This is an optimization exercise on Yosys and OpenROAD, whose aim is small area and a short achievable clock period, not a production implementation.
At most, simulation tests tie the RTL to the original design; equivalence was not proved.
Not every run is shown, and edits may drop behaviour that the tests do not exercise.
No functional check of the RTL was part of runs 2 to 5.

==> run_1/wires.png <==
(1 px per um) Only two layers are drawn.
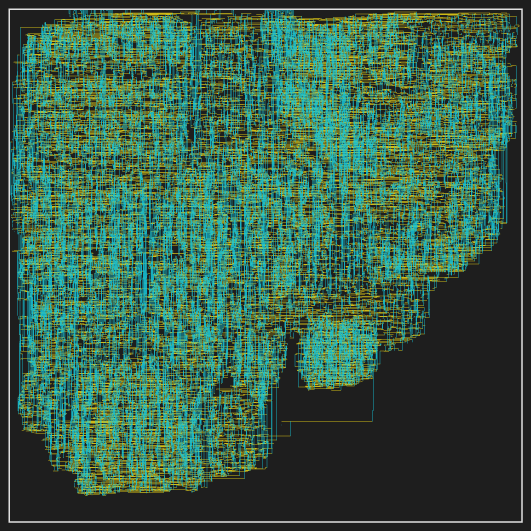
==> run_1/detail.png <==
Window x 108 to 148, y 108 to 148 um. Cells in gray, sequential cells in the stronger gray; small squares are vias.
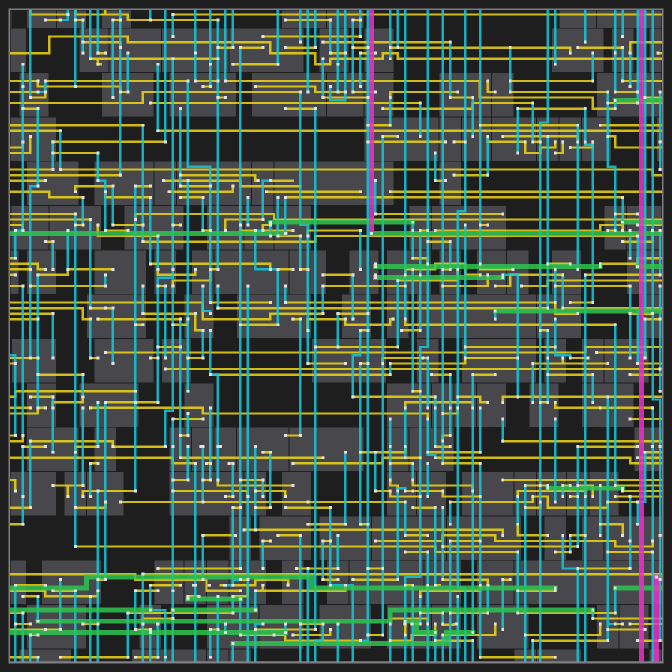
==> run_1/io_fan.png <==
(1 px per um)
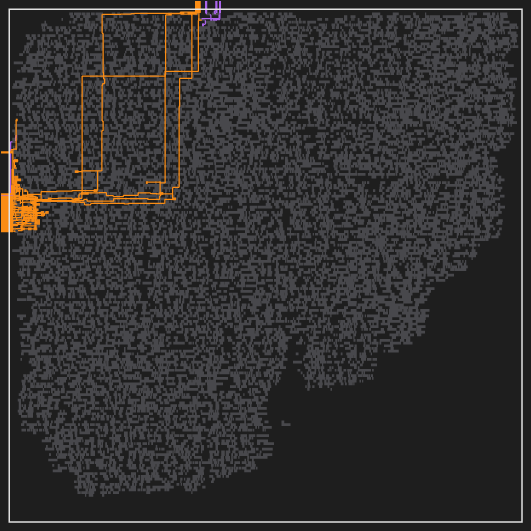
==> run_1/congestion.png <==
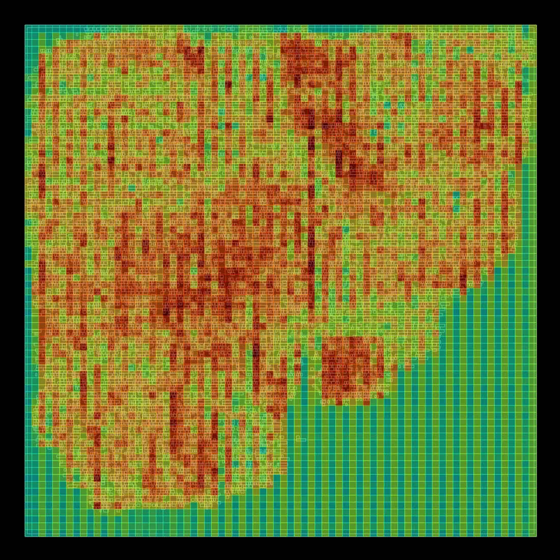
==> design/flow/design.v <==
module lut (
    input   [7:0] index,
    input         enable,
    output  logic [15:0] value
);
    always_comb begin
        value = 0;
        if(enable == 1) begin
            case (index)
                0: value = 1;
                1: value = 16'h4dbc;
                2: value = 16'h4dbc;
                3: value = 16'h679f;
                4: value = 16'h4db7;
                5: value = 16'h3e2c;
                6: value = 16'h33cf;
                7: value = 16'h2c68;
                8: value = 16'h26db;
                9: value = 16'h228a;
                10: value = 16'h1f16;
                11: value = 16'h1c42;
                12: value = 16'h19e7;
                13: value = 16'h17e9;
                14: value = 16'h1634;
                15: value = 16'h14b9;
                16: value = 16'h136d;
                17: value = 16'h1249;
                18: value = 16'h1145;
                19: value = 16'h105c;
                20: value = 16'h0f8b;
                21: value = 16'h0ecd;
                22: value = 16'h0e21;
                23: value = 16'h0d84;
                24: value = 16'h0cf3;
                25: value = 16'h0c6f;
                26: value = 16'h0bf4;
                27: value = 16'h0b83;
                28: value = 16'h0b1a;
                29: value = 16'h0ab8;
                30: value = 16'h0a5c;
                31: value = 16'h0a07;
                32: value = 16'h09b6;
                33: value = 16'h096b;
                34: value = 16'h0924;
                35: value = 16'h08e1;
                36: value = 16'h08a2;
                37: value = 16'h0866;
                38: value = 16'h082e;
                39: value = 16'h07f8;
                40: value = 16'h07c5;
                41: value = 16'h0795;
                42: value = 16'h0766;
                43: value = 16'h073a;
                44: value = 16'h0710;
                45: value = 16'h06e8;
                46: value = 16'h06c2;
                47: value = 16'h069d;
                48: value = 16'h0679;
                49: value = 16'h0658;
                50: value = 16'h0637;
                51: value = 16'h0618;
                52: value = 16'h05fa;
                53: value = 16'h05dd;
                54: value = 16'h05c1;
                55: value = 16'h05a6;
                56: value = 16'h058d;
                57: value = 16'h0574;
                58: value = 16'h055c;
                59: value = 16'h0544;
                60: value = 16'h052e;
                61: value = 16'h0518;
                62: value = 16'h0503;
                63: value = 16'h04ef;
                64: value = 16'h04db;
                65: value = 16'h04c8;
                66: value = 16'h04b5;
                67: value = 16'h04a3;
                68: value = 16'h0492;
                69: value = 16'h0481;
                70: value = 16'h0470;
                71: value = 16'h0460;
                72: value = 16'h0451;
                73: value = 16'h0442;
                74: value = 16'h0433;
                75: value = 16'h0425;
                76: value = 16'h0417;
                77: value = 16'h0409;
                78: value = 16'h03fc;
                79: value = 16'h03ef;
                80: value = 16'h03e2;
                81: value = 16'h03d6;
                82: value = 16'h03ca;
                83: value = 16'h03be;
                84: value = 16'h03b3;
                85: value = 16'h03a8;
                86: value = 16'h039d;
                87: value = 16'h0392;
                88: value = 16'h0388;
                89: value = 16'h037e;
                90: value = 16'h0374;
                91: value = 16'h036a;
                92: value = 16'h0361;
                93: value = 16'h0357;
                94: value = 16'h034e;
                95: value = 16'h0345;
                96: value = 16'h033c;
                97: value = 16'h0334;
                98: value = 16'h032c;
                99: value = 16'h0323;
                100: value = 16'h031b;
                101: value = 16'h0313;
                102: value = 16'h030c;
                103: value = 16'h0304;
                104: value = 16'h02fd;
                105: value = 16'h02f5;
                106: value = 16'h02ee;
                107: value = 16'h02e7;
                108: value = 16'h02e0;
                109: value = 16'h02da;
                110: value = 16'h02d3;
                111: value = 16'h02cc;
                112: value = 16'h02c6;
                113: value = 16'h02c0;
                114: value = 16'h02ba;
                115: value = 16'h02b4;
                116: value = 16'h02ae;
                117: value = 16'h02a8;
                118: value = 16'h02a2;
                119: value = 16'h029c;
                120: value = 16'h0297;
                121: value = 16'h0291;
                122: value = 16'h028c;
                123: value = 16'h0287;
                124: value = 16'h0281;
                125: value = 16'h027c;
                126: value = 16'h0277;
                127: value = 16'h0272;
                128: value = 16'h026d;
                129: value = 16'h0268;
                130: value = 16'h0264;
                131: value = 16'h025f;
                132: value = 16'h025a;
                133: value = 16'h0256;
                134: value = 16'h0251;
                135: value = 16'h024d;
                136: value = 16'h0249;
                137: value = 16'h0244;
                138: value = 16'h0240;
                139: value = 16'h023c;
                140: value = 16'h0238;
                141: value = 16'h0234;
                142: value = 16'h0230;
                143: value = 16'h022c;
                144: value = 16'h0228;
                145: value = 16'h0224;
                146: value = 16'h0221;
                147: value = 16'h021d;
                148: value = 16'h0219;
                149: value = 16'h0216;
                150: value = 16'h0212;
                151: value = 16'h020f;
                152: value = 16'h020b;
                153: value = 16'h0208;
                154: value = 16'h0204;
                155: value = 16'h0201;
                156: value = 16'h01fe;
                157: value = 16'h01fa;
                158: value = 16'h01f7;
                159: value = 16'h01f4;
                160: value = 16'h01f1;
                161: value = 16'h01ee;
                162: value = 16'h01eb;
                163: value = 16'h01e8;
                164: value = 16'h01e5;
                165: value = 16'h01e2;
                166: value = 16'h01df;
                167: value = 16'h01dc;
                168: value = 16'h01d9;
                169: value = 16'h01d6;
                170: value = 16'h01d4;
                171: value = 16'h01d1;
                172: value = 16'h01ce;
                173: value = 16'h01cc;
                174: value = 16'h01c9;
                175: value = 16'h01c6;
                176: value = 16'h01c4;
                177: value = 16'h01c1;
                178: value = 16'h01bf;
                179: value = 16'h01bc;
                180: value = 16'h01ba;
                181: value = 16'h01b7;
                182: value = 16'h01b5;
                183: value = 16'h01b2;
                184: value = 16'h01b0;
                185: value = 16'h01ae;
                186: value = 16'h01ab;
                187: value = 16'h01a9;
                188: value = 16'h01a7;
                189: value = 16'h01a5;
                190: value = 16'h01a2;
                191: value = 16'h01a0;
                192: value = 16'h019e;
                193: value = 16'h019c;
                194: value = 16'h019a;
                195: value = 16'h0198;
                196: value = 16'h0196;
                197: value = 16'h0193;
                198: value = 16'h0191;
                199: value = 16'h018f;
                200: value = 16'h018d;
                201: value = 16'h018b;
                202: value = 16'h0189;
                203: value = 16'h0188;
                204: value = 16'h0186;
                205: value = 16'h0184;
                206: value = 16'h0182;
                207: value = 16'h0180;
                208: value = 16'h017e;
                209: value = 16'h017c;
                210: value = 16'h017a;
                211: value = 16'h0179;
                212: value = 16'h0177;
                213: value = 16'h0175;
                214: value = 16'h0173;
                215: value = 16'h0172;
                216: value = 16'h0170;
                217: value = 16'h016e;
                218: value = 16'h016d;
                219: value = 16'h016b;
                220: value = 16'h0169;
                221: value = 16'h0168;
                222: value = 16'h0166;
                223: value = 16'h0164;
                224: value = 16'h0163;
                225: value = 16'h0161;
                226: value = 16'h0160;
                227: value = 16'h015e;
                228: value = 16'h015d;
                229: value = 16'h015b;
                230: value = 16'h015a;
                231: value = 16'h0158;
                232: value = 16'h0157;
                233: value = 16'h0155;
                234: value = 16'h0154;
                235: value = 16'h0152;
                236: value = 16'h0151;
                237: value = 16'h014f;
                238: value = 16'h014e;
                239: value = 16'h014c;
                240: value = 16'h014b;
                241: value = 16'h014a;
                242: value = 16'h0148;
                243: value = 16'h0147;
                244: value = 16'h0146;
                245: value = 16'h0144;
                246: value = 16'h0143;
                247: value = 16'h0142;
                248: value = 16'h0140;
                249: value = 16'h013f;
                250: value = 16'h013e;
                251: value = 16'h013d;
                252: value = 16'h013b;
                253: value = 16'h013a;
                254: value = 16'h0139;
                255: value = 16'h0138;
            endcase
        end
    end
endmodule
module cordic # (parameter DATA_WIDTH = 16) (
    input                       clk,
    input                       rst_n,
    input                       start,
    input  [2:0]                mode,
    input  [3:0]                shift,
    input  [DATA_WIDTH*2 - 1 : 0] opa,
    input  [DATA_WIDTH*2 - 1 : 0] opb,
    output logic [DATA_WIDTH*2 - 1 : 0] data_o
);
    localparam [15:0] SCL = 16'sh4dbc;
    logic [DATA_WIDTH-1:0] opa_r, opa_i, opb_r, opb_i, out_r, out_i;
    assign opa_r = opa[DATA_WIDTH*2-1:DATA_WIDTH];
    assign opa_i = opa[DATA_WIDTH-1:0];
    assign opb_r = opb[DATA_WIDTH*2-1:DATA_WIDTH];
    assign opb_i = opb[DATA_WIDTH-1:0];
    assign data_o = {out_r,out_i};
    logic  start1;
    logic  [2:0] mode1;
    always_ff @ (posedge clk or negedge rst_n) begin
        if (rst_n == 0) begin
            start1 <= '0;
        end
        else begin
            start1 <= start;
        end
    end
    always_ff @ (posedge clk or negedge rst_n) begin
        if (rst_n == 0) begin
            mode1 <= '0;
        end
        else if (start) begin
            mode1 <= mode;
        end
    end
    logic signed  [DATA_WIDTH - 1 : 0] real_opa_r;
    logic signed  [DATA_WIDTH - 1 : 0] real_opa_i;
    logic signed  [DATA_WIDTH - 1 : 0] real_opb_r;
    logic signed  [DATA_WIDTH - 1 : 0] real_opb_i;
    assign real_opa_r = (start == 1)? opa_r : '0;
    assign real_opa_i = (start == 1)? opa_i : '0;
    assign real_opb_r = (start == 1)? opb_r : '0;
    assign real_opb_i = (start == 1)? opb_i : '0;
    logic [3:0] shiftd;
    logic signed [DATA_WIDTH + 2 : 0] xs, ys;
    logic signed [DATA_WIDTH - 1 : 0] zs;
    logic signed [DATA_WIDTH/2 - 1 : 0] ws;
    logic signed [DATA_WIDTH + 2 : 0] x0, y0;
    logic signed [DATA_WIDTH - 1 : 0] z0;
    logic signed [DATA_WIDTH/2 - 1 : 0] w0;
    logic pre_shift, x_small, y_small, w_small;
    assign x_small = real_opa_r[DATA_WIDTH-1:8] == '1 || real_opa_r[DATA_WIDTH-1:8] == 0;
    assign y_small = real_opa_i[DATA_WIDTH-1:8] == '1 || real_opa_i[DATA_WIDTH-1:8] == 0;
    assign w_small = real_opb_r[DATA_WIDTH-1:8] == '1 || real_opb_r[DATA_WIDTH-1:8] == 0;
    assign pre_shift = x_small && y_small;
    always_comb begin
        xs = 0;
        ys = 0;
        ws = 0;
        if (pre_shift == 1) begin
            xs = {real_opa_r[DATA_WIDTH-1], real_opa_r[DATA_WIDTH-1], real_opa_r[DATA_WIDTH-1], real_opa_r[7:0], 8'b0};
            ys = {real_opa_i[DATA_WIDTH-1], real_opa_i[DATA_WIDTH-1], real_opa_i[DATA_WIDTH-1], real_opa_i[7:0], 8'b0};
        end
        else begin
            xs = {real_opa_r[DATA_WIDTH-1], real_opa_r[DATA_WIDTH-1], real_opa_r[DATA_WIDTH-1], real_opa_r};
            ys = {real_opa_i[DATA_WIDTH-1], real_opa_i[DATA_WIDTH-1], real_opa_i[DATA_WIDTH-1], real_opa_i};
        end
        if (w_small == 1) begin
            ws = real_opb_r [DATA_WIDTH/2 - 1 : 0];
        end
        else begin
            ws = real_opb_r [DATA_WIDTH - 1 : DATA_WIDTH/2];
        end
    end
    assign zs = (mode[2] == 1)? (~real_opb_i + 1) : real_opb_r;
    logic  vectoring;
    assign vectoring = (mode[2] == 0 && mode [1:0] != 0);
    assign w0 = ws;
    always_comb begin
       x0 = 0;
       y0 = 0;
       z0 = 0;
       if (vectoring == 1) begin
          case ({ys[DATA_WIDTH+2], xs[DATA_WIDTH+2]})
             2'b00: begin
                x0 = xs;
                y0 = ys;
                z0 = {2'b00, zs[DATA_WIDTH - 3 : 0]};
             end
             2'b01: begin
                x0 = ys;
                y0 = ~xs + 1;
                z0 = {2'b01, zs[DATA_WIDTH - 3 : 0]};
             end
             2'b10: begin
                x0 = ~xs+1;
                y0 = ~ys+1;
                z0 = {2'b10, zs[DATA_WIDTH - 3 : 0]};
             end
             2'b11: begin
                x0 = ~ys + 1;
                y0 = xs;
                z0 = {2'b11, zs[DATA_WIDTH - 3 : 0]};
             end
          endcase
       end
       else begin
          z0 = {2'b00, zs[DATA_WIDTH-3:0]};
          case (zs[DATA_WIDTH-1 : DATA_WIDTH-2])
              2'b00: begin
                 x0 = xs;
                 y0 = ys;
              end
              2'b01: begin
                 x0 = ~ys + 1;
                 y0 = xs;
              end
              2'b10: begin
                 x0 = ~xs + 1;
                 y0 = ~ys + 1;
              end
              2'b11: begin
                 x0 = ys;
                 y0 = ~xs + 1;
              end
          endcase
       end
    end
    logic signed [DATA_WIDTH + 2 : 0] x1, y1;
    logic signed [DATA_WIDTH - 1 : 0] z1;
    logic signed [DATA_WIDTH/2 - 1 : 0] w1;
    logic pre_shiftd, wsmalld;
    logic wactivate;
    always_ff @ (posedge clk or negedge rst_n) begin
       if (rst_n == 0) begin
          x1 <= '0;
          y1 <= '0;
          z1 <= '0;
          w1 <= '0;
          pre_shiftd <= '0;
          wsmalld <= '0;
          shiftd <= '0;
          wactivate <= '0;
       end
       else if (start ==1) begin
          x1 <= x0;
          y1 <= y0;
          z1 <= z0;
          w1 <= w0;
          pre_shiftd <= pre_shift;
          wsmalld <= w_small;
          shiftd <= shift;
          wactivate <= mode[2];
       end
    end
    logic signed [5:0][DATA_WIDTH + 2 : 0] x_pipe, y_pipe;
    logic signed [5:0][DATA_WIDTH - 1 : 0] z_pipe;
    logic [5:0] preshift_pipe;
    logic [5:0] [2:0] mode_pipe;
    assign x_pipe[0] = x1;
    assign y_pipe[0] = y1;
    assign z_pipe[0] = z1;
    assign mode_pipe[0] = mode1;
    assign preshift_pipe [0] = pre_shiftd;
    genvar i;
    generate
        for (i = 0; i < 5; i = i + 1) begin
            corker #(.DATA_WIDTH(DATA_WIDTH), .ITER(i)) ck (
                .clk(clk),
                .rst_n(rst_n),
                .start(start),
                .mode (mode_pipe[i]),
                .moded (mode_pipe[i+1]),
                .preshift (preshift_pipe[i]),
                .preshiftd (preshift_pipe[i+1]),
                .x (x_pipe[i]),
                .y (y_pipe[i]),
                .z (z_pipe[i]),
                .x_new (x_pipe[i+1]),
                .y_new (y_pipe[i+1]),
                .z_new (z_pipe[i+1])
            );
        end
    endgenerate
    logic [DATA_WIDTH - 1 : 0] mult_value;
    logic [5:0] final_shift;
    reciprocal r1 (
        .*,
        .shift(shiftd)
    );
    logic signed [DATA_WIDTH - 1 : 0]  final_mult;
    logic [5:0]  shift_amount;
    assign final_mult = (mode_pipe[5][2]) ? mult_value : $signed(SCL);
    assign shift_amount  = (mode_pipe[5][2]) ? final_shift : ((preshift_pipe[5])? 23 : 15);
    logic signed [2*DATA_WIDTH + 2 : 0] m_result0_pre, m_result1_pre;
    logic signed [2*DATA_WIDTH + 2 : 0] m_result0_sat, m_result1_sat;
    logic signed [DATA_WIDTH - 1 : 0] m_result0, m_result1;
    assign m_result0_pre = final_mult * $signed(x_pipe[5]);
    assign m_result1_pre = final_mult * $signed(y_pipe[5]);
    assign m_result0_sat = m_result0_pre >>> shift_amount;
    assign m_result1_sat = m_result1_pre >>> shift_amount;
    logic [DATA_WIDTH - 1 : 0] pos_ext, neg_ext;
    assign pos_ext = {1'b0, {(DATA_WIDTH-1){1'b1}}};
    assign neg_ext = {1'b1, {(DATA_WIDTH-1){1'b0}}};
    always_comb begin
        m_result0 = '0;
        if (m_result0_sat[2*DATA_WIDTH + 2] == 0) begin
            if (m_result0_sat[2*DATA_WIDTH + 2 : DATA_WIDTH - 1] == 0) m_result0 = m_result0_sat [DATA_WIDTH - 1 : 0];
            else m_result0 = pos_ext;
        end
        else begin
            if (m_result0_sat[2*DATA_WIDTH + 2 : DATA_WIDTH - 1] == '1) m_result0 = m_result0_sat [DATA_WIDTH - 1 : 0];
            else m_result0 = neg_ext;
        end
    end
    always_comb begin
        m_result1 = '0;
        if (m_result1_sat[2*DATA_WIDTH + 2] == 0) begin
            if (m_result1_sat[2*DATA_WIDTH + 2 : DATA_WIDTH - 1] == 0) m_result1 = m_result1_sat [DATA_WIDTH - 1 : 0];
            else m_result1 = pos_ext;
        end
        else begin
            if (m_result1_sat[2*DATA_WIDTH + 2 : DATA_WIDTH - 1] == '1) m_result1 = m_result1_sat [DATA_WIDTH - 1 : 0];
            else m_result1 = neg_ext;
        end
    end
    logic [DATA_WIDTH - 1 : 0] out_r_pre, out_i_pre;
    always_comb begin
        out_r_pre = '0;
        out_i_pre = '0;
        if (mode_pipe[5][2] == 1 || mode_pipe[5][1:0] == 0) begin
            out_r_pre = m_result0;
            out_i_pre = m_result1;
        end
        else if (mode_pipe[5][1:0] == 1) begin
            out_r_pre = z_pipe[5];
            out_i_pre = '0;
        end
        else if (mode_pipe[5][1:0] == 2) begin
            out_r_pre = m_result0;
            out_i_pre = '0;
        end
        else if (mode_pipe[5][1:0] == 3) begin
            out_r_pre = m_result0;
            out_i_pre = z_pipe[5];
        end
    end
    assign out_r = out_r_pre;
    assign out_i = out_i_pre;
endmodule
module reciprocal #(parameter DATA_WIDTH = 8) (
    input               clk,
    input               rst_n,
    input  [DATA_WIDTH - 1 : 0] w1,
    input               pre_shiftd,   
    input               wsmalld,      
    input               wactivate,
    input               start,
    input  [3:0]        shift,
    output logic  [2*DATA_WIDTH - 1 : 0] mult_value,
    output logic  [5:0]     final_shift
);
    logic [2*DATA_WIDTH - 1 : 0] lut_value0, lut_value1;
    logic [5:0] constant_shift, shift0, shift1;
    lut l1 (.index(w1), .enable(wactivate), .value(lut_value0));
    assign shift0 = constant_shift - shift;
    always_comb begin
       constant_shift = '0;
       if (w1 == 1) begin
       constant_shift = 15;
       case ({pre_shiftd, wsmalld})
           2'b10: constant_shift = 31;
           2'b00: constant_shift = 23;
           2'b11: constant_shift = 23;
           default: begin
           end
       endcase
       end
       else if (w1 == 2) begin
       constant_shift = 16;
       case ({pre_shiftd, wsmalld})
           2'b10: constant_shift = 32;
           2'b00: constant_shift = 24;
           2'b11: constant_shift = 24;
           default: begin
           end
       endcase
       end
       else begin
       constant_shift = 17;
       case ({pre_shiftd, wsmalld})
           2'b10: constant_shift = 33;
           2'b00: constant_shift = 25;
           2'b11: constant_shift = 25;
           default: begin
           end
       endcase
       end
    end
    logic start0, start1, start2, start3, start4;
    assign start0 = wactivate;
    always_ff @ (posedge clk or negedge rst_n) begin
       if (rst_n == 0) begin
          start1 <= '0;
          start2 <= '0;
          start3 <= '0;
          start4 <= '0;
       end
       else if (start) begin
          start1 <= start0;
          start2 <= start1;
          start3 <= start2;
          start4 <= start3;
       end
    end
    always_ff @(posedge clk or negedge rst_n) begin
       if (rst_n == 0) begin
          lut_value1 <= '0;
          shift1 <= '0;
       end
       else if (start && start0) begin
          lut_value1 <= lut_value0;
          shift1 <= shift0;
       end
    end
    logic [2*DATA_WIDTH - 1 : 0] lut_value2, lut_value3, lut_value4, lut_value2_pre;
    logic [5:0] shift2, shift3, shift4;
    assign lut_value2_pre = lut_value1;
    always_ff @ (posedge clk or negedge rst_n) begin
       if (rst_n == 0) begin
          lut_value2 <= '0;
          shift2 <= '0;
       end
       else if (start && start1) begin
          lut_value2 <= lut_value2_pre;
          shift2 <= shift1;
       end
    end
    always_ff @ (posedge clk or negedge rst_n) begin
       if (rst_n == 0) begin
          lut_value3 <= '0;
          shift3 <= '0;
       end
       else if (start && start2) begin
          lut_value3 <= lut_value2;
          shift3 <= shift2;
       end
    end
    always_ff @ (posedge clk or negedge rst_n) begin
       if (rst_n == 0) begin
          lut_value4 <= '0;
          shift4 <= '0;
       end
       else if (start && start3) begin
          lut_value4 <= lut_value3;
          shift4 <= shift3;
       end
    end
    always_ff @ (posedge clk or negedge rst_n) begin
       if (rst_n == 0) begin
          mult_value <= '0;
          final_shift <= '0;
       end
       else if (start && start4) begin
          mult_value <= lut_value4;
          final_shift <= shift4;
       end
    end
endmodule
module corker #(parameter DATA_WIDTH = 16, ITER = 0) (
    input   clk,
    input   rst_n,
    input   preshift,
    output logic preshiftd,
    input  [2:0] mode,
    input start,
    output logic [2:0] moded,
    input signed [DATA_WIDTH + 2 : 0] x,
    input signed [DATA_WIDTH + 2 : 0] y,
    input signed [DATA_WIDTH - 1 : 0] z,
    output logic signed [DATA_WIDTH + 2 : 0] x_new,
    output logic signed [DATA_WIDTH + 2 : 0] y_new,
    output logic signed [DATA_WIDTH - 1 : 0] z_new
);
    localparam [159:0] NEW_ATAN = {
        16'd0020,
        16'd0040,
        16'd0081,
        16'd0162,
        16'd0325,
        16'd0651,
        16'd1297,
        16'd2555,
        16'd4836,
        16'd8192
    };
    logic signed [DATA_WIDTH + 2 : 0] ximm1, yimm1, ximm2, yimm2;
    logic signed [DATA_WIDTH - 1 : 0] zimm1, zimm2;
    logic vectoring;
    assign vectoring = mode [2] == 0 && mode[1:0] != 0;
    always_comb begin
        ximm1 = 0;
        yimm1 = 0;
        zimm1 = 0;
        ximm2 = 0;
        yimm2 = 0;
        zimm2 = 0;
        if (start == 1 && vectoring == 1) begin
            if (y[DATA_WIDTH + 2] == 1) begin
                ximm1 = x - $signed(y >>> 2*ITER);
                yimm1 = y + $signed(x >>> 2*ITER);
                zimm1 = z - $signed(NEW_ATAN[16*(2*ITER) +: 16]);
            end
            else begin
                ximm1 = x + $signed(y >>> 2*ITER);
                yimm1 = y - $signed(x >>> 2*ITER);
                zimm1 = z + $signed(NEW_ATAN[16*(2*ITER) +: 16]);
            end
            if (yimm1[DATA_WIDTH + 2] == 1) begin
                ximm2 = ximm1 - $signed(yimm1 >>> (2*ITER+1));
                yimm2 = yimm1 + $signed(ximm1 >>> (2*ITER+1));
                zimm2 = zimm1 - $signed(NEW_ATAN[16*(2*ITER+1) +: 16]);
            end
            else begin
                ximm2 = ximm1 + $signed(yimm1 >>> (2*ITER+1));
                yimm2 = yimm1 - $signed(ximm1 >>> (2*ITER+1));
                zimm2 = zimm1 + $signed(NEW_ATAN[16*(2*ITER+1) +: 16]);
            end
        end
        else if (start == 1) begin
            if (z[DATA_WIDTH - 1] == 1) begin
                ximm1 = x + $signed(y >>> 2*ITER);
                yimm1 = y - $signed(x >>> 2*ITER);
                zimm1 = z + $signed(NEW_ATAN[16*(2*ITER) +: 16]);
            end
            else begin
                ximm1 = x - $signed(y >>> 2*ITER);
                yimm1 = y + $signed(x >>> 2*ITER);
                zimm1 = z - $signed(NEW_ATAN[16*(2*ITER) +: 16]);
            end
            if (zimm1[DATA_WIDTH - 1] == 1) begin
                ximm2 = ximm1 + $signed(yimm1 >>> (2*ITER+1));
                yimm2 = yimm1 - $signed(ximm1 >>> (2*ITER+1));
                zimm2 = zimm1 + $signed(NEW_ATAN[16*(2*ITER+1) +: 16]);
            end
            else begin
                ximm2 = ximm1 - $signed(yimm1 >>> (2*ITER+1));
                yimm2 = yimm1 + $signed(ximm1 >>> (2*ITER+1));
                zimm2 = zimm1 - $signed(NEW_ATAN[16*(2*ITER+1) +: 16]);
            end
        end
    end
    always_ff @ (posedge clk or negedge rst_n) begin
        if (rst_n == 0) begin
            moded <= '0;
            x_new <= '0;
            y_new <= '0;
            z_new <= '0;
            preshiftd <= '0;
        end
        else if (start == 1) begin
            moded <= mode;
            x_new <= ximm2;
            y_new <= yimm2;
            z_new <= zimm2;
            preshiftd <= preshift;
        end
    end
endmodule
==> design/flow/run.sh <==
#!/bin/bash
# synth_recipe.tcl (not shown) runs the flow's synth.tcl, then flattens the netlist and writes it again
# the make line also repeats each setting of config.mk as NAME=value (left out here)
make -C /OpenROAD-flow-scripts/flow DESIGN_CONFIG=/design/flow/config.mk WORK_HOME=/design/flow/orfs CLKGATE_MAP_FILE= SYNTH_SCRIPT=/design/flow/synth_recipe.tcl finish
==> design/flow/config.mk <==
export PLATFORM = sky130hd
export DESIGN_NAME = cordic
export DESIGN_NICKNAME = cordic
export VERILOG_FILES = /design/flow/design.v
export SDC_FILE = /design/flow/constraint.sdc
export NUM_CORES = 4
export LEC_CHECK = 0
export CAP_MARGIN = 20
export CORE_MARGIN = 2
export CORE_UTILIZATION = 40
export PLACE_DENSITY = 0.6
export SLEW_MARGIN = 20
==> design/flow/constraint.sdc <==
create_clock -name core_clock -period 13.0 [get_ports {clk}]
set_input_delay 2.6000 -clock core_clock [delete_from_list [all_inputs] [get_ports {clk}]]
set_output_delay 2.6000 -clock core_clock [all_outputs]
set_load 0.01 [all_outputs]
==> flow_metrics.py, run 1 <==
metrics = {
    "critical_path": {
        "end_kind": "output pin",
        "crit_arrival_ns": 10.12,
        "rr_worst_depth": 31,
        "slowest_stage": "dfrtp_4",
        "critPathRequiredTime_ns": 10.40,
    },
    "logic_synthesis": {
        "synth_seq_cells": 466,
        "synth-compound-area-share_pct": 22.1,
        "syn-cell-area_mm2": 0.103,
        "ys_warn_count": 8,
        "synth_edf_count": 0,
        "synthSimpleGateAreaFrac_pct": 18.9,
        "synthXorXnorAreaFrac_pct": 10.2,
        "synth_ff_type": "dfrtp_1",
        "synth_cell_types": 119,
        "synthTopCellsByCount": "inv_1, nand2_1, nor2_1",
    },
    "clocking": {
        "cts.sinks": 466,
        "clkLatencyLatePin_ns": 0.73,
        "h-tree-depth": 3,
        "cts_tree": "yes",
        "cts-root-buf": "clkbuf_16",
    },
    "timing": {
        "setup_viol": 0,
        "fin_crit_ns": 12.72,
        "timing.fmax_mhz": 78.6,
        "period_share_pct": 97.9,
        "setup_tns_ns": 0,
        "final_hold_viol_count": 0,
    },
    "floorplan": {
        "rows": 186,
        "initial_core_util_pct": 40.2,
        "coreArea_mm2": 0.256,
        "die_w_um": 511,
        "fp.dieH_um": 511,
        "ioPinCount": 106,
    },
    "worst_hold_path": {
        "hold_depth": 2,
        "hp-class": "register to register",
    },
    "drt": {
        "wire_per_inst_um": 20.9,
        "num_vias": 96500,
    },
    "final_layout": {
        "final_nets": 15000,
        "syn2layout_area_growth_pct": 6.90,
        "design_area_mm2": 0.110,
        "fillCellCount": 26400,
        "regArea_mm2": 0.0117,
        "final_cell_count_no_fill": 16700,
    },
    "grt": {
        "grt_antenna_before_repair": 4,
        "grt_pass1_vias": 91900,
        "overflow": 0,
    },
    "run_status": {
        "status": "complete, no violations",
    },
    "place": {
        "hpwl_mm": 277,
        "placed_cell_area_mm2": 0.107,
    },
}
Notes on wires.png above:
| layer | color | wire length |
|---|---|---|
| metal 2 | cyan | 161 mm |
| metal 1 | yellow | 149 mm |

Notes on detail.png above:
| layer | color |
|---|---|
| metal 4 | magenta |
| metal 3 | green |
| metal 2 | cyan |
| metal 1 | yellow |
most frequent: nor2_1 (16)
sequential cells in the window: 0
cells with their middle in the window: 133

Notes on io_fan.png above:
| port | color | bits | direction | edge | end cells | buffers | wire |
|---|---|---|---|---|---|---|---|
| opb | orange | 32 | input | 28 west, 4 north | 62 | 32 | 2,680 um |
| shift | purple | 4 | input | 3 north, 1 west | 4 | 4 | 121 um |

Notes on congestion.png above:
met1 Resource Use GR: 33.9%
met3 usage: 3.13%
final core utilization: 42.9%
Most Crowded Layer GR: met2
Tot GR Track Use: 25.9%

run 1: how the worst max path moves through the flow:
stage                           start         end  slack (ns)  depth (start not counted)
5_1_grt        genblk1[4].ck.moded[2]  data_o[20]       -0.06                         32
3_5_place_dp   genblk1[4].ck.moded[2]  data_o[22]        0.53                         28
3_3_place_gp   genblk1[4].ck.moded[2]  data_o[24]        0.51                         27
4_1_cts        genblk1[4].ck.moded[2]  data_o[22]        0.02                         29
6_report       genblk1[4].ck.moded[2]  data_o[22]        0.28                         30
2_1_floorplan  genblk1[4].ck.moded[2]  data_o[10]        1.38                         32
run 1: sequential cells by signal, summed over array words and instances, names as in the netlist, 8 cells and up:
| register | flops |
|---|---|
| genblk1.ck.moded | 12 |
| r1.lut_value2 | 15 |
| r1.lut_value3 | 15 |
| z1 | 16 |
| genblk1.ck.y_new | 95 |
| x1 | 19 |
| y1 | 19 |
| w1 | 8 |
| genblk1.ck.x_new | 95 |
| r1.mult_value | 15 |
| r1.lut_value1 | 15 |
| r1.lut_value4 | 15 |
| genblk1.ck.z_new | 80 |
run 1: placed cells by master (no fill, tap or decap), types with 35 or more instances in the layout:
cell type	instances
inv_1	1332
nand2_1	1203
nor2_1	1142
a21oi_1	1087
ha_1	1060
o21ai_0	904
xnor2_1	853
fa_1	619
dfrtp_1	454
nor3_1	353
xor2_1	320
mux2i_1	261
and2_1	240
nand3_1	232
and3_1	221
buf_4	201
a21o_1	195
mux2_2	184
a211oi_1	165
o211ai_1	159
a31oi_1	149
or3_1	137
nor2b_1	131
nand2b_1	129
o21a_1	112
clkdlybuf4s50_1	102
o21bai_1	92
o31ai_1	72
nor4_1	71
clkbuf_16	68
a21boi_0	62
nand4_1	57
or2_2	51
o221ai_1	46
o41ai_1	38
o31a_1	37
a211o_1	36
o22ai_1	35
run 1: kinds of logic (layout without fill, tap and decap cells):
family,count (synthesis),count (layout)
AOI/OAI and AO/OA,3611,3612
buffers and inverters,2088,1788
muxes,459,459
xor gates and xnor gates,1186,1186
DFF,466,466
adders and majority gates,1684,1684
and+or+nand+nor,4126,4127
other,0,2
run 1: stage by stage:
| stage | utilization (%) | hold slack, ns | worst slack (ns) |
|---|---|---|---|
| after floorplan | - | 0.435 | 1.38 |
| after global placement | 41.8 | 0.453 | 0.512 |
| after detailed placement | 41.8 | 0.463 | 0.531 |
| after CTS | 42.7 | 0.476 | 0.0216 |
| after global routing | 42.9 | 0.503 | -0.0618 |
| final | 42.9 | 0.478 | 0.275 |
run 1: worst max-delay path: cells and delay by family (launching register included):
kind,cells,cell delay [ns]
adder cells (fa/ha/maj),7,3.33
AND/OR/NAND/NOR,5,1.32
flip-flops,1,0.56
AO/OA/AOI/OAI,6,1.66
multiplexers,1,0.52
buffers and inverters,10,1.81
XOR/XNOR,1,0.11
run 1: metal layers:
layer | vias up | wire length, um | global-route usage [%]
met2 | 3231 | 161000 | 42.8
li1 | 46400 | - | -
met4 | 6 | 17100 | 11.3
met5 | - | 37 | 0
met3 | 654 | 21400 | 3.13
met1 | 46200 | 149000 | 33.9
run 1: timing repair:
item / in CTS / in global routing
hold buffers: 0 / 0
setup buffers: 1 / 11
resized for setup: 8 / 66
pin swaps: 0 / 9
endpoints found under the setup margin: 30 / 30
gates cloned: 0 / 3
run 1: cell type report:
class,instances,share of cell area (%)
multi-input combinational,11100,76.2
clock buffer,84,1.67
inverter,1346,4.60
tap,3384,3.85
clock inverter,38,0.503
antenna,2,0.00455
timing repair buffer,320,2.54
sequential,466,10.6
--- run 2 (changed files replaced; the others as in run 1) ---
==> design/flow/design.v <==
module lut (
    input        [7:0]  index,
    output logic [15:0] value
);
    always_comb begin
        case (index)
            8'd0: value = 16'h0001;
            8'd1: value = 16'h4dbc;
            8'd2: value = 16'h4dbc;
            8'd3: value = 16'h679f;
            8'd4: value = 16'h4db7;
            8'd5: value = 16'h3e2c;
            8'd6: value = 16'h33cf;
            8'd7: value = 16'h2c68;
            8'd8: value = 16'h26db;
            8'd9: value = 16'h228a;
            8'd10: value = 16'h1f16;
            8'd11: value = 16'h1c42;
            8'd12: value = 16'h19e7;
            8'd13: value = 16'h17e9;
            8'd14: value = 16'h1634;
            8'd15: value = 16'h14b9;
            8'd16: value = 16'h136d;
            8'd17: value = 16'h1249;
            8'd18: value = 16'h1145;
            8'd19: value = 16'h105c;
            8'd20: value = 16'h0f8b;
            8'd21: value = 16'h0ecd;
            8'd22: value = 16'h0e21;
            8'd23: value = 16'h0d84;
            8'd24: value = 16'h0cf3;
            8'd25: value = 16'h0c6f;
            8'd26: value = 16'h0bf4;
            8'd27: value = 16'h0b83;
            8'd28: value = 16'h0b1a;
            8'd29: value = 16'h0ab8;
            8'd30: value = 16'h0a5c;
            8'd31: value = 16'h0a07;
            8'd32: value = 16'h09b6;
            8'd33: value = 16'h096b;
            8'd34: value = 16'h0924;
            8'd35: value = 16'h08e1;
            8'd36: value = 16'h08a2;
            8'd37: value = 16'h0866;
            8'd38: value = 16'h082e;
            8'd39: value = 16'h07f8;
            8'd40: value = 16'h07c5;
            8'd41: value = 16'h0795;
            8'd42: value = 16'h0766;
            8'd43: value = 16'h073a;
            8'd44: value = 16'h0710;
            8'd45: value = 16'h06e8;
            8'd46: value = 16'h06c2;
            8'd47: value = 16'h069d;
            8'd48: value = 16'h0679;
            8'd49: value = 16'h0658;
            8'd50: value = 16'h0637;
            8'd51: value = 16'h0618;
            8'd52: value = 16'h05fa;
            8'd53: value = 16'h05dd;
            8'd54: value = 16'h05c1;
            8'd55: value = 16'h05a6;
            8'd56: value = 16'h058d;
            8'd57: value = 16'h0574;
            8'd58: value = 16'h055c;
            8'd59: value = 16'h0544;
            8'd60: value = 16'h052e;
            8'd61: value = 16'h0518;
            8'd62: value = 16'h0503;
            8'd63: value = 16'h04ef;
            8'd64: value = 16'h04db;
            8'd65: value = 16'h04c8;
            8'd66: value = 16'h04b5;
            8'd67: value = 16'h04a3;
            8'd68: value = 16'h0492;
            8'd69: value = 16'h0481;
            8'd70: value = 16'h0470;
            8'd71: value = 16'h0460;
            8'd72: value = 16'h0451;
            8'd73: value = 16'h0442;
            8'd74: value = 16'h0433;
            8'd75: value = 16'h0425;
            8'd76: value = 16'h0417;
            8'd77: value = 16'h0409;
            8'd78: value = 16'h03fc;
            8'd79: value = 16'h03ef;
            8'd80: value = 16'h03e2;
            8'd81: value = 16'h03d6;
            8'd82: value = 16'h03ca;
            8'd83: value = 16'h03be;
            8'd84: value = 16'h03b3;
            8'd85: value = 16'h03a8;
            8'd86: value = 16'h039d;
            8'd87: value = 16'h0392;
            8'd88: value = 16'h0388;
            8'd89: value = 16'h037e;
            8'd90: value = 16'h0374;
            8'd91: value = 16'h036a;
            8'd92: value = 16'h0361;
            8'd93: value = 16'h0357;
            8'd94: value = 16'h034e;
            8'd95: value = 16'h0345;
            8'd96: value = 16'h033c;
            8'd97: value = 16'h0334;
            8'd98: value = 16'h032c;
            8'd99: value = 16'h0323;
            8'd100: value = 16'h031b;
            8'd101: value = 16'h0313;
            8'd102: value = 16'h030c;
            8'd103: value = 16'h0304;
            8'd104: value = 16'h02fd;
            8'd105: value = 16'h02f5;
            8'd106: value = 16'h02ee;
            8'd107: value = 16'h02e7;
            8'd108: value = 16'h02e0;
            8'd109: value = 16'h02da;
            8'd110: value = 16'h02d3;
            8'd111: value = 16'h02cc;
            8'd112: value = 16'h02c6;
            8'd113: value = 16'h02c0;
            8'd114: value = 16'h02ba;
            8'd115: value = 16'h02b4;
            8'd116: value = 16'h02ae;
            8'd117: value = 16'h02a8;
            8'd118: value = 16'h02a2;
            8'd119: value = 16'h029c;
            8'd120: value = 16'h0297;
            8'd121: value = 16'h0291;
            8'd122: value = 16'h028c;
            8'd123: value = 16'h0287;
            8'd124: value = 16'h0281;
            8'd125: value = 16'h027c;
            8'd126: value = 16'h0277;
            8'd127: value = 16'h0272;
            8'd128: value = 16'h026d;
            8'd129: value = 16'h0268;
            8'd130: value = 16'h0264;
            8'd131: value = 16'h025f;
            8'd132: value = 16'h025a;
            8'd133: value = 16'h0256;
            8'd134: value = 16'h0251;
            8'd135: value = 16'h024d;
            8'd136: value = 16'h0249;
            8'd137: value = 16'h0244;
            8'd138: value = 16'h0240;
            8'd139: value = 16'h023c;
            8'd140: value = 16'h0238;
            8'd141: value = 16'h0234;
            8'd142: value = 16'h0230;
            8'd143: value = 16'h022c;
            8'd144: value = 16'h0228;
            8'd145: value = 16'h0224;
            8'd146: value = 16'h0221;
            8'd147: value = 16'h021d;
            8'd148: value = 16'h0219;
            8'd149: value = 16'h0216;
            8'd150: value = 16'h0212;
            8'd151: value = 16'h020f;
            8'd152: value = 16'h020b;
            8'd153: value = 16'h0208;
            8'd154: value = 16'h0204;
            8'd155: value = 16'h0201;
            8'd156: value = 16'h01fe;
            8'd157: value = 16'h01fa;
            8'd158: value = 16'h01f7;
            8'd159: value = 16'h01f4;
            8'd160: value = 16'h01f1;
            8'd161: value = 16'h01ee;
            8'd162: value = 16'h01eb;
            8'd163: value = 16'h01e8;
            8'd164: value = 16'h01e5;
            8'd165: value = 16'h01e2;
            8'd166: value = 16'h01df;
            8'd167: value = 16'h01dc;
            8'd168: value = 16'h01d9;
            8'd169: value = 16'h01d6;
            8'd170: value = 16'h01d4;
            8'd171: value = 16'h01d1;
            8'd172: value = 16'h01ce;
            8'd173: value = 16'h01cc;
            8'd174: value = 16'h01c9;
            8'd175: value = 16'h01c6;
            8'd176: value = 16'h01c4;
            8'd177: value = 16'h01c1;
            8'd178: value = 16'h01bf;
            8'd179: value = 16'h01bc;
            8'd180: value = 16'h01ba;
            8'd181: value = 16'h01b7;
            8'd182: value = 16'h01b5;
            8'd183: value = 16'h01b2;
            8'd184: value = 16'h01b0;
            8'd185: value = 16'h01ae;
            8'd186: value = 16'h01ab;
            8'd187: value = 16'h01a9;
            8'd188: value = 16'h01a7;
            8'd189: value = 16'h01a5;
            8'd190: value = 16'h01a2;
            8'd191: value = 16'h01a0;
            8'd192: value = 16'h019e;
            8'd193: value = 16'h019c;
            8'd194: value = 16'h019a;
            8'd195: value = 16'h0198;
            8'd196: value = 16'h0196;
            8'd197: value = 16'h0193;
            8'd198: value = 16'h0191;
            8'd199: value = 16'h018f;
            8'd200: value = 16'h018d;
            8'd201: value = 16'h018b;
            8'd202: value = 16'h0189;
            8'd203: value = 16'h0188;
            8'd204: value = 16'h0186;
            8'd205: value = 16'h0184;
            8'd206: value = 16'h0182;
            8'd207: value = 16'h0180;
            8'd208: value = 16'h017e;
            8'd209: value = 16'h017c;
            8'd210: value = 16'h017a;
            8'd211: value = 16'h0179;
            8'd212: value = 16'h0177;
            8'd213: value = 16'h0175;
            8'd214: value = 16'h0173;
            8'd215: value = 16'h0172;
            8'd216: value = 16'h0170;
            8'd217: value = 16'h016e;
            8'd218: value = 16'h016d;
            8'd219: value = 16'h016b;
            8'd220: value = 16'h0169;
            8'd221: value = 16'h0168;
            8'd222: value = 16'h0166;
            8'd223: value = 16'h0164;
            8'd224: value = 16'h0163;
            8'd225: value = 16'h0161;
            8'd226: value = 16'h0160;
            8'd227: value = 16'h015e;
            8'd228: value = 16'h015d;
            8'd229: value = 16'h015b;
            8'd230: value = 16'h015a;
            8'd231: value = 16'h0158;
            8'd232: value = 16'h0157;
            8'd233: value = 16'h0155;
            8'd234: value = 16'h0154;
            8'd235: value = 16'h0152;
            8'd236: value = 16'h0151;
            8'd237: value = 16'h014f;
            8'd238: value = 16'h014e;
            8'd239: value = 16'h014c;
            8'd240: value = 16'h014b;
            8'd241: value = 16'h014a;
            8'd242: value = 16'h0148;
            8'd243: value = 16'h0147;
            8'd244: value = 16'h0146;
            8'd245: value = 16'h0144;
            8'd246: value = 16'h0143;
            8'd247: value = 16'h0142;
            8'd248: value = 16'h0140;
            8'd249: value = 16'h013f;
            8'd250: value = 16'h013e;
            8'd251: value = 16'h013d;
            8'd252: value = 16'h013b;
            8'd253: value = 16'h013a;
            8'd254: value = 16'h0139;
            8'd255: value = 16'h0138;
            default: value = 16'h0000;
        endcase
    end
endmodule
module cordic # (parameter DATA_WIDTH = 16) (
    input                       clk,
    input                       rst_n,
    input                       start,
    input  [2:0]                mode,
    input  [3:0]                shift,
    input  [DATA_WIDTH*2 - 1 : 0] opa,
    input  [DATA_WIDTH*2 - 1 : 0] opb,
    output logic [DATA_WIDTH*2 - 1 : 0] data_o
);
    localparam [11:0] RA = 12'b0110_1001_0010;
    localparam [15:0] SCL = 16'h4dbc;
    localparam [159:0] ATAN = {
        16'd20, 16'd40, 16'd81, 16'd162, 16'd325,
        16'd651, 16'd1297, 16'd2555, 16'd4836, 16'd8192
    };
    wire [15:0] ar = opa[31:16];
    wire [15:0] ai = opa[15:0];
    wire [15:0] br = opb[31:16];
    wire [15:0] bi = opb[15:0];
    wire x_small = (&ar[15:8]) | ~(|ar[15:8]);
    wire y_small = (&ai[15:8]) | ~(|ai[15:8]);
    wire w_small = (&br[15:8]) | ~(|br[15:8]);
    logic [15:0] r1_ar, r1_ai, r1_z;
    logic        r1_ps, r1_ws, r1_zneg, r1_vec;
    logic [1:0]  r1_mode;
    logic [3:0]  r1_shift;
    logic [7:0]  r1_w;
    always_ff @(posedge clk or negedge rst_n) begin
        if (!rst_n) begin
            r1_ar <= '0; r1_ai <= '0; r1_z <= '0; r1_ps <= 1'b0; r1_ws <= 1'b0;
            r1_zneg <= 1'b0; r1_vec <= 1'b0; r1_mode <= '0; r1_shift <= '0; r1_w <= '0;
        end else if (start) begin
            r1_ar    <= ar;
            r1_ai    <= ai;
            r1_z     <= mode[2] ? bi : br;
            r1_zneg  <= mode[2];
            r1_vec   <= ~mode[2] & (|mode[1:0]);
            r1_mode  <= mode[1:0];
            r1_ps    <= x_small & y_small;
            r1_ws    <= w_small;
            r1_shift <= shift;
            r1_w     <= w_small ? br[7:0] : br[15:8];
        end
    end
    logic [5:0] cshift, shamt0;
    logic [7:0] widx0;
    always_comb begin
        if (r1_w == 8'd1)      cshift = 6'd15;
        else if (r1_w == 8'd2) cshift = 6'd16;
        else                   cshift = 6'd17;
        if (r1_ps & ~r1_ws)      cshift = cshift + 6'd16;
        else if (r1_ps == r1_ws) cshift = cshift + 6'd8;
        if (r1_zneg) shamt0 = cshift - {2'b00, r1_shift};
        else         shamt0 = r1_ps ? 6'd23 : 6'd15;
        widx0 = r1_zneg ? r1_w : 8'd1;    
    end
    logic signed [18:0] sx [0:12];
    logic signed [18:0] sy [0:12];
    logic        [15:0] sz [0:12];
    logic        [2:0]  sm [0:12];
    logic        [5:0]  ssh[0:12];
    logic        [7:0]  sw [0:12];
    logic        [14:0] sk [0:12];    
    logic signed [34:0] spx[0:12];
    logic signed [34:0] spy[0:12];
    logic        [31:0] sd [0:12];
    logic signed [18:0] nx [0:11];
    logic signed [18:0] ny [0:11];
    logic        [15:0] nz [0:11];
    logic        [2:0]  nm [0:11];
    logic        [5:0]  nsh[0:11];
    logic        [7:0]  nw [0:11];
    logic        [14:0] nk [0:11];
    logic signed [34:0] npx[0:11];
    logic signed [34:0] npy[0:11];
    logic        [31:0] nd [0:11];
    wire signed [18:0] xs = r1_ps ? {{3{r1_ar[15]}}, r1_ar[7:0], 8'b0} : {{3{r1_ar[15]}}, r1_ar};
    wire signed [18:0] ys = r1_ps ? {{3{r1_ai[15]}}, r1_ai[7:0], 8'b0} : {{3{r1_ai[15]}}, r1_ai};
    wire [15:0] zs = r1_zneg ? (~r1_z + 16'd1) : r1_z;
    wire vec0 = r1_vec;
    always_comb begin : p_step0
        logic signed [18:0] x0, y0;
        logic [15:0] z0;
        logic [1:0] q;
        q = vec0 ? {r1_ai[15], r1_ar[15]} : zs[15:14];
        case (q)
            2'b00: begin x0 = xs;  y0 = ys;  end
            2'b01: begin x0 = vec0 ? ys : -ys;  y0 = vec0 ? -xs : xs; end
            2'b10: begin x0 = -xs; y0 = -ys; end
            default: begin x0 = vec0 ? -ys : ys; y0 = vec0 ? xs : -xs; end
        endcase
        z0 = {vec0 ? q : 2'b00, zs[13:0]};
        if (vec0 ? y0[18] : ~z0[15]) begin
            nx[0] = x0 - y0;
            ny[0] = y0 + x0;
            nz[0] = z0 - 16'd8192;
        end else begin
            nx[0] = x0 + y0;
            ny[0] = y0 - x0;
            nz[0] = z0 + 16'd8192;
        end
        nm[0] = {r1_vec, r1_mode};
        nsh[0] = shamt0;
        nw[0] = widx0;
        nk[0] = '0;
        npx[0] = '0;
        npy[0] = '0;
        nd[0] = '0;
    end
    logic [15:0] lut_v;
    lut l1 (.index(sw[9]), .value(lut_v));
    genvar i;
    generate
        for (i = 1; i <= 9; i = i + 1) begin : g_rot
            always_comb begin : p_rot
                logic vec, neg;
                vec = sm[i][2];
                neg = vec ? sy[i][18] : ~sz[i][15];
                if (neg) begin
                    nx[i] = sx[i] - (sy[i] >>> i);
                    ny[i] = sy[i] + (sx[i] >>> i);
                    nz[i] = sz[i] - ATAN[16*i +: 16];
                end else begin
                    nx[i] = sx[i] + (sy[i] >>> i);
                    ny[i] = sy[i] - (sx[i] >>> i);
                    nz[i] = sz[i] + ATAN[16*i +: 16];
                end
                nm[i] = sm[i];
                nsh[i] = ssh[i];
                nw[i] = (i == 9) ? '0 : sw[i];
                nk[i] = (i == 9) ? lut_v[14:0] : '0;
                npx[i] = '0;
                npy[i] = '0;
                nd[i] = '0;
            end
        end
    endgenerate
    function automatic [34:0] bmul(input logic [14:0] k, input logic signed [18:0] x);
        logic [16:0] kk;
        logic [34:0] acc;
        logic b2, b1, b0, neg, one, two;
        logic [19:0] m, pp, row;
        kk = {2'b00, k};
        acc = 35'd0;
        for (int j = 0; j < 8; j++) begin
            b2 = kk[2*j+1];
            b1 = kk[2*j];
            b0 = (j == 0) ? 1'b0 : kk[2*j-1];
            neg = b2 & ~(b1 & b0);
            one = b1 ^ b0;
            two = (b2 & ~b1 & ~b0) | (~b2 & b1 & b0);
            m = one ? {x[18], x} : (two ? {x, 1'b0} : 20'd0);
            pp = m ^ {20{neg}};
            row = {~pp[19], pp[18:0]};
            acc = acc + ({15'd0, row} << (2*j)) + ({34'd0, neg} << (2*j));
        end
        bmul = acc - 35'h2AAA80000;
    endfunction
    always_comb begin : p_mul
        nx[10] = '0;
        ny[10] = '0;
        nz[10] = sz[10];
        nm[10] = sm[10];
        nsh[10] = ssh[10];
        nw[10] = '0;
        nk[10] = '0;
        npx[10] = bmul(sk[10], sx[10]);
        npy[10] = bmul(sk[10], sy[10]);
        nd[10] = '0;
    end
    function automatic [15:0] sat16(input logic signed [34:0] p, input logic [5:0] sh);
        logic [34:0] r;
        logic [19:0] e;
        logic ok;
        r = p >>> sh;
        e[19] = 1'b1;
        for (int j = 18; j >= 0; j--) e[j] = e[j+1] & (p[15+j] == p[34]);
        ok = (sh >= 6'd20) ? 1'b1 : e[sh];
        sat16 = ok ? r[15:0] : (p[34] ? 16'h8000 : 16'h7fff);
    endfunction
    always_comb begin : p_out
        logic [15:0] m0, m1;
        m0 = sat16(spx[11], ssh[11]);
        m1 = sat16(spy[11], ssh[11]);
        nx[11] = '0;
        ny[11] = '0;
        nz[11] = '0;
        nm[11] = '0;
        nsh[11] = '0;
        nw[11] = '0;
        nk[11] = '0;
        npx[11] = '0;
        npy[11] = '0;
        if (!sm[11][2])                      nd[11] = {m0, m1};
        else if (sm[11][1:0] == 2'd1)        nd[11] = {sz[11], 16'd0};
        else if (sm[11][1:0] == 2'd2)        nd[11] = {m0, 16'd0};
        else                                 nd[11] = {m0, sz[11]};
    end
    assign sx[0] = '0; assign sy[0] = '0; assign sz[0] = '0; assign sm[0] = '0;
    assign ssh[0] = '0; assign sw[0] = '0; assign sk[0] = '0;
    assign spx[0] = '0; assign spy[0] = '0; assign sd[0] = '0;
    generate
        for (i = 0; i < 12; i = i + 1) begin : g_stage
            if (RA[i]) begin : g_reg
                always_ff @(posedge clk or negedge rst_n) begin
                    if (!rst_n) begin
                        sx[i+1] <= '0; sy[i+1] <= '0; sz[i+1] <= '0; sm[i+1] <= '0;
                        ssh[i+1] <= '0; sw[i+1] <= '0; sk[i+1] <= '0;
                        spx[i+1] <= '0; spy[i+1] <= '0; sd[i+1] <= '0;
                    end else if (start) begin
                        sx[i+1] <= nx[i]; sy[i+1] <= ny[i]; sz[i+1] <= nz[i]; sm[i+1] <= nm[i];
                        ssh[i+1] <= nsh[i]; sw[i+1] <= nw[i]; sk[i+1] <= nk[i];
                        spx[i+1] <= npx[i]; spy[i+1] <= npy[i]; sd[i+1] <= nd[i];
                    end
                end
            end else begin : g_wire
                assign sx[i+1] = nx[i]; assign sy[i+1] = ny[i]; assign sz[i+1] = nz[i];
                assign sm[i+1] = nm[i]; assign ssh[i+1] = nsh[i]; assign sw[i+1] = nw[i];
                assign sk[i+1] = nk[i]; assign spx[i+1] = npx[i]; assign spy[i+1] = npy[i];
                assign sd[i+1] = nd[i];
            end
        end
    endgenerate
    assign data_o = RA[11] ? sd[12] : nd[11];
endmodule
==> run_2/logic_types.png <==
(1.5 px per um)
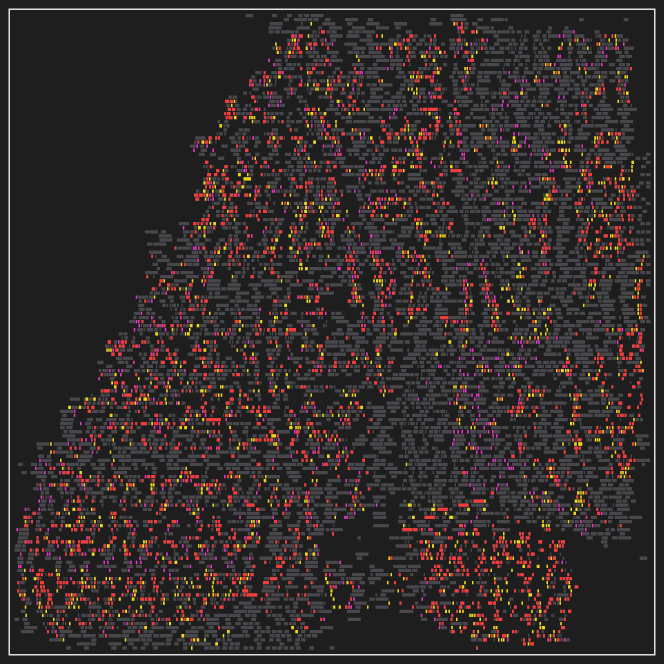
| family | color | cells | where |
|---|---|---|---|
| inverters | magenta | 595 | widely spread |
| inverting AOI/OAI gates | red | 1,962 | widely spread |
| NAND gates | yellow | 987 | widely spread |

==> run_2/detail.png <==
Window x 87 to 127, y 87 to 127 um. Cells in gray, sequential cells in the stronger gray; small squares are vias.
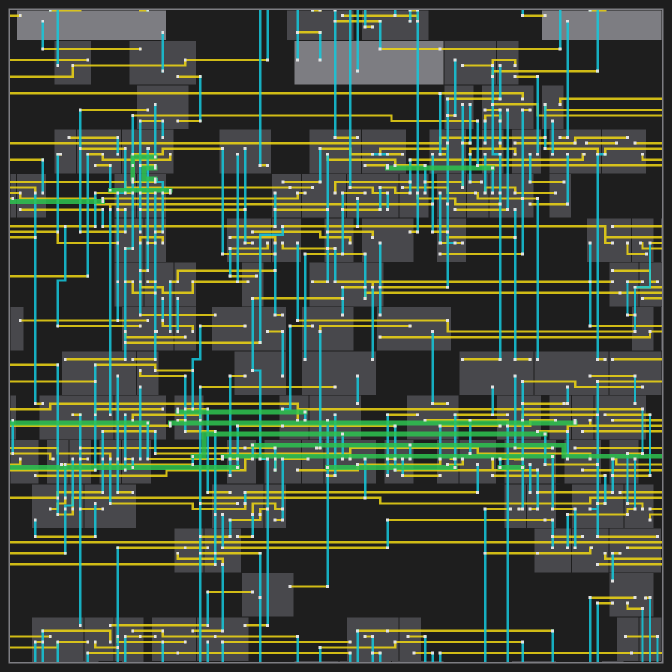
| layer | color |
|---|---|
| metal 1 | yellow |
| metal 3 | green |
| metal 2 | cyan |
most frequent: xnor2_1 (14), a21oi_1 (13)
netlist names of flops here include: sx (2), sy (1)
cells with their middle in the window: 112
sequential cells in the window: 3

==> run_2/io_fan.png <==
(1 px per um)
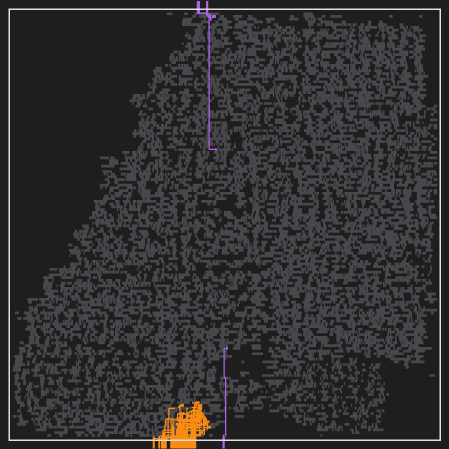
| port | color | bits | direction | edge | end cells | buffers | wire |
|---|---|---|---|---|---|---|---|
| opb | orange | 32 | input | south | 29 | 32 | 1,250 um |
| shift | purple | 4 | input | 3 north, 1 south | 4 | 4 | 276 um |

==> run_2/wires.png <==
(1 px per um) Only two layers are drawn.
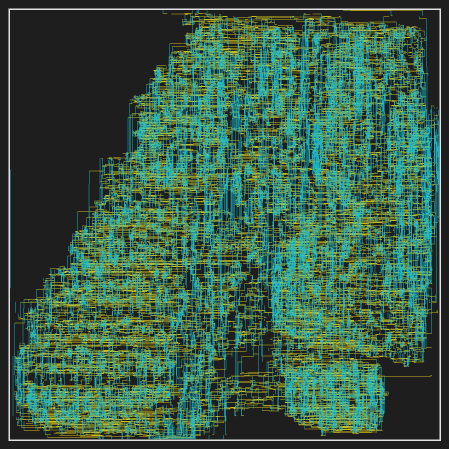
| layer | color | wire length |
|---|---|---|
| metal 1 | yellow | 101 mm |
| metal 2 | cyan | 106 mm |

==> flow_metrics.py, run 2 <==
metrics = {
    "timing": {
        "fin_crit_ns": 11.96,
        "final_hold_viol_count": 0,
        "period_share_pct": 92.0,
        "setup_viol": 0,
        "timing.fmax_mhz": 83.6,
        "setup_tns_ns": 0,
    },
    "grt": {
        "overflow": 0,
        "met2_usage_pct": 40.6,
        "grt_antenna_before_repair": 2,
        "grt_use_total_pct": 24.0,
        "use_met1_pct": 31.9,
    },
    "floorplan": {
        "fp.dieH_um": 429,
        "initial_core_util_pct": 40.1,
        "ioPinCount": 106,
        "die_w_um": 429,
    },
    "final_layout": {
        "final_cell_mix": "nor2_1, ha_1, xnor2_1",
        "final_common_cell": "nor2_1",
        "final_nets": 9852,
        "syn2layout_area_growth_pct": 7.13,
        "design_area_mm2": 0.0776,
        "largest_register_ffs": 80,
    },
    "clocking": {
        "cts-root-buf": "clkbuf_16",
        "cts.sinks": 452,
        "cts_tree": "yes",
    },
    "logic_synthesis": {
        "syn-cell-area_mm2": 0.0724,
        "ys_warn_count": 162,
        "synth_cell_types": 120,
        "synthTopCellsByCount": "nor2_1, ha_1, xnor2_1",
        "synthSimpleGateAreaFrac_pct": 16.2,
        "synth-compound-area-share_pct": 20.9,
        "synth_seq_cells": 452,
        "synth_edf_count": 0,
    },
    "run_status": {
        "status": "complete, no violations",
    },
    "place": {
        "pre_cts_slack_ns": 1.16,
        "placed_cell_area_mm2": 0.0754,
        "hpwl_mm": 176,
    },
    "critical_path": {
        "critical_path_buf_inv_count": 2,
        "slowest_stage": "a2111oi_0",
        "end_kind": "register",
        "crit_arrival_ns": 12.54,
        "startpoint": "r1_z[4]",
        "crit_family": "compound AO/OA/AOI/OAI gates",
    },
}
-- run 2: per-stage QoR --
step	instances	hold WS [ns]	util (%)
floorplan	9049	0.444	-
global placement	11100	0.460	41.8
detailed placement	11100	0.469	41.8
CTS	11200	0.482	43.0
global route	11200	0.510	43.0
finish	11200	0.482	43.0
-- run 2: repair_timing --
action | CTS | global route
setup endpoints to repair | 0 | 1
hold buffers | 0 | 0
setup buffers | 0 | 4
resized for setup | 0 | 1
-- run 2: cell families (layout without fill, tap and decap cells) --
group,Yosys count,in the layout
other cells,0,1
xor+xnor,946,946
mux,699,699
compound gates,2364,2364
simple gates,2532,2532
fa+ha+maj,961,961
buf+inv,1095,912
flops,452,452
-- run 2: layout make-up --
cell class              instances  area, um^2
clock buffers                  78        1720
flip-flops and latches        452       11300
clock inverters                32         388
multi-input cells            7502       57100
diodes                          1        2.50
inverters                     595        2240
well taps                    2370        2970
repair buffers                207        1860
fillers                     18200      103000
-- run 2: worst register-to-register path: cells and delay by family (launching register included) --
| kind | cells | cell delay, ns |
|---|---|---|
| buffers and inverters | 2 | 0.68 |
| adders and majority gates | 2 | 0.84 |
| xor gates and xnor gates | 2 | 0.89 |
| and+or+nand+nor | 9 | 2.32 |
| AOI/OAI and AO/OA | 21 | 6.44 |
| muxes | 1 | 0.26 |
| DFF | 1 | 0.44 |
-- run 2: metal layers --
| layer | part of all wire (%) | wire, um |
|---|---|---|
| met5 | 0 | 0 |
| met4 | 3.4 | 7670 |
| met3 | 5.7 | 13000 |
| met2 | 47 | 106000 |
| met1 | 44 | 101000 |
-- run 2: worst min path at each step --
stage                          from        end  cells after the start
after floorplan           sz[10][8]  sz[10][8]                      1
after global placement    sz[10][6]  sz[10][6]                      1
after detailed placement  sz[10][8]  sz[10][8]                      1
after CTS                 sz[10][8]  sz[10][8]                      1
after global routing      sz[10][6]  sz[10][6]                      1
final                      sw[5][4]   sw[8][4]                      2
==> run_2/congestion.png <==
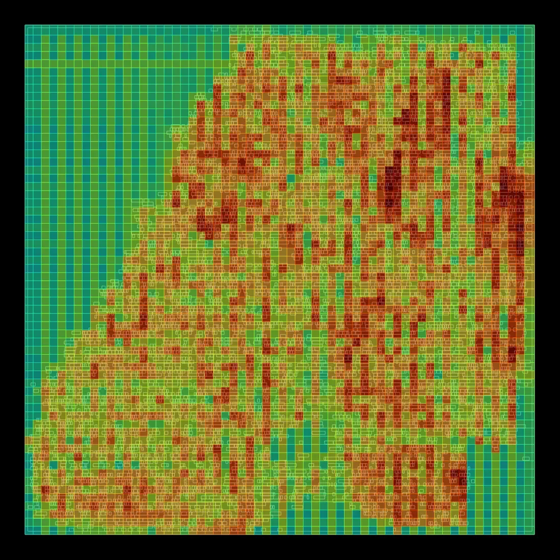

==> run 3: changes to the inputs <==
--- a/design/flow/design.v
+++ b/design/flow/design.v
@@ -274,7 +274,7 @@
     input  [DATA_WIDTH*2 - 1 : 0] opb,
     output logic [DATA_WIDTH*2 - 1 : 0] data_o
 );
-    localparam [11:0] RA = 12'b0110_1001_0010;
+    localparam [11:0] RA = 12'b1101_0010_0100;
     localparam [15:0] SCL = 16'h4dbc;
     localparam [159:0] ATAN = {
         16'd20, 16'd40, 16'd81, 16'd162, 16'd325,
==> run_3/congestion.png <==
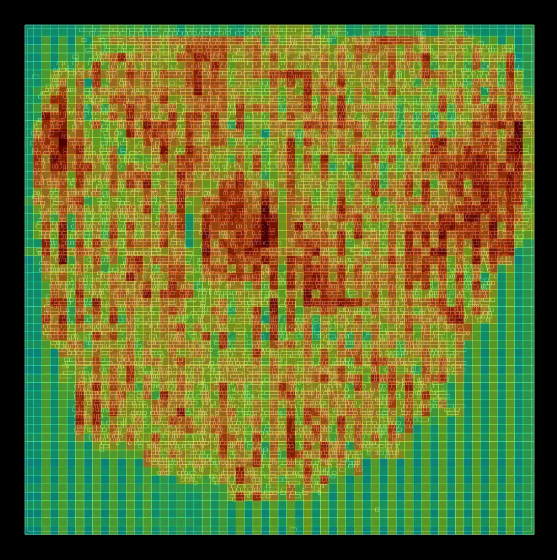
final core utilization: 43.6%
met3 usage: 2.27%

==> run_3/logic_types.png <==
(1.5 px per um)
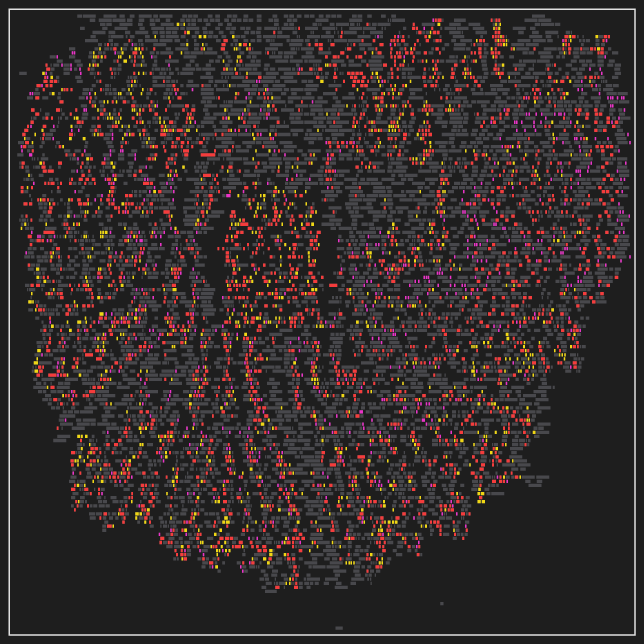
| family | color | cells |
|---|---|---|
| NAND gates | yellow | 875 |
| inverters | magenta | 624 |
| inverting AOI/OAI gates | red | 2,093 |

==> flow_metrics.py, run 3 <==
metrics = {
    "worst_hold_path": {
        "min_from": "sz[3][6]",
        "hold_depth": 1,
    },
    "floorplan": {
        "initial_core_util_pct": 40.2,
        "die_w_um": 416,
        "ioPinCount": 106,
        "fp.dieH_um": 416,
        "rows": 151,
        "coreArea_mm2": 0.169,
    },
    "clocking": {
        "cts-root-buf": "clkbuf_16",
        "cts_tree": "yes",
        "cts.sinks": 406,
        "clkLatencyLatePin_ns": 0.66,
        "h-tree-depth": 2,
        "numCtsBuffers": 51,
        "postCtsHoldBufs": 0,
    },
    "place": {
        "hpwl_mm": 168,
        "placed_cell_area_mm2": 0.0717,
        "pre_cts_slack_ns": 0.379,
    },
    "final_layout": {
        "antenna_cells": 0,
        "final_cell_mix": "nor2_1, ha_1, a21oi_1",
        "final_common_cell": "nor2_1",
        "design_area_mm2": 0.0737,
        "largest_register_ffs": 64,
        "syn2layout_area_growth_pct": 8.48,
        "final_nets": 9546,
        "largest_register": "sz",
        "fillCellCount": 16900,
    },
    "timing": {
        "setup_viol": 0,
        "whs_ns": 0.490,
        "setup_slack_ns": 0.826,
        "timing.fmax_mhz": 82.1,
        "period_share_pct": 93.6,
        "final_hold_viol_count": 0,
        "fin_crit_ns": 12.17,
    },
    "grt": {
        "grt_pass1_vias": 61400,
        "overflow": 0,
    },
    "logic_synthesis": {
        "ys_warn_count": 142,
        "synth_ff_type": "dfrtp_1",
        "synth_cell_types": 101,
        "syn-cell-area_mm2": 0.0680,
        "synth_edf_count": 0,
        "synthTopCellsByCount": "nor2_1, ha_1, a21oi_1",
        "synth_seq_cells": 406,
    },
    "critical_path": {
        "cp.depth": 55,
        "critPathRequiredTime_ns": 13.53,
        "endpoint": "sx[3][18]",
        "rr_worst_depth": 55,
        "end_kind": "register",
        "crit_family": "compound AO/OA/AOI/OAI gates",
        "startpoint": "r1_z[0]",
        "critical_path_buf_inv_count": 4,
        "slowest_stage": "or4b_2",
        "crit_arrival_ns": 12.71,
    },
    "drt": {
        "wire_per_inst_um": 20.2,
    },
    "run_status": {
        "status": "complete, no violations",
    },
}
==> run_3/wires.png <==
(1 px per um) Only two layers are drawn.
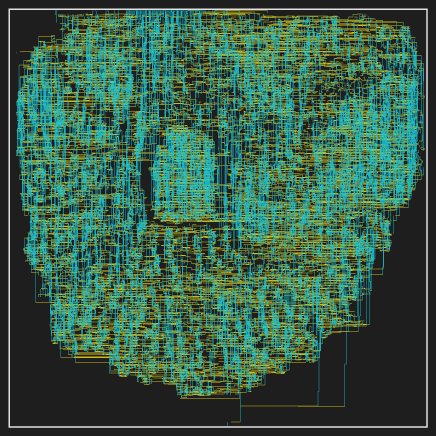
| layer | color | wire length |
|---|---|---|
| metal 1 | yellow | 94.4 mm |
| metal 2 | cyan | 105 mm |

==> run_3/io_fan.png <==
(1 px per um)
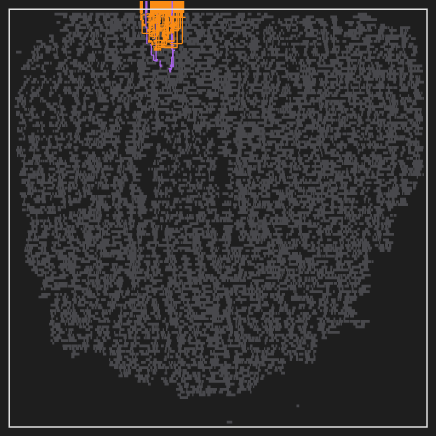
| port | color | bits | direction | edge | end cells | buffers | wire |
|---|---|---|---|---|---|---|---|
| opb | orange | 32 | input | north | 32 | 32 | 1,200 um |
| shift | purple | 4 | input | north | 4 | 4 | 238 um |

run 3: cell count changes after synthesis, moves of 82 or more:
cell,previous run,this run
mux2i_1,343,138
xor2_1,249,343
xnor2_1,684,602
nor3_1,186,289
nor2_1,912,739
a22oi_1,13,146
run 3: metrics by stage:
step / TNS (ns) / utilization, % / cells
floorplan: 0 / - / 8597
global placement: 0 / 42.4 / 10700
detailed placement: 0 / 42.4 / 10700
CTS: 0 / 43.5 / 10800
global route: -0.158 / 43.6 / 10800
finish: 0 / 43.6 / 10800
run 3: timing repair:
item	CTS	global route
endpoints found under the hold margin	0	0
setup buffers	0	4
gates resized for setup	0	39
endpoints found under the setup margin	0	24
run 3: cell families (layout without fill, tap and decap cells):
| logic type | Yosys count | count (layout) | share of synthesized area (%) |
|---|---|---|---|
| AOI/OAI and AO/OA | 2464 | 2464 | 23.2 |
| xor gates and xnor gates | 952 | 952 | 12.4 |
| adders and majority gates | 963 | 963 | 20.3 |
| buffers and inverters | 1059 | 1010 | 5.87 |
| DFF | 406 | 406 | 14.9 |
| muxes | 429 | 429 | 7.36 |
| and+or+nand+nor | 2324 | 2324 | 16.0 |
run 3: worst register-to-register path, delay by kind of cell, from the launching register on:
family	cells	cell delay (ns)
flip-flops	1	0.38
buffers and inverters	4	0.61
adder cells (fa/ha/maj)	4	1.23
AND/OR/NAND/NOR	9	2.33
AO/OA/AOI/OAI	33	6.77
XOR/XNOR	5	0.73
run 3: area by class of cell:
cell class,instances,area [um^2],area share (%)
clock buffers,67,1480,2.00
clock inverters,25,375,0.509
inverters,624,2360,3.20
multi-input cells,7132,54000,73.3
flip-flops and latches,406,10200,13.8
well taps,2218,2780,3.76
repair buffers,294,2520,3.42
run 3: layer usage:
| layer | wire length (um) | track usage (%) |
|---|---|---|
| met3 | 9950 | 2.27 |
| met4 | 8570 | 9.00 |
| met2 | 105000 | 41.8 |
| met1 | 94400 | 31.5 |
| met5 | 0 | 0 |
run 3: how the worst min path moves through the flow:
stage / end / slack (ns)
final: sz[3][6] / 0.49
after global routing: sd[12][23] / 0.52
after CTS: sz[3][6] / 0.49
after detailed placement: sw[9][5] / 0.48
after global placement: sw[9][4] / 0.47
after floorplan: sz[9][1] / 0.45
==> run_3/detail.png <==
Window x 84 to 124, y 84 to 124 um. Cells in gray, sequential cells in the stronger gray; small squares are vias.
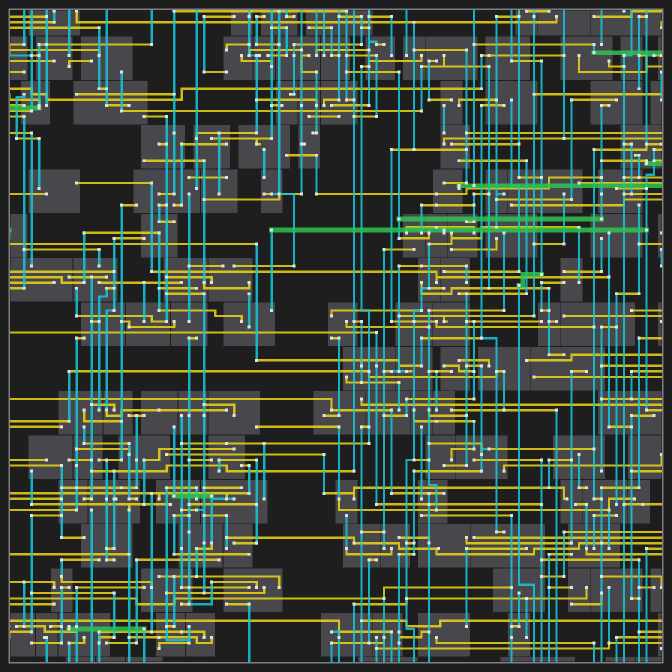

--- run 4 (changed files replaced; the others as in run 3) ---
==> design/flow/design.v <==
module lut (
    input        [7:0]  index,
    output logic [15:0] value
);
    always_comb begin
        case (index)
            8'd0: value = 16'h0001;
            8'd1: value = 16'h4dbc;
            8'd2: value = 16'h4dbc;
            8'd3: value = 16'h679f;
            8'd4: value = 16'h4db7;
            8'd5: value = 16'h3e2c;
            8'd6: value = 16'h33cf;
            8'd7: value = 16'h2c68;
            8'd8: value = 16'h26db;
            8'd9: value = 16'h228a;
            8'd10: value = 16'h1f16;
            8'd11: value = 16'h1c42;
            8'd12: value = 16'h19e7;
            8'd13: value = 16'h17e9;
            8'd14: value = 16'h1634;
            8'd15: value = 16'h14b9;
            8'd16: value = 16'h136d;
            8'd17: value = 16'h1249;
            8'd18: value = 16'h1145;
            8'd19: value = 16'h105c;
            8'd20: value = 16'h0f8b;
            8'd21: value = 16'h0ecd;
            8'd22: value = 16'h0e21;
            8'd23: value = 16'h0d84;
            8'd24: value = 16'h0cf3;
            8'd25: value = 16'h0c6f;
            8'd26: value = 16'h0bf4;
            8'd27: value = 16'h0b83;
            8'd28: value = 16'h0b1a;
            8'd29: value = 16'h0ab8;
            8'd30: value = 16'h0a5c;
            8'd31: value = 16'h0a07;
            8'd32: value = 16'h09b6;
            8'd33: value = 16'h096b;
            8'd34: value = 16'h0924;
            8'd35: value = 16'h08e1;
            8'd36: value = 16'h08a2;
            8'd37: value = 16'h0866;
            8'd38: value = 16'h082e;
            8'd39: value = 16'h07f8;
            8'd40: value = 16'h07c5;
            8'd41: value = 16'h0795;
            8'd42: value = 16'h0766;
            8'd43: value = 16'h073a;
            8'd44: value = 16'h0710;
            8'd45: value = 16'h06e8;
            8'd46: value = 16'h06c2;
            8'd47: value = 16'h069d;
            8'd48: value = 16'h0679;
            8'd49: value = 16'h0658;
            8'd50: value = 16'h0637;
            8'd51: value = 16'h0618;
            8'd52: value = 16'h05fa;
            8'd53: value = 16'h05dd;
            8'd54: value = 16'h05c1;
            8'd55: value = 16'h05a6;
            8'd56: value = 16'h058d;
            8'd57: value = 16'h0574;
            8'd58: value = 16'h055c;
            8'd59: value = 16'h0544;
            8'd60: value = 16'h052e;
            8'd61: value = 16'h0518;
            8'd62: value = 16'h0503;
            8'd63: value = 16'h04ef;
            8'd64: value = 16'h04db;
            8'd65: value = 16'h04c8;
            8'd66: value = 16'h04b5;
            8'd67: value = 16'h04a3;
            8'd68: value = 16'h0492;
            8'd69: value = 16'h0481;
            8'd70: value = 16'h0470;
            8'd71: value = 16'h0460;
            8'd72: value = 16'h0451;
            8'd73: value = 16'h0442;
            8'd74: value = 16'h0433;
            8'd75: value = 16'h0425;
            8'd76: value = 16'h0417;
            8'd77: value = 16'h0409;
            8'd78: value = 16'h03fc;
            8'd79: value = 16'h03ef;
            8'd80: value = 16'h03e2;
            8'd81: value = 16'h03d6;
            8'd82: value = 16'h03ca;
            8'd83: value = 16'h03be;
            8'd84: value = 16'h03b3;
            8'd85: value = 16'h03a8;
            8'd86: value = 16'h039d;
            8'd87: value = 16'h0392;
            8'd88: value = 16'h0388;
            8'd89: value = 16'h037e;
            8'd90: value = 16'h0374;
            8'd91: value = 16'h036a;
            8'd92: value = 16'h0361;
            8'd93: value = 16'h0357;
            8'd94: value = 16'h034e;
            8'd95: value = 16'h0345;
            8'd96: value = 16'h033c;
            8'd97: value = 16'h0334;
            8'd98: value = 16'h032c;
            8'd99: value = 16'h0323;
            8'd100: value = 16'h031b;
            8'd101: value = 16'h0313;
            8'd102: value = 16'h030c;
            8'd103: value = 16'h0304;
            8'd104: value = 16'h02fd;
            8'd105: value = 16'h02f5;
            8'd106: value = 16'h02ee;
            8'd107: value = 16'h02e7;
            8'd108: value = 16'h02e0;
            8'd109: value = 16'h02da;
            8'd110: value = 16'h02d3;
            8'd111: value = 16'h02cc;
            8'd112: value = 16'h02c6;
            8'd113: value = 16'h02c0;
            8'd114: value = 16'h02ba;
            8'd115: value = 16'h02b4;
            8'd116: value = 16'h02ae;
            8'd117: value = 16'h02a8;
            8'd118: value = 16'h02a2;
            8'd119: value = 16'h029c;
            8'd120: value = 16'h0297;
            8'd121: value = 16'h0291;
            8'd122: value = 16'h028c;
            8'd123: value = 16'h0287;
            8'd124: value = 16'h0281;
            8'd125: value = 16'h027c;
            8'd126: value = 16'h0277;
            8'd127: value = 16'h0272;
            8'd128: value = 16'h026d;
            8'd129: value = 16'h0268;
            8'd130: value = 16'h0264;
            8'd131: value = 16'h025f;
            8'd132: value = 16'h025a;
            8'd133: value = 16'h0256;
            8'd134: value = 16'h0251;
            8'd135: value = 16'h024d;
            8'd136: value = 16'h0249;
            8'd137: value = 16'h0244;
            8'd138: value = 16'h0240;
            8'd139: value = 16'h023c;
            8'd140: value = 16'h0238;
            8'd141: value = 16'h0234;
            8'd142: value = 16'h0230;
            8'd143: value = 16'h022c;
            8'd144: value = 16'h0228;
            8'd145: value = 16'h0224;
            8'd146: value = 16'h0221;
            8'd147: value = 16'h021d;
            8'd148: value = 16'h0219;
            8'd149: value = 16'h0216;
            8'd150: value = 16'h0212;
            8'd151: value = 16'h020f;
            8'd152: value = 16'h020b;
            8'd153: value = 16'h0208;
            8'd154: value = 16'h0204;
            8'd155: value = 16'h0201;
            8'd156: value = 16'h01fe;
            8'd157: value = 16'h01fa;
            8'd158: value = 16'h01f7;
            8'd159: value = 16'h01f4;
            8'd160: value = 16'h01f1;
            8'd161: value = 16'h01ee;
            8'd162: value = 16'h01eb;
            8'd163: value = 16'h01e8;
            8'd164: value = 16'h01e5;
            8'd165: value = 16'h01e2;
            8'd166: value = 16'h01df;
            8'd167: value = 16'h01dc;
            8'd168: value = 16'h01d9;
            8'd169: value = 16'h01d6;
            8'd170: value = 16'h01d4;
            8'd171: value = 16'h01d1;
            8'd172: value = 16'h01ce;
            8'd173: value = 16'h01cc;
            8'd174: value = 16'h01c9;
            8'd175: value = 16'h01c6;
            8'd176: value = 16'h01c4;
            8'd177: value = 16'h01c1;
            8'd178: value = 16'h01bf;
            8'd179: value = 16'h01bc;
            8'd180: value = 16'h01ba;
            8'd181: value = 16'h01b7;
            8'd182: value = 16'h01b5;
            8'd183: value = 16'h01b2;
            8'd184: value = 16'h01b0;
            8'd185: value = 16'h01ae;
            8'd186: value = 16'h01ab;
            8'd187: value = 16'h01a9;
            8'd188: value = 16'h01a7;
            8'd189: value = 16'h01a5;
            8'd190: value = 16'h01a2;
            8'd191: value = 16'h01a0;
            8'd192: value = 16'h019e;
            8'd193: value = 16'h019c;
            8'd194: value = 16'h019a;
            8'd195: value = 16'h0198;
            8'd196: value = 16'h0196;
            8'd197: value = 16'h0193;
            8'd198: value = 16'h0191;
            8'd199: value = 16'h018f;
            8'd200: value = 16'h018d;
            8'd201: value = 16'h018b;
            8'd202: value = 16'h0189;
            8'd203: value = 16'h0188;
            8'd204: value = 16'h0186;
            8'd205: value = 16'h0184;
            8'd206: value = 16'h0182;
            8'd207: value = 16'h0180;
            8'd208: value = 16'h017e;
            8'd209: value = 16'h017c;
            8'd210: value = 16'h017a;
            8'd211: value = 16'h0179;
            8'd212: value = 16'h0177;
            8'd213: value = 16'h0175;
            8'd214: value = 16'h0173;
            8'd215: value = 16'h0172;
            8'd216: value = 16'h0170;
            8'd217: value = 16'h016e;
            8'd218: value = 16'h016d;
            8'd219: value = 16'h016b;
            8'd220: value = 16'h0169;
            8'd221: value = 16'h0168;
            8'd222: value = 16'h0166;
            8'd223: value = 16'h0164;
            8'd224: value = 16'h0163;
            8'd225: value = 16'h0161;
            8'd226: value = 16'h0160;
            8'd227: value = 16'h015e;
            8'd228: value = 16'h015d;
            8'd229: value = 16'h015b;
            8'd230: value = 16'h015a;
            8'd231: value = 16'h0158;
            8'd232: value = 16'h0157;
            8'd233: value = 16'h0155;
            8'd234: value = 16'h0154;
            8'd235: value = 16'h0152;
            8'd236: value = 16'h0151;
            8'd237: value = 16'h014f;
            8'd238: value = 16'h014e;
            8'd239: value = 16'h014c;
            8'd240: value = 16'h014b;
            8'd241: value = 16'h014a;
            8'd242: value = 16'h0148;
            8'd243: value = 16'h0147;
            8'd244: value = 16'h0146;
            8'd245: value = 16'h0144;
            8'd246: value = 16'h0143;
            8'd247: value = 16'h0142;
            8'd248: value = 16'h0140;
            8'd249: value = 16'h013f;
            8'd250: value = 16'h013e;
            8'd251: value = 16'h013d;
            8'd252: value = 16'h013b;
            8'd253: value = 16'h013a;
            8'd254: value = 16'h0139;
            8'd255: value = 16'h0138;
            default: value = 16'h0000;
        endcase
    end
endmodule
module cordic # (parameter DATA_WIDTH = 16) (
    input                       clk,
    input                       rst_n,
    input                       start,
    input  [2:0]                mode,
    input  [3:0]                shift,
    input  [DATA_WIDTH*2 - 1 : 0] opa,
    input  [DATA_WIDTH*2 - 1 : 0] opb,
    output logic [DATA_WIDTH*2 - 1 : 0] data_o
);
    localparam [159:0] ATAN = {
        16'd20, 16'd40, 16'd81, 16'd162, 16'd325,
        16'd651, 16'd1297, 16'd2555, 16'd4836, 16'd8192
    };
    function automatic [53:0] urot(input logic signed [18:0] x, input logic signed [18:0] y,
                                   input logic [15:0] z, input logic vec, input integer k);
        logic neg;
        logic signed [18:0] xn, yn;
        logic [15:0] zn;
        neg = vec ? y[18] : ~z[15];
        if (neg) begin
            xn = x - (y >>> k);
            yn = y + (x >>> k);
            zn = z - ATAN[16*k +: 16];
        end else begin
            xn = x + (y >>> k);
            yn = y - (x >>> k);
            zn = z + ATAN[16*k +: 16];
        end
        urot = {xn, yn, zn};
    endfunction
    logic [6:1] vld;
    always_ff @(posedge clk or negedge rst_n) begin
        if (!rst_n)     vld <= '0;
        else if (start) vld <= {vld[5:1], 1'b1};
    end
    wire [15:0] ar = opa[31:16];
    wire [15:0] ai = opa[15:0];
    wire [15:0] br = opb[31:16];
    wire [15:0] bi = opb[15:0];
    wire x_small = (&ar[15:8]) | ~(|ar[15:8]);
    wire y_small = (&ai[15:8]) | ~(|ai[15:8]);
    wire w_small = (&br[15:8]) | ~(|br[15:8]);
    wire pre_shift = x_small & y_small;
    wire vec_in = ~mode[2] & (|mode[1:0]);
    wire signed [18:0] xs = pre_shift ? {{3{ar[15]}}, ar[7:0], 8'b0} : {{3{ar[15]}}, ar};
    wire signed [18:0] ys = pre_shift ? {{3{ai[15]}}, ai[7:0], 8'b0} : {{3{ai[15]}}, ai};
    wire [15:0] nbi = ~bi + 16'd1;
    wire [15:0] zs = mode[2] ? nbi : br;
    logic [1:0] qe;
    always_comb begin
        if (!vec_in)      qe = zs[15:14];
        else if (ai[15])  qe = 2'b01;
        else if (ar[15])  qe = 2'b10;
        else              qe = 2'b11;
    end
    wire cx = qe[1] ^ qe[0];
    wire dx = ~qe[1];
    wire cy = qe[1];
    wire dy = qe[1] ^ qe[0];
    wire signed [18:0] x1_in = (xs ^ {19{cx}}) + (ys ^ {19{dx}}) + {17'd0, cx & dx, cx ^ dx};
    wire signed [18:0] y1_in = (xs ^ {19{cy}}) + (ys ^ {19{dy}}) + {17'd0, cy & dy, cy ^ dy};
    logic [15:0] z1_in;
    always_comb begin
        if (!vec_in)                   z1_in = {2'b00, zs[13:0]} - 16'd8192;
        else if (ai[15] & ar[15])      z1_in = {2'b11, zs[13:0]} - 16'd8192;
        else                           z1_in = {ai[15], ar[15], zs[13:0]} + 16'd8192;
    end
    logic signed [18:0] x1, y1;
    logic [15:0] z1;
    logic        vec1, ps1, ws1, m2_1;
    logic [1:0]  md1;
    logic [3:0]  sft1;
    logic [7:0]  w1;
    always_ff @(posedge clk) begin
        if (start) begin
            x1   <= x1_in;
            y1   <= y1_in;
            z1   <= z1_in;
            vec1 <= vec_in;
            md1  <= mode[1:0];
            m2_1 <= mode[2];
            ps1  <= pre_shift;
            ws1  <= w_small;
            sft1 <= shift;
            w1   <= w_small ? br[7:0] : br[15:8];
        end
    end
    logic [5:0] cshift, shamt_1;
    always_comb begin
        if (w1 == 8'd1)      cshift = 6'd15;
        else if (w1 == 8'd2) cshift = 6'd16;
        else                 cshift = 6'd17;
        if (ps1 & ~ws1)      cshift = cshift + 6'd16;
        else if (ps1 == ws1) cshift = cshift + 6'd8;
        if (m2_1) shamt_1 = cshift - {2'b00, sft1};
        else      shamt_1 = ps1 ? 6'd23 : 6'd15;
    end
    logic [53:0] r1a, r1b;
    assign r1a = urot(x1, y1, z1, vec1, 1);
    assign r1b = urot(r1a[53:35], r1a[34:16], r1a[15:0], vec1, 2);
    logic signed [18:0] x2, y2;
    logic [15:0] z2;
    logic        vec2;
    logic [1:0]  md2;
    logic [5:0]  sh2;
    logic [7:0]  w2;
    always_ff @(posedge clk) begin
        if (start) begin
            {x2, y2, z2} <= r1b;
            vec2 <= vec1;
            md2  <= md1;
            sh2  <= shamt_1;
            w2   <= m2_1 ? w1 : 8'd1;    
        end
    end
    logic [53:0] r2a, r2b;
    assign r2a = urot(x2, y2, z2, vec2, 3);
    assign r2b = urot(r2a[53:35], r2a[34:16], r2a[15:0], vec2, 4);
    logic signed [18:0] x3, y3;
    logic [15:0] z3;
    logic        vec3;
    logic [1:0]  md3;
    logic [5:0]  sh3;
    logic [7:0]  w3;
    always_ff @(posedge clk) begin
        if (start) begin
            {x3, y3, z3} <= r2b;
            vec3 <= vec2;
            md3  <= md2;
            sh3  <= sh2;
            w3   <= w2;
        end
    end
    logic [53:0] r3a, r3b;
    assign r3a = urot(x3, y3, z3, vec3, 5);
    assign r3b = urot(r3a[53:35], r3a[34:16], r3a[15:0], vec3, 6);
    logic signed [18:0] x4, y4;
    logic [15:0] z4;
    logic        vec4;
    logic [1:0]  md4;
    logic [5:0]  sh4;
    logic [7:0]  w4;
    always_ff @(posedge clk) begin
        if (start) begin
            {x4, y4, z4} <= r3b;
            vec4 <= vec3;
            md4  <= md3;
            sh4  <= sh3;
            w4   <= w3;
        end
    end
    logic [53:0] r4a, r4b;
    assign r4a = urot(x4, y4, z4, vec4, 7);
    assign r4b = urot(r4a[53:35], r4a[34:16], r4a[15:0], vec4, 8);
    logic [15:0] kval;
    lut l1 (.index(w4), .value(kval));
    logic [7:0] bneg_4, bone_4, btwo_4;
    always_comb begin : p_booth
        logic [16:0] kk;
        logic b2, b1, b0;
        kk = {1'b0, kval};
        for (int j = 0; j < 8; j++) begin
            b2 = kk[2*j+1];
            b1 = kk[2*j];
            b0 = (j == 0) ? 1'b0 : kk[2*j-1];
            bneg_4[j] = b2 & ~(b1 & b0);
            bone_4[j] = b1 ^ b0;
            btwo_4[j] = (b2 & ~b1 & ~b0) | (~b2 & b1 & b0);
        end
    end
    logic signed [18:0] x5, y5;
    logic [15:0] z5;
    logic        vec5;
    logic [1:0]  md5;
    logic [5:0]  sh5;
    logic [7:0]  bneg5, bone5, btwo5;
    always_ff @(posedge clk) begin
        if (start) begin
            {x5, y5, z5} <= r4b;
            vec5  <= vec4;
            md5   <= md4;
            sh5   <= sh4;
            bneg5 <= bneg_4;
            bone5 <= bone_4;
            btwo5 <= btwo_4;
        end
    end
    logic [53:0] r5a;
    assign r5a = urot(x5, y5, z5, vec5, 9);
    function automatic [69:0] bmul_cs(input logic [7:0] bneg, input logic [7:0] bone,
                                      input logic [7:0] btwo, input logic signed [18:0] x);
        logic [34:0] row [0:8];
        logic [34:0] s, c, t0, t1, t2;
        logic [19:0] m, pp;
        for (int j = 0; j < 8; j++) begin
            m = bone[j] ? {x[18], x} : (btwo[j] ? {x, 1'b0} : 20'd0);
            pp = m ^ {20{bneg[j]}};
            row[j] = ({15'd0, ~pp[19], pp[18:0]} << (2*j)) | ((j > 0) ? ({34'd0, bneg[j-1]} << (2*j-2)) : 35'd0);
        end
        row[8] = 35'h555580000 | ({34'd0, bneg[7]} << 14);
        for (int j = 0; j < 3; j++) begin
            t0 = row[3*j] ^ row[3*j+1] ^ row[3*j+2];
            t1 = ((row[3*j] & row[3*j+1]) | (row[3*j] & row[3*j+2]) | (row[3*j+1] & row[3*j+2])) << 1;
            row[2*j] = t0;
            row[2*j+1] = t1;
        end
        for (int j = 0; j < 2; j++) begin
            t0 = row[3*j] ^ row[3*j+1] ^ row[3*j+2];
            t1 = ((row[3*j] & row[3*j+1]) | (row[3*j] & row[3*j+2]) | (row[3*j+1] & row[3*j+2])) << 1;
            row[2*j] = t0;
            row[2*j+1] = t1;
        end
        t0 = row[0] ^ row[1] ^ row[2];
        t1 = ((row[0] & row[1]) | (row[0] & row[2]) | (row[1] & row[2])) << 1;
        t2 = row[3];
        s = t0 ^ t1 ^ t2;
        c = ((t0 & t1) | (t0 & t2) | (t1 & t2)) << 1;
        bmul_cs = {s, c};
    endfunction
    logic [69:0] csx, csy;
    assign csx = bmul_cs(bneg5, bone5, btwo5, r5a[53:35]);
    assign csy = bmul_cs(bneg5, bone5, btwo5, r5a[34:16]);
    logic [34:0] px_s, px_c, py_s, py_c;
    logic [15:0] z6;
    logic        vec6;
    logic [1:0]  md6;
    logic [5:0]  sh6;
    always_ff @(posedge clk) begin
        if (start) begin
            {px_s, px_c} <= csx;
            {py_s, py_c} <= csy;
            z6   <= r5a[15:0];
            vec6 <= vec5;
            md6  <= md5;
            sh6  <= sh5;
        end
    end
    function automatic [15:0] sat16(input logic signed [34:0] p, input logic [5:0] sh);
        logic [34:0] r;
        logic [19:0] e;
        logic ok;
        r = p >>> sh;
        e[19] = 1'b1;
        for (int j = 18; j >= 0; j--) e[j] = e[j+1] & (p[15+j] == p[34]);
        ok = (sh >= 6'd20) ? 1'b1 : e[sh];
        sat16 = ok ? r[15:0] : (p[34] ? 16'h8000 : 16'h7fff);
    endfunction
    wire signed [34:0] px = px_s + px_c;
    wire signed [34:0] py = py_s + py_c;
    wire [15:0] m0 = sat16(px, sh6);
    wire [15:0] m1 = sat16(py, sh6);
    logic [31:0] dout;
    always_comb begin
        if (!vec6)               dout = {m0, m1};
        else if (md6 == 2'd1)    dout = {z6, 16'd0};
        else if (md6 == 2'd2)    dout = {m0, 16'd0};
        else                     dout = {m0, z6};
    end
    assign data_o = vld[6] ? dout : 32'd0;
endmodule
==> run_4/detail.png <==
Window x 85 to 125, y 85 to 125 um. Cells in gray, sequential cells in the stronger gray; small squares are vias.
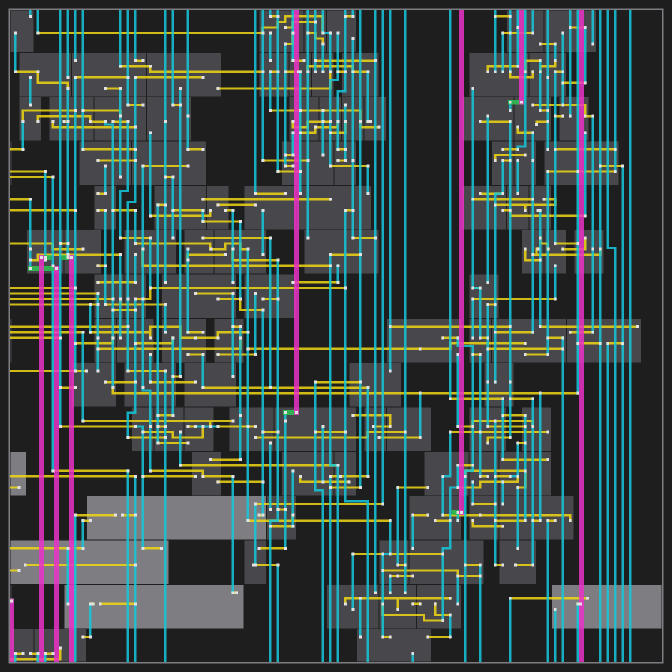
| layer | color |
|---|---|
| metal 2 | cyan |
| metal 3 | green |
| metal 4 | magenta |
| metal 1 | yellow |
netlist names of flops here include: x1 (3), z1 (1)
sequential cells in the window: 4
cells with their middle in the window: 99
most frequent: ha_1 (13), nor2_1 (12), xnor2_1 (10)

==> run_4/logic_types.png <==
(1.5 px per um)
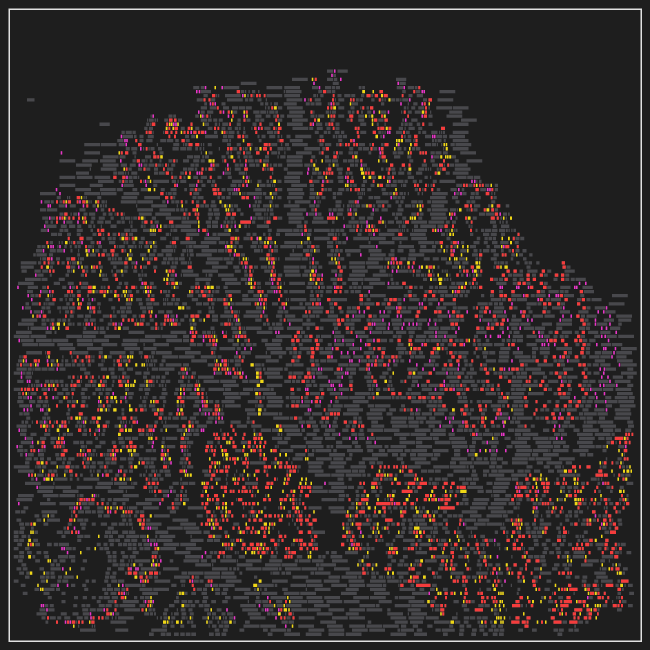
| family | color | cells |
|---|---|---|
| inverting AOI/OAI gates | red | 1,808 |
| NAND gates | yellow | 800 |
| inverters | magenta | 584 |

==> flow_metrics.py, run 4 <==
metrics = {
    "run_status": {
        "status": "complete, no violations",
    },
    "timing": {
        "setup_slack_ns": 3.07,
        "setup_tns_ns": 0,
        "setup_viol": 0,
        "timing.fmax_mhz": 101,
        "whs_ns": 0.395,
        "final_hold_viol_count": 0,
        "period_share_pct": 76.3,
    },
    "clocking": {
        "cts.sinks": 547,
        "clkLatencyLatePin_ns": 0.70,
        "postCtsSetupRepairBufs": 0,
        "cts_tree": "yes",
        "cts-root-buf": "clkbuf_16",
    },
    "final_layout": {
        "syn2layout_area_growth_pct": 8.26,
        "final_nets": 8854,
        "final_cell_mix": "ha_1, nor2_1, xnor2_1",
        "design_area_mm2": 0.0750,
        "final_common_cell": "ha_1",
    },
    "critical_path": {
        "startpoint": "opb[3]",
        "crit_arrival_ns": 10.32,
        "end_kind": "register",
        "critPathRequiredTime_ns": 13.40,
    },
    "grt": {
        "grt_pass1_vias": 58000,
        "overflow": 0,
        "grt_antenna_before_repair": 2,
    },
    "logic_synthesis": {
        "synth_cell_types": 123,
        "synth_edf_count": 526,
        "synth_ff_type": "edfxtp_1",
        "ys_warn_count": 4,
        "synth_seq_cells": 547,
        "syn-cell-area_mm2": 0.0693,
    },
    "floorplan": {
        "die_w_um": 420,
        "ioPinCount": 106,
    },
    "place": {
        "placed_cell_area_mm2": 0.0728,
        "pre_cts_slack_ns": 2.50,
        "hpwl_mm": 152,
    },
    "worst_hold_path": {
        "min_from": "w2[7]",
        "hp-class": "register to register",
    },
    "drt": {
        "wire_per_inst_um": 19.6,
    },
}
==> run_4/wires.png <==
(1 px per um) Only two layers are drawn.
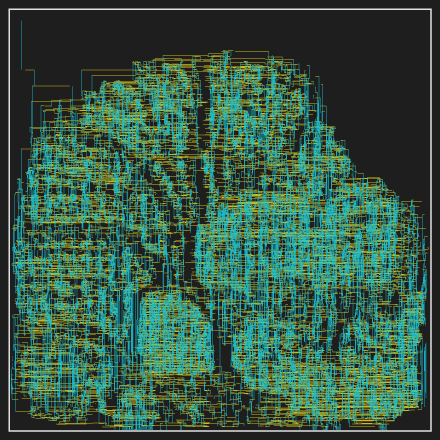
| layer | color | wire length |
|---|---|---|
| metal 2 | cyan | 96.7 mm |
| metal 1 | yellow | 85.8 mm |

==> run_4/congestion.png <==
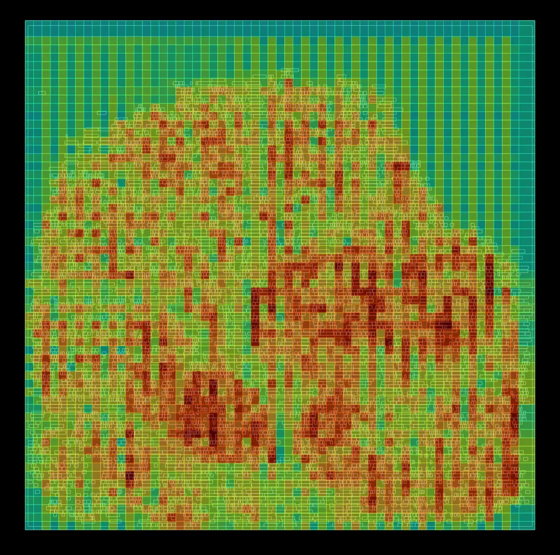
met3 usage: 2.62%
met2 usage: 38.9%

[run 4: cell families after synthesis]
group,synth area share (%)
compound gates,21.2
buf+inv,5.17
xor+xnor,12.6
flops,23.4
mux,3.36
simple gates,14.1
fa+ha+maj,20.1
[run 4: stage by stage]
| stage | utilization, % | std cells |
|---|---|---|
| 2_1_floorplan | - | 7896 |
| 3_3_place_gp | 42.3 | 10000 |
| 3_5_place_dp | 42.3 | 10000 |
| 4_1_cts | 43.6 | 10200 |
| 5_1_grt | 43.6 | 10200 |
| 6_report | 43.6 | 10200 |
[run 4: path summary, 6_finish.rpt]
kind,endpoint,cells past startpoint
setup / recovery,y1[17],30
hold / removal,w3[7],0
setup reg to reg,y2[18],33
hold reg to reg,w3[7],0
max in group asynchronous,vld[3],1
min in group asynchronous,vld[6],1
[run 4: final cells by class]
type	instances	area, um^2
fillers	16900	96900
multi-input cells	6412	49700
flip-flops and latches	547	16200
well taps	2310	2890
inverters	584	2190
clock buffers	86	1870
repair buffers	193	1740
clock inverters	41	389
diodes	3	7.51
[run 4: metal layers]
metal	wire (um)	share of wire (%)	track usage, %	vias up
met5	0	0	0	-
met4	7210	3.6	7.97	0
met3	9930	5.0	2.62	360
met2	96700	48	38.9	1725
met1	85800	43	28.2	28400
li1	-	-	-	28500
[run 4: critical path, delay by kind of cell]
family | cells | cell delay, ns
XOR/XNOR | 2 | 0.30
AND/OR/NAND/NOR | 8 | 1.40
buffers and inverters | 4 | 1.29
adder cells (fa/ha/maj) | 4 | 1.91
AO/OA/AOI/OAI | 12 | 2.78
==> run_4/io_fan.png <==
(1 px per um)
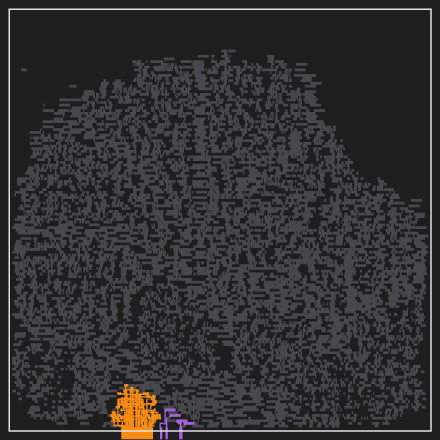

==> run 5: changes to the inputs <==
--- a/design/flow/config.mk
+++ b/design/flow/config.mk
@@ -5,6 +5,7 @@
 export SDC_FILE = /design/flow/constraint.sdc
 export NUM_CORES = 4
 export LEC_CHECK = 0
+export ABC_AREA = 1
 export CAP_MARGIN = 20
 export CORE_MARGIN = 2
 export CORE_UTILIZATION = 40
==> run_5/io_fan.png <==
(1 px per um)
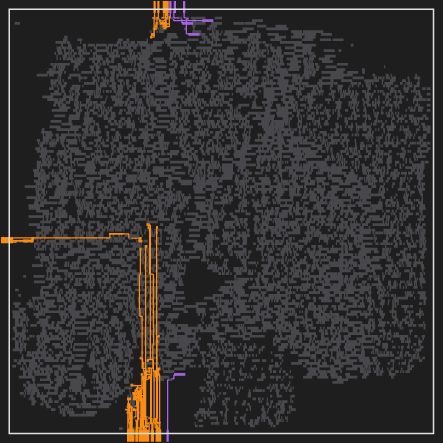
| port | color | bits | direction | edge | end cells | buffers | wire |
|---|---|---|---|---|---|---|---|
| shift | purple | 4 | input | 3 north, 1 south | 4 | 4 | 152 um |
| opb | orange | 32 | input | 22 south, 6 north, 4 west | 64 | 32 | 2,390 um |

==> run_5/wires.png <==
(1 px per um) Only two layers are drawn.
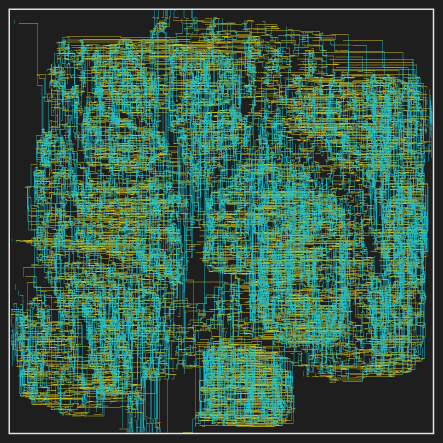
| layer | color | wire length |
|---|---|---|
| metal 1 | yellow | 94.4 mm |
| metal 2 | cyan | 107 mm |

==> run_5/detail.png <==
Window x 86 to 126, y 86 to 126 um. Cells in gray, sequential cells in the stronger gray; small squares are vias.
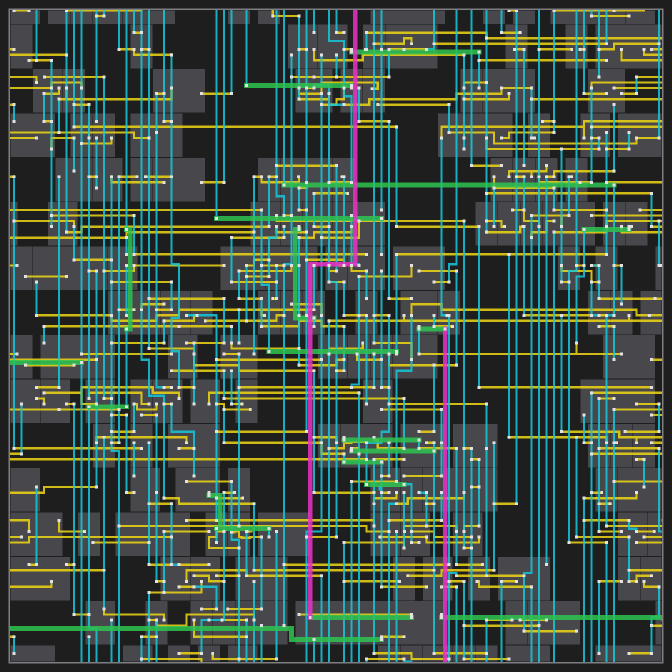
| layer | color |
|---|---|
| metal 2 | cyan |
| metal 3 | green |
| metal 1 | yellow |
| metal 4 | magenta |
cells with their middle in the window: 137
sequential cells in the window: 0
most frequent: inv_1 (26), nand2_1 (24), xor2_1 (16)

==> run_5/congestion.png <==
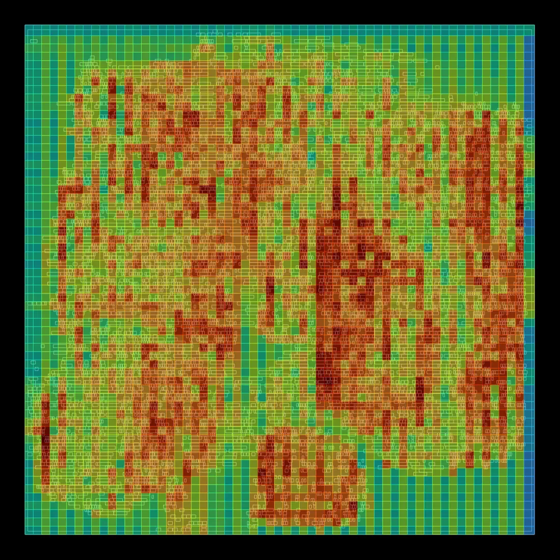
Tot GR Track Use: 24.7%
met2 usage: 42.5%
met3 usage: 2.68%
wire per inst: 19.2 um
final core utilization: 43.6%

==> flow_metrics.py, run 5 <==
metrics = {
    "grt": {
        "overflow": 0,
        "grt_pass1_vias": 62100,
    },
    "timing": {
        "setup_tns_ns": 0,
        "timing.fmax_mhz": 106,
        "period_share_pct": 72.5,
        "fin_crit_ns": 9.42,
    },
    "critical_path": {
        "crit_arrival_ns": 9.84,
        "crit_family": "simple AND/OR/NAND/NOR gates",
        "r2r_end": "y4[16]",
        "slowest_stage": "ha_1",
        "end_kind": "register",
        "cp.depth": 37,
    },
    "worst_hold_path": {
        "hp-class": "register to register",
        "hold_depth": 0,
    },
    "final_layout": {
        "fillCellCount": 17800,
        "final_common_cell": "nand2_1",
        "final_cell_mix": "nand2_1, inv_1, xor2_1",
        "syn2layout_area_growth_pct": 8.05,
    },
    "run_status": {
        "status": "complete, no violations",
    },
    "logic_synthesis": {
        "synth_edf_count": 526,
        "synth_seq_cells": 547,
        "syn-cell-area_mm2": 0.0702,
        "ys_warn_count": 4,
    },
    "clocking": {
        "cts.sinks": 547,
        "numCtsBuffers": 67,
        "ctsResizeCount": 0,
        "h-tree-depth": 3,
        "postCtsSetupRepairBufs": 0,
        "clkLatencyLatePin_ns": 0.68,
    },
    "floorplan": {
        "initial_core_util_pct": 40.3,
        "ioPinCount": 106,
        "fp.dieH_um": 423,
    },
    "drt": {
        "num_vias": 63100,
    },
}
-- run 5: cell types whose count changed in the layout (fill, tap and decap cells not counted), moves of 100 or more --
cell	delta
o22ai_1	+254
xor2_1	+444
nor3_1	-131
nand2_1	+1564
mux2i_1	-100
nand3_1	+319
a22oi_1	-261
xnor2_1	-402
a21o_1	-110
inv_1	+759
-- run 5: cells by family (layout without fill, tap and decap cells) --
group / count (synthesis) / count (layout) / share of synthesized area (%)
XOR/XNOR: 1014 / 1014 / 12.7
flip-flops: 547 / 547 / 23.2
AND/OR/NAND/NOR: 3489 / 3489 / 21.0
buffers and inverters: 1654 / 1693 / 9.10
other: 0 / 5 / 0
adder cells (fa/ha/maj): 972 / 972 / 19.8
multiplexers: 6 / 6 / 0.0874
AO/OA/AOI/OAI: 1709 / 1709 / 14.2
-- run 5: final cells by class --
cell class                      instances  area, um^2  area share, %
Tap cell                             2325        2910           3.84
Timing Repair Buffer                  191        1710           2.26
Sequential cell                       547       16200           21.4
Inverter                             1385        5200           6.86
Antenna cell                            5        12.5         0.0165
Clock buffer                           80        1770           2.33
Multi-Input combinational cell       7190       47600           62.8
Clock inverter                         37         370          0.489
-- run 5: worst max path at each step --
stage / end / slack (ns) / from
after floorplan: x1[17] / 4.64 / opb[1]
after global placement: y1[17] / 2.67 / opb[0]
after detailed placement: y1[17] / 2.90 / opb[0]
after CTS: y1[17] / 3.60 / opb[0]
after global routing: y1[17] / 2.95 / opb[2]
final: y1[17] / 3.58 / opb[2]
-- run 5: per-layer routing --
layer	global-route usage, %	share of wire, %	vias up
met3	2.68	5.4	453
met2	42.5	47	1924
met1	30.7	42	29600
met4	12.3	5.3	4
li1	-	-	31100
met5	0	0.0098	-
-- run 5: through the flow --
step | std cells | area (um^2) | utilization [%] | setup slack [ns]
5_1_grt | 11800 | 75800 | 43.6 | 2.95
6_report | 11800 | 75800 | 43.6 | 3.58
4_1_cts | 11800 | 75800 | 43.6 | 3.60
3_3_place_gp | 11600 | 73600 | 42.3 | 2.67
2_1_floorplan | 9391 | 70200 | - | 4.64
3_5_place_dp | 11600 | 73600 | 42.3 | 2.90
==> run_5/logic_types.png <==
(1.5 px per um)
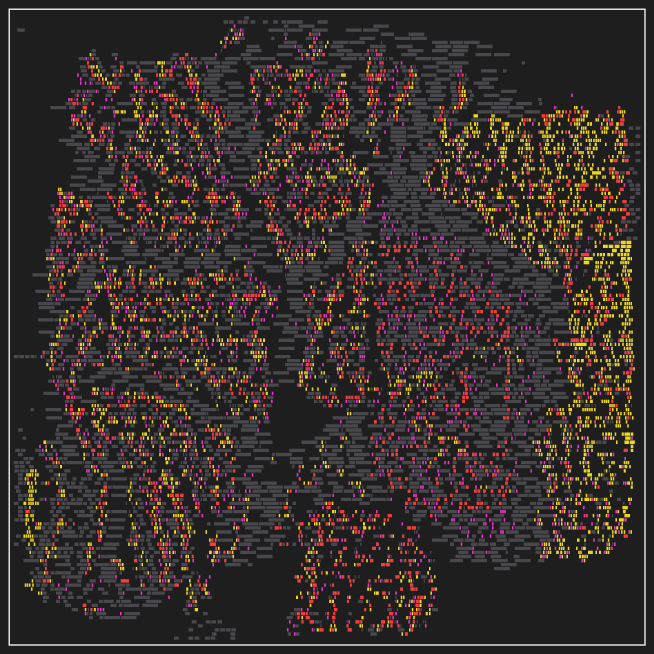

==> run 6: changes to the inputs <==
--- a/design/flow/design.v
+++ b/design/flow/design.v
@@ -274,27 +274,6 @@
     input  [DATA_WIDTH*2 - 1 : 0] opb,
     output logic [DATA_WIDTH*2 - 1 : 0] data_o
 );
-    localparam [159:0] ATAN = {
-        16'd20, 16'd40, 16'd81, 16'd162, 16'd325,
-        16'd651, 16'd1297, 16'd2555, 16'd4836, 16'd8192
-    };
-    function automatic [53:0] urot(input logic signed [18:0] x, input logic signed [18:0] y,
-                                   input logic [15:0] z, input logic vec, input integer k);
-        logic neg;
-        logic signed [18:0] xn, yn;
-        logic [15:0] zn;
-        neg = vec ? y[18] : ~z[15];
-        if (neg) begin
-            xn = x - (y >>> k);
-            yn = y + (x >>> k);
-            zn = z - ATAN[16*k +: 16];
-        end else begin
-            xn = x + (y >>> k);
-            yn = y - (x >>> k);
-            zn = z + ATAN[16*k +: 16];
-        end
-        urot = {xn, yn, zn};
-    endfunction
     logic [6:1] vld;
     always_ff @(posedge clk or negedge rst_n) begin
         if (!rst_n)     vld <= '0;
@@ -313,25 +292,10 @@
     wire signed [18:0] ys = pre_shift ? {{3{ai[15]}}, ai[7:0], 8'b0} : {{3{ai[15]}}, ai};
     wire [15:0] nbi = ~bi + 16'd1;
     wire [15:0] zs = mode[2] ? nbi : br;
-    logic [1:0] qe;
-    always_comb begin
-        if (!vec_in)      qe = zs[15:14];
-        else if (ai[15])  qe = 2'b01;
-        else if (ar[15])  qe = 2'b10;
-        else              qe = 2'b11;
-    end
-    wire cx = qe[1] ^ qe[0];
-    wire dx = ~qe[1];
-    wire cy = qe[1];
-    wire dy = qe[1] ^ qe[0];
-    wire signed [18:0] x1_in = (xs ^ {19{cx}}) + (ys ^ {19{dx}}) + {17'd0, cx & dx, cx ^ dx};
-    wire signed [18:0] y1_in = (xs ^ {19{cy}}) + (ys ^ {19{dy}}) + {17'd0, cy & dy, cy ^ dy};
+    logic signed [18:0] x1_in, y1_in;
     logic [15:0] z1_in;
-    always_comb begin
-        if (!vec_in)                   z1_in = {2'b00, zs[13:0]} - 16'd8192;
-        else if (ai[15] & ar[15])      z1_in = {2'b11, zs[13:0]} - 16'd8192;
-        else                           z1_in = {ai[15], ar[15], zs[13:0]} + 16'd8192;
-    end
+    cordic_pre u_pre (.xs(xs), .ys(ys), .zs(zs), .vec(vec_in), .sx(ar[15]), .sy(ai[15]),
+                      .x1(x1_in), .y1(y1_in), .z1(z1_in));
     logic signed [18:0] x1, y1;
     logic [15:0] z1;
     logic        vec1, ps1, ws1, m2_1;
@@ -362,9 +326,8 @@
         if (m2_1) shamt_1 = cshift - {2'b00, sft1};
         else      shamt_1 = ps1 ? 6'd23 : 6'd15;
     end
-    logic [53:0] r1a, r1b;
-    assign r1a = urot(x1, y1, z1, vec1, 1);
-    assign r1b = urot(r1a[53:35], r1a[34:16], r1a[15:0], vec1, 2);
+    logic [53:0] r1b;
+    cordic_rot2 #(.K(1)) u_rot1 (.x(x1), .y(y1), .z(z1), .vec(vec1), .r(r1b));
     logic signed [18:0] x2, y2;
     logic [15:0] z2;
     logic        vec2;
@@ -380,9 +343,8 @@
             w2   <= m2_1 ? w1 : 8'd1;    
         end
     end
-    logic [53:0] r2a, r2b;
-    assign r2a = urot(x2, y2, z2, vec2, 3);
-    assign r2b = urot(r2a[53:35], r2a[34:16], r2a[15:0], vec2, 4);
+    logic [53:0] r2b;
+    cordic_rot2 #(.K(3)) u_rot3 (.x(x2), .y(y2), .z(z2), .vec(vec2), .r(r2b));
     logic signed [18:0] x3, y3;
     logic [15:0] z3;
     logic        vec3;
@@ -398,9 +360,8 @@
             w3   <= w2;
         end
     end
-    logic [53:0] r3a, r3b;
-    assign r3a = urot(x3, y3, z3, vec3, 5);
-    assign r3b = urot(r3a[53:35], r3a[34:16], r3a[15:0], vec3, 6);
+    logic [53:0] r3b;
+    cordic_rot2 #(.K(5)) u_rot5 (.x(x3), .y(y3), .z(z3), .vec(vec3), .r(r3b));
     logic signed [18:0] x4, y4;
     logic [15:0] z4;
     logic        vec4;
@@ -416,9 +377,8 @@
             w4   <= w3;
         end
     end
-    logic [53:0] r4a, r4b;
-    assign r4a = urot(x4, y4, z4, vec4, 7);
-    assign r4b = urot(r4a[53:35], r4a[34:16], r4a[15:0], vec4, 8);
+    logic [53:0] r4b;
+    cordic_rot2 #(.K(7)) u_rot7 (.x(x4), .y(y4), .z(z4), .vec(vec4), .r(r4b));
     logic [15:0] kval;
     lut l1 (.index(w4), .value(kval));
     logic [7:0] bneg_4, bone_4, btwo_4;
@@ -453,7 +413,121 @@
         end
     end
     logic [53:0] r5a;
-    assign r5a = urot(x5, y5, z5, vec5, 9);
+    cordic_rot1 #(.K(9)) u_rot9 (.x(x5), .y(y5), .z(z5), .vec(vec5), .r(r5a));
+    logic [69:0] csx, csy;
+    cordic_mulcs u_mulx (.bneg(bneg5), .bone(bone5), .btwo(btwo5), .x(r5a[53:35]), .cs(csx));
+    cordic_mulcs u_muly (.bneg(bneg5), .bone(bone5), .btwo(btwo5), .x(r5a[34:16]), .cs(csy));
+    logic [34:0] px_s, px_c, py_s, py_c;
+    logic [15:0] z6;
+    logic        vec6;
+    logic [1:0]  md6;
+    logic [5:0]  sh6;
+    always_ff @(posedge clk) begin
+        if (start) begin
+            {px_s, px_c} <= csx;
+            {py_s, py_c} <= csy;
+            z6   <= r5a[15:0];
+            vec6 <= vec5;
+            md6  <= md5;
+            sh6  <= sh5;
+        end
+    end
+    logic [31:0] dout;
+    cordic_out u_out (.px_s(px_s), .px_c(px_c), .py_s(py_s), .py_c(py_c), .z(z6), .vec(vec6),
+                      .md(md6), .sh(sh6), .dout(dout));
+    assign data_o = vld[6] ? dout : 32'd0;
+endmodule
+module cordic_pre (
+    input  logic signed [18:0] xs, ys,
+    input  logic [15:0] zs,
+    input  logic vec, sx, sy,
+    output logic signed [18:0] x1, y1,
+    output logic [15:0] z1
+);
+    logic [1:0] qe;
+    always_comb begin
+        if (!vec)      qe = zs[15:14];
+        else if (sy)   qe = 2'b01;
+        else if (sx)   qe = 2'b10;
+        else           qe = 2'b11;
+    end
+    wire cx = qe[1] ^ qe[0];
+    wire dx = ~qe[1];
+    wire cy = qe[1];
+    wire dy = qe[1] ^ qe[0];
+    assign x1 = (xs ^ {19{cx}}) + (ys ^ {19{dx}}) + {17'd0, cx & dx, cx ^ dx};
+    assign y1 = (xs ^ {19{cy}}) + (ys ^ {19{dy}}) + {17'd0, cy & dy, cy ^ dy};
+    always_comb begin
+        if (!vec)          z1 = {2'b00, zs[13:0]} - 16'd8192;
+        else if (sy & sx)  z1 = {2'b11, zs[13:0]} - 16'd8192;
+        else               z1 = {sy, sx, zs[13:0]} + 16'd8192;
+    end
+endmodule
+module cordic_rot2 #(parameter K = 1) (
+    input  logic signed [18:0] x, y,
+    input  logic [15:0] z,
+    input  logic vec,
+    output logic [53:0] r
+);
+    localparam [159:0] ATAN = {
+        16'd20, 16'd40, 16'd81, 16'd162, 16'd325,
+        16'd651, 16'd1297, 16'd2555, 16'd4836, 16'd8192
+    };
+    function automatic [53:0] urot(input logic signed [18:0] x, input logic signed [18:0] y,
+                                   input logic [15:0] z, input logic vec, input integer k);
+        logic neg;
+        logic signed [18:0] xn, yn;
+        logic [15:0] zn;
+        neg = vec ? y[18] : ~z[15];
+        if (neg) begin
+            xn = x - (y >>> k);
+            yn = y + (x >>> k);
+            zn = z - ATAN[16*k +: 16];
+        end else begin
+            xn = x + (y >>> k);
+            yn = y - (x >>> k);
+            zn = z + ATAN[16*k +: 16];
+        end
+        urot = {xn, yn, zn};
+    endfunction
+    logic [53:0] ra;
+    assign ra = urot(x, y, z, vec, K);
+    assign r = urot(ra[53:35], ra[34:16], ra[15:0], vec, K + 1);
+endmodule
+module cordic_rot1 #(parameter K = 9) (
+    input  logic signed [18:0] x, y,
+    input  logic [15:0] z,
+    input  logic vec,
+    output logic [53:0] r
+);
+    localparam [159:0] ATAN = {
+        16'd20, 16'd40, 16'd81, 16'd162, 16'd325,
+        16'd651, 16'd1297, 16'd2555, 16'd4836, 16'd8192
+    };
+    function automatic [53:0] urot(input logic signed [18:0] x, input logic signed [18:0] y,
+                                   input logic [15:0] z, input logic vec, input integer k);
+        logic neg;
+        logic signed [18:0] xn, yn;
+        logic [15:0] zn;
+        neg = vec ? y[18] : ~z[15];
+        if (neg) begin
+            xn = x - (y >>> k);
+            yn = y + (x >>> k);
+            zn = z - ATAN[16*k +: 16];
+        end else begin
+            xn = x + (y >>> k);
+            yn = y - (x >>> k);
+            zn = z + ATAN[16*k +: 16];
+        end
+        urot = {xn, yn, zn};
+    endfunction
+    assign r = urot(x, y, z, vec, K);
+endmodule
+module cordic_mulcs (
+    input  logic [7:0] bneg, bone, btwo,
+    input  logic signed [18:0] x,
+    output logic [69:0] cs
+);
     function automatic [69:0] bmul_cs(input logic [7:0] bneg, input logic [7:0] bone,
                                       input logic [7:0] btwo, input logic signed [18:0] x);
         logic [34:0] row [0:8];
@@ -484,24 +558,16 @@
         c = ((t0 & t1) | (t0 & t2) | (t1 & t2)) << 1;
         bmul_cs = {s, c};
     endfunction
-    logic [69:0] csx, csy;
-    assign csx = bmul_cs(bneg5, bone5, btwo5, r5a[53:35]);
-    assign csy = bmul_cs(bneg5, bone5, btwo5, r5a[34:16]);
-    logic [34:0] px_s, px_c, py_s, py_c;
-    logic [15:0] z6;
-    logic        vec6;
-    logic [1:0]  md6;
-    logic [5:0]  sh6;
-    always_ff @(posedge clk) begin
-        if (start) begin
-            {px_s, px_c} <= csx;
-            {py_s, py_c} <= csy;
-            z6   <= r5a[15:0];
-            vec6 <= vec5;
-            md6  <= md5;
-            sh6  <= sh5;
-        end
-    end
+    assign cs = bmul_cs(bneg, bone, btwo, x);
+endmodule
+module cordic_out (
+    input  logic [34:0] px_s, px_c, py_s, py_c,
+    input  logic [15:0] z,
+    input  logic vec,
+    input  logic [1:0] md,
+    input  logic [5:0] sh,
+    output logic [31:0] dout
+);
     function automatic [15:0] sat16(input logic signed [34:0] p, input logic [5:0] sh);
         logic [34:0] r;
         logic [19:0] e;
@@ -514,14 +580,12 @@
     endfunction
     wire signed [34:0] px = px_s + px_c;
     wire signed [34:0] py = py_s + py_c;
-    wire [15:0] m0 = sat16(px, sh6);
-    wire [15:0] m1 = sat16(py, sh6);
-    logic [31:0] dout;
+    wire [15:0] m0 = sat16(px, sh);
+    wire [15:0] m1 = sat16(py, sh);
     always_comb begin
-        if (!vec6)               dout = {m0, m1};
-        else if (md6 == 2'd1)    dout = {z6, 16'd0};
-        else if (md6 == 2'd2)    dout = {m0, 16'd0};
-        else                     dout = {m0, z6};
+        if (!vec)               dout = {m0, m1};
+        else if (md == 2'd1)    dout = {z, 16'd0};
+        else if (md == 2'd2)    dout = {m0, 16'd0};
+        else                     dout = {m0, z};
     end
-    assign data_o = vld[6] ? dout : 32'd0;
 endmodule
--- a/design/flow/config.mk
+++ b/design/flow/config.mk
@@ -5,9 +5,9 @@
 export SDC_FILE = /design/flow/constraint.sdc
 export NUM_CORES = 4
 export LEC_CHECK = 0
-export ABC_AREA = 1
 export CAP_MARGIN = 20
 export CORE_MARGIN = 2
 export CORE_UTILIZATION = 40
 export PLACE_DENSITY = 0.6
 export SLEW_MARGIN = 20
+export SYNTH_HIERARCHICAL = 1
==> run_6/logic_types.png <==
(1.5 px per um)
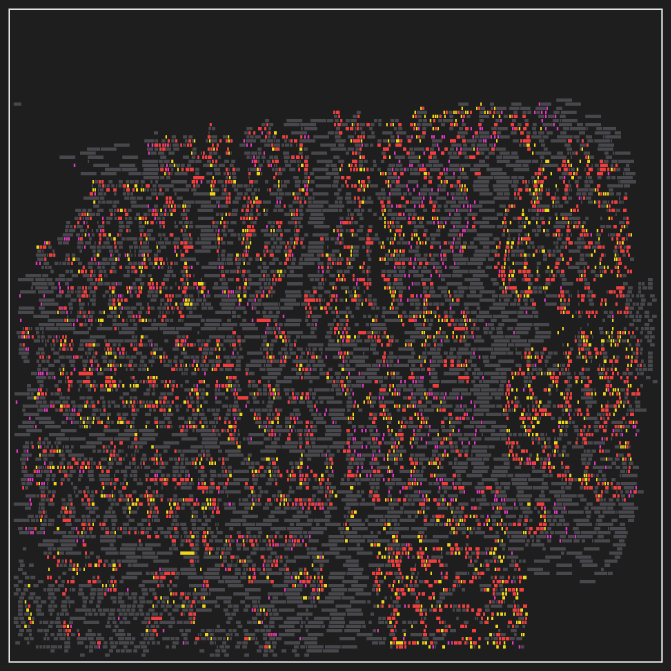
| family | color | cells |
|---|---|---|
| inverters | magenta | 549 |
| inverting AOI/OAI gates | red | 1,960 |
| NAND gates | yellow | 1,027 |

==> run_6/wires.png <==
(1 px per um) Only two layers are drawn.
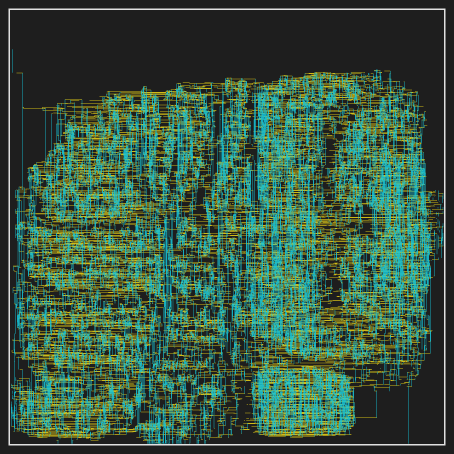
| layer | color | wire length |
|---|---|---|
| metal 2 | cyan | 95.9 mm |
| metal 1 | yellow | 97.4 mm |

==> flow_metrics.py, run 6 <==
metrics = {
    "clocking": {
        "numCtsBuffers": 68,
        "cts-root-buf": "clkbuf_16",
        "postCtsHoldBufs": 0,
        "cts.sinks": 543,
        "postCtsSetupRepairBufs": 0,
        "h-tree-depth": 3,
        "ctsResizeCount": 0,
    },
    "timing": {
        "setup_tns_ns": 0,
        "setup_slack_ns": 3.93,
        "final_hold_viol_count": 0,
        "setup_viol": 0,
        "fin_crit_ns": 9.07,
        "timing.fmax_mhz": 110,
    },
    "logic_synthesis": {
        "yosys-mux-area-fraction_pct": 3.02,
        "syn-cell-area_mm2": 0.0740,
        "synthXorXnorAreaFrac_pct": 13.4,
        "synthTopCellsByCount": "ha_1, xnor2_1, nand2_1",
        "synth_cell_types": 156,
        "synth_seq_cells": 543,
        "synth_edf_count": 537,
        "synth_top_family_by_area": "compound AO/OA/AOI/OAI gates",
        "ys_warn_count": 17,
        "synthAdderAreaFrac_pct": 19.2,
    },
    "place": {
        "hpwl_mm": 162,
        "pre_cts_slack_ns": 4.24,
    },
    "critical_path": {
        "end_kind": "output pin",
        "critPathRequiredTime_ns": 10.40,
        "critical_path_buf_inv_count": 1,
        "crit_arrival_ns": 6.47,
        "crit_family": "compound AO/OA/AOI/OAI gates",
    },
    "final_layout": {
        "final_nets": 9305,
        "final_cell_mix": "ha_1, xnor2_1, nand2_1",
        "antenna_cells": 0,
        "final_common_cell": "ha_1",
        "syn2layout_area_growth_pct": 6.70,
    },
    "drt": {
        "wire_per_inst_um": 19.8,
        "num_vias": 62400,
    },
    "run_status": {
        "status": "complete, no violations",
    },
    "floorplan": {
        "fp.dieH_um": 434,
        "ioPinCount": 106,
        "initial_core_util_pct": 40.3,
        "rows": 157,
        "die_w_um": 434,
        "coreArea_mm2": 0.183,
    },
    "grt": {
        "grt_antenna_before_repair": 1,
        "grt_pass1_vias": 60800,
        "overflow": 0,
    },
    "worst_hold_path": {
        "min_from": "md3[1]",
    },
}
==> run_6/detail.png <==
Window x 89 to 129, y 89 to 129 um. Cells in gray, sequential cells in the stronger gray; small squares are vias.
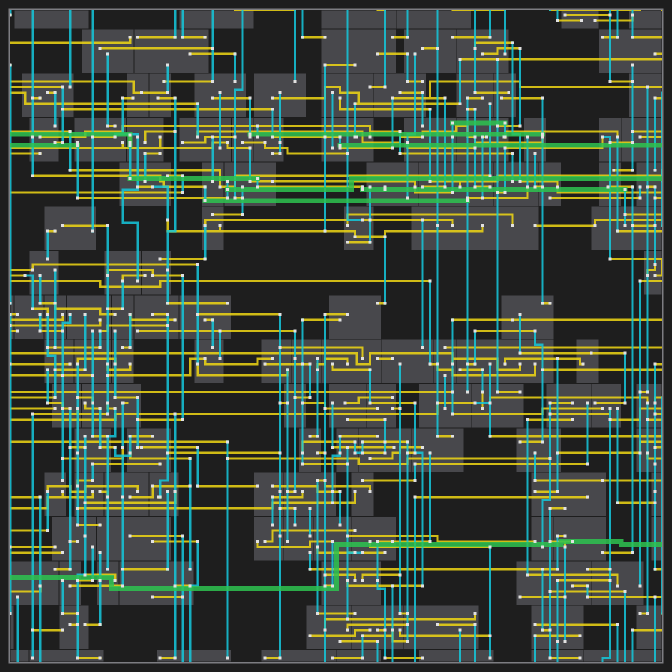
| layer | color |
|---|---|
| metal 1 | yellow |
| metal 3 | green |
| metal 2 | cyan |
sequential cells in the window: 0
cells with their middle in the window: 109
most frequent: xnor2_1 (16), o21ai_0 (10)

==> run_6/congestion.png <==
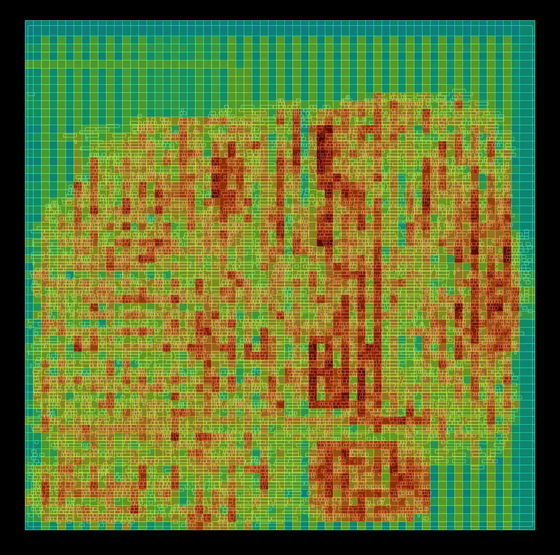
Tot GR Track Use: 22.2%
met3 usage: 3.21%
final core utilization: 43.0%
met1 Resource Use GR: 30.5%

==> run 6: cell count changes in the layout (fill, tap and decap cells not counted), sizes merged, moves of 110 or more <==
cell	delta
a21o	+132
a22oi	+178
inv	-822
nand2	-1464
nand2b	+110
nand3	-347
nor2b	+113
o22ai	-248
xnor2	+536
xor2	-438
==> run 6: metrics by stage <==
stage / cells / hold slack (ns) / cell area (um^2)
after floorplan: 8405 / 0.400 / 74000
after global placement: 10600 / 0.401 / 76700
after detailed placement: 10600 / 0.405 / 76700
after CTS: 10800 / 0.415 / 78900
after global routing: 10800 / 0.423 / 79000
final: 10800 / 0.407 / 79000
==> run 6: logic make-up after synthesis <==
family                     Yosys count
AOI/OAI and AO/OA                 2373
xor gates and xnor gates          1116
adders and majority gates          993
buffers and inverters              997
DFF                                543
muxes                              174
other                                3
and+or+nand+nor                   2198
==> run 6: per-module statistics from Yosys (local to each module, per instance), excerpt <==
module | copies in the design | flops+latches | cell area [um^2] | cells inside
lut | 1 | 0 | 3280 | 503
cordic_mulcs | 2 | 0 | 6830 | 827
cordic_pre | 1 | 0 | 3030 | 363
cordic_out | 1 | 0 | 9280 | 1407
cordic | 1 | 543 | 18200 | 806
==> run 6: worst paths after layout <==
| path | cells past startpoint | to |
|---|---|---|
| max in group asynchronous | 1 | vld[6] |
| worst max register to register | 27 | y4[17] |
| min in group asynchronous | 1 | vld[1] |
| worst max-delay path | 17 | data_o[11] |
| worst min-delay path | 0 | md4[1] |
| worst min register to register | 0 | md4[1] |
==> run 6: area by class of cell <==
class | count | area, um^2
multi-input combinational | 6865 | 53500
clock inverter | 44 | 390
fill | 18100 | 105000
sequential | 543 | 16300
tap | 2464 | 3080
clock buffer | 78 | 1800
inverter | 549 | 2060
timing repair buffer | 212 | 1880
==> run 6: worst reg2reg max path: stages (launching register included) <==
cell      delay (ns)
edfxtp_1        0.62
nor2_1          0.13
a21oi_1         0.14
buf_4           0.27
inv_1           0.15
buf_4           0.27
ha_1            0.40
o21ai_0         0.13
o21a_1          0.21
o31ai_1         0.45
o21ai_0         0.25
o21ai_1         0.73
nand2b_1        0.22
nand3_2         0.37
inv_1           0.54
buf_4           0.36
nor2_1          0.10
xnor2_1         0.13
ha_1            0.34
a21o_1          0.20
a21oi_1         0.18
o21ai_0         0.20
a311oi_1        0.51
o31ai_1         0.17
or4_1           0.45
a41o_1          0.23
a21oi_1         0.18
xnor2_1         0.09
==> run 6: routing by layer <==
metal / vias up / track usage, % / part of all wire [%]
li1: 30100 / - / -
met1: 30000 / 30.5 / 46
met2: 1972 / 36.0 / 45
met3: 370 / 3.21 / 6.1
met4: 2 / 6.44 / 2.9
met5: - / 0 / 0.0094

## afterwards: timing with drivers on the ports
The flow's constraints put no driver on any port. The routed layouts listed below were extracted and timed again, unchanged, in two steps.
Step 1 sets driving cells, clkbuf_16 on the clock port and buf_2 on the other inputs (assumed; they add their load-dependent delay and slew).
Step 2 adds t to the input delays and takes it off the output delays; t is the mean of the earliest and latest rising clock arrival at the registers after step 1. Input paths then give back, and output paths get back, about the clock's delay inside the block.
a / b / c = ideal / step 1 / step 2; a / b = the first two.
run	t, ns	slack for setup (ns)	hold slack, ns	clock arrival spread, ns	worst slew at a driven data input, ns
run 1	0.786	0.275 / 0.201 / 0.988	0.478 / 0.478 / 0.478	0.039 / 0.039	0.06
run 2	0.752	1.038 / 1.038 / 1.038	0.482 / 0.482 / 0.482	0.040 / 0.041	0.08
run 3	0.713	0.826 / 0.826 / 0.826	0.490 / 0.490 / 0.490	0.048 / 0.048	0.07
run 4	0.753	3.075 / 3.132 / 2.379	0.395 / 0.395 / 0.395	0.044 / 0.044	0.07
run 5	0.749	3.580 / 3.638 / 2.889	0.415 / 0.415 / 0.415	0.041 / 0.042	0.12
run 6	0.746	3.934 / 3.852 / 4.223	0.407 / 0.407 / 0.407	0.033 / 0.033	0.06
After both steps setup and hold are still met in every run listed. The setup slack of run 4, which loses most, moves by +0.057 ns with the drivers and by -0.696 ns with both steps.
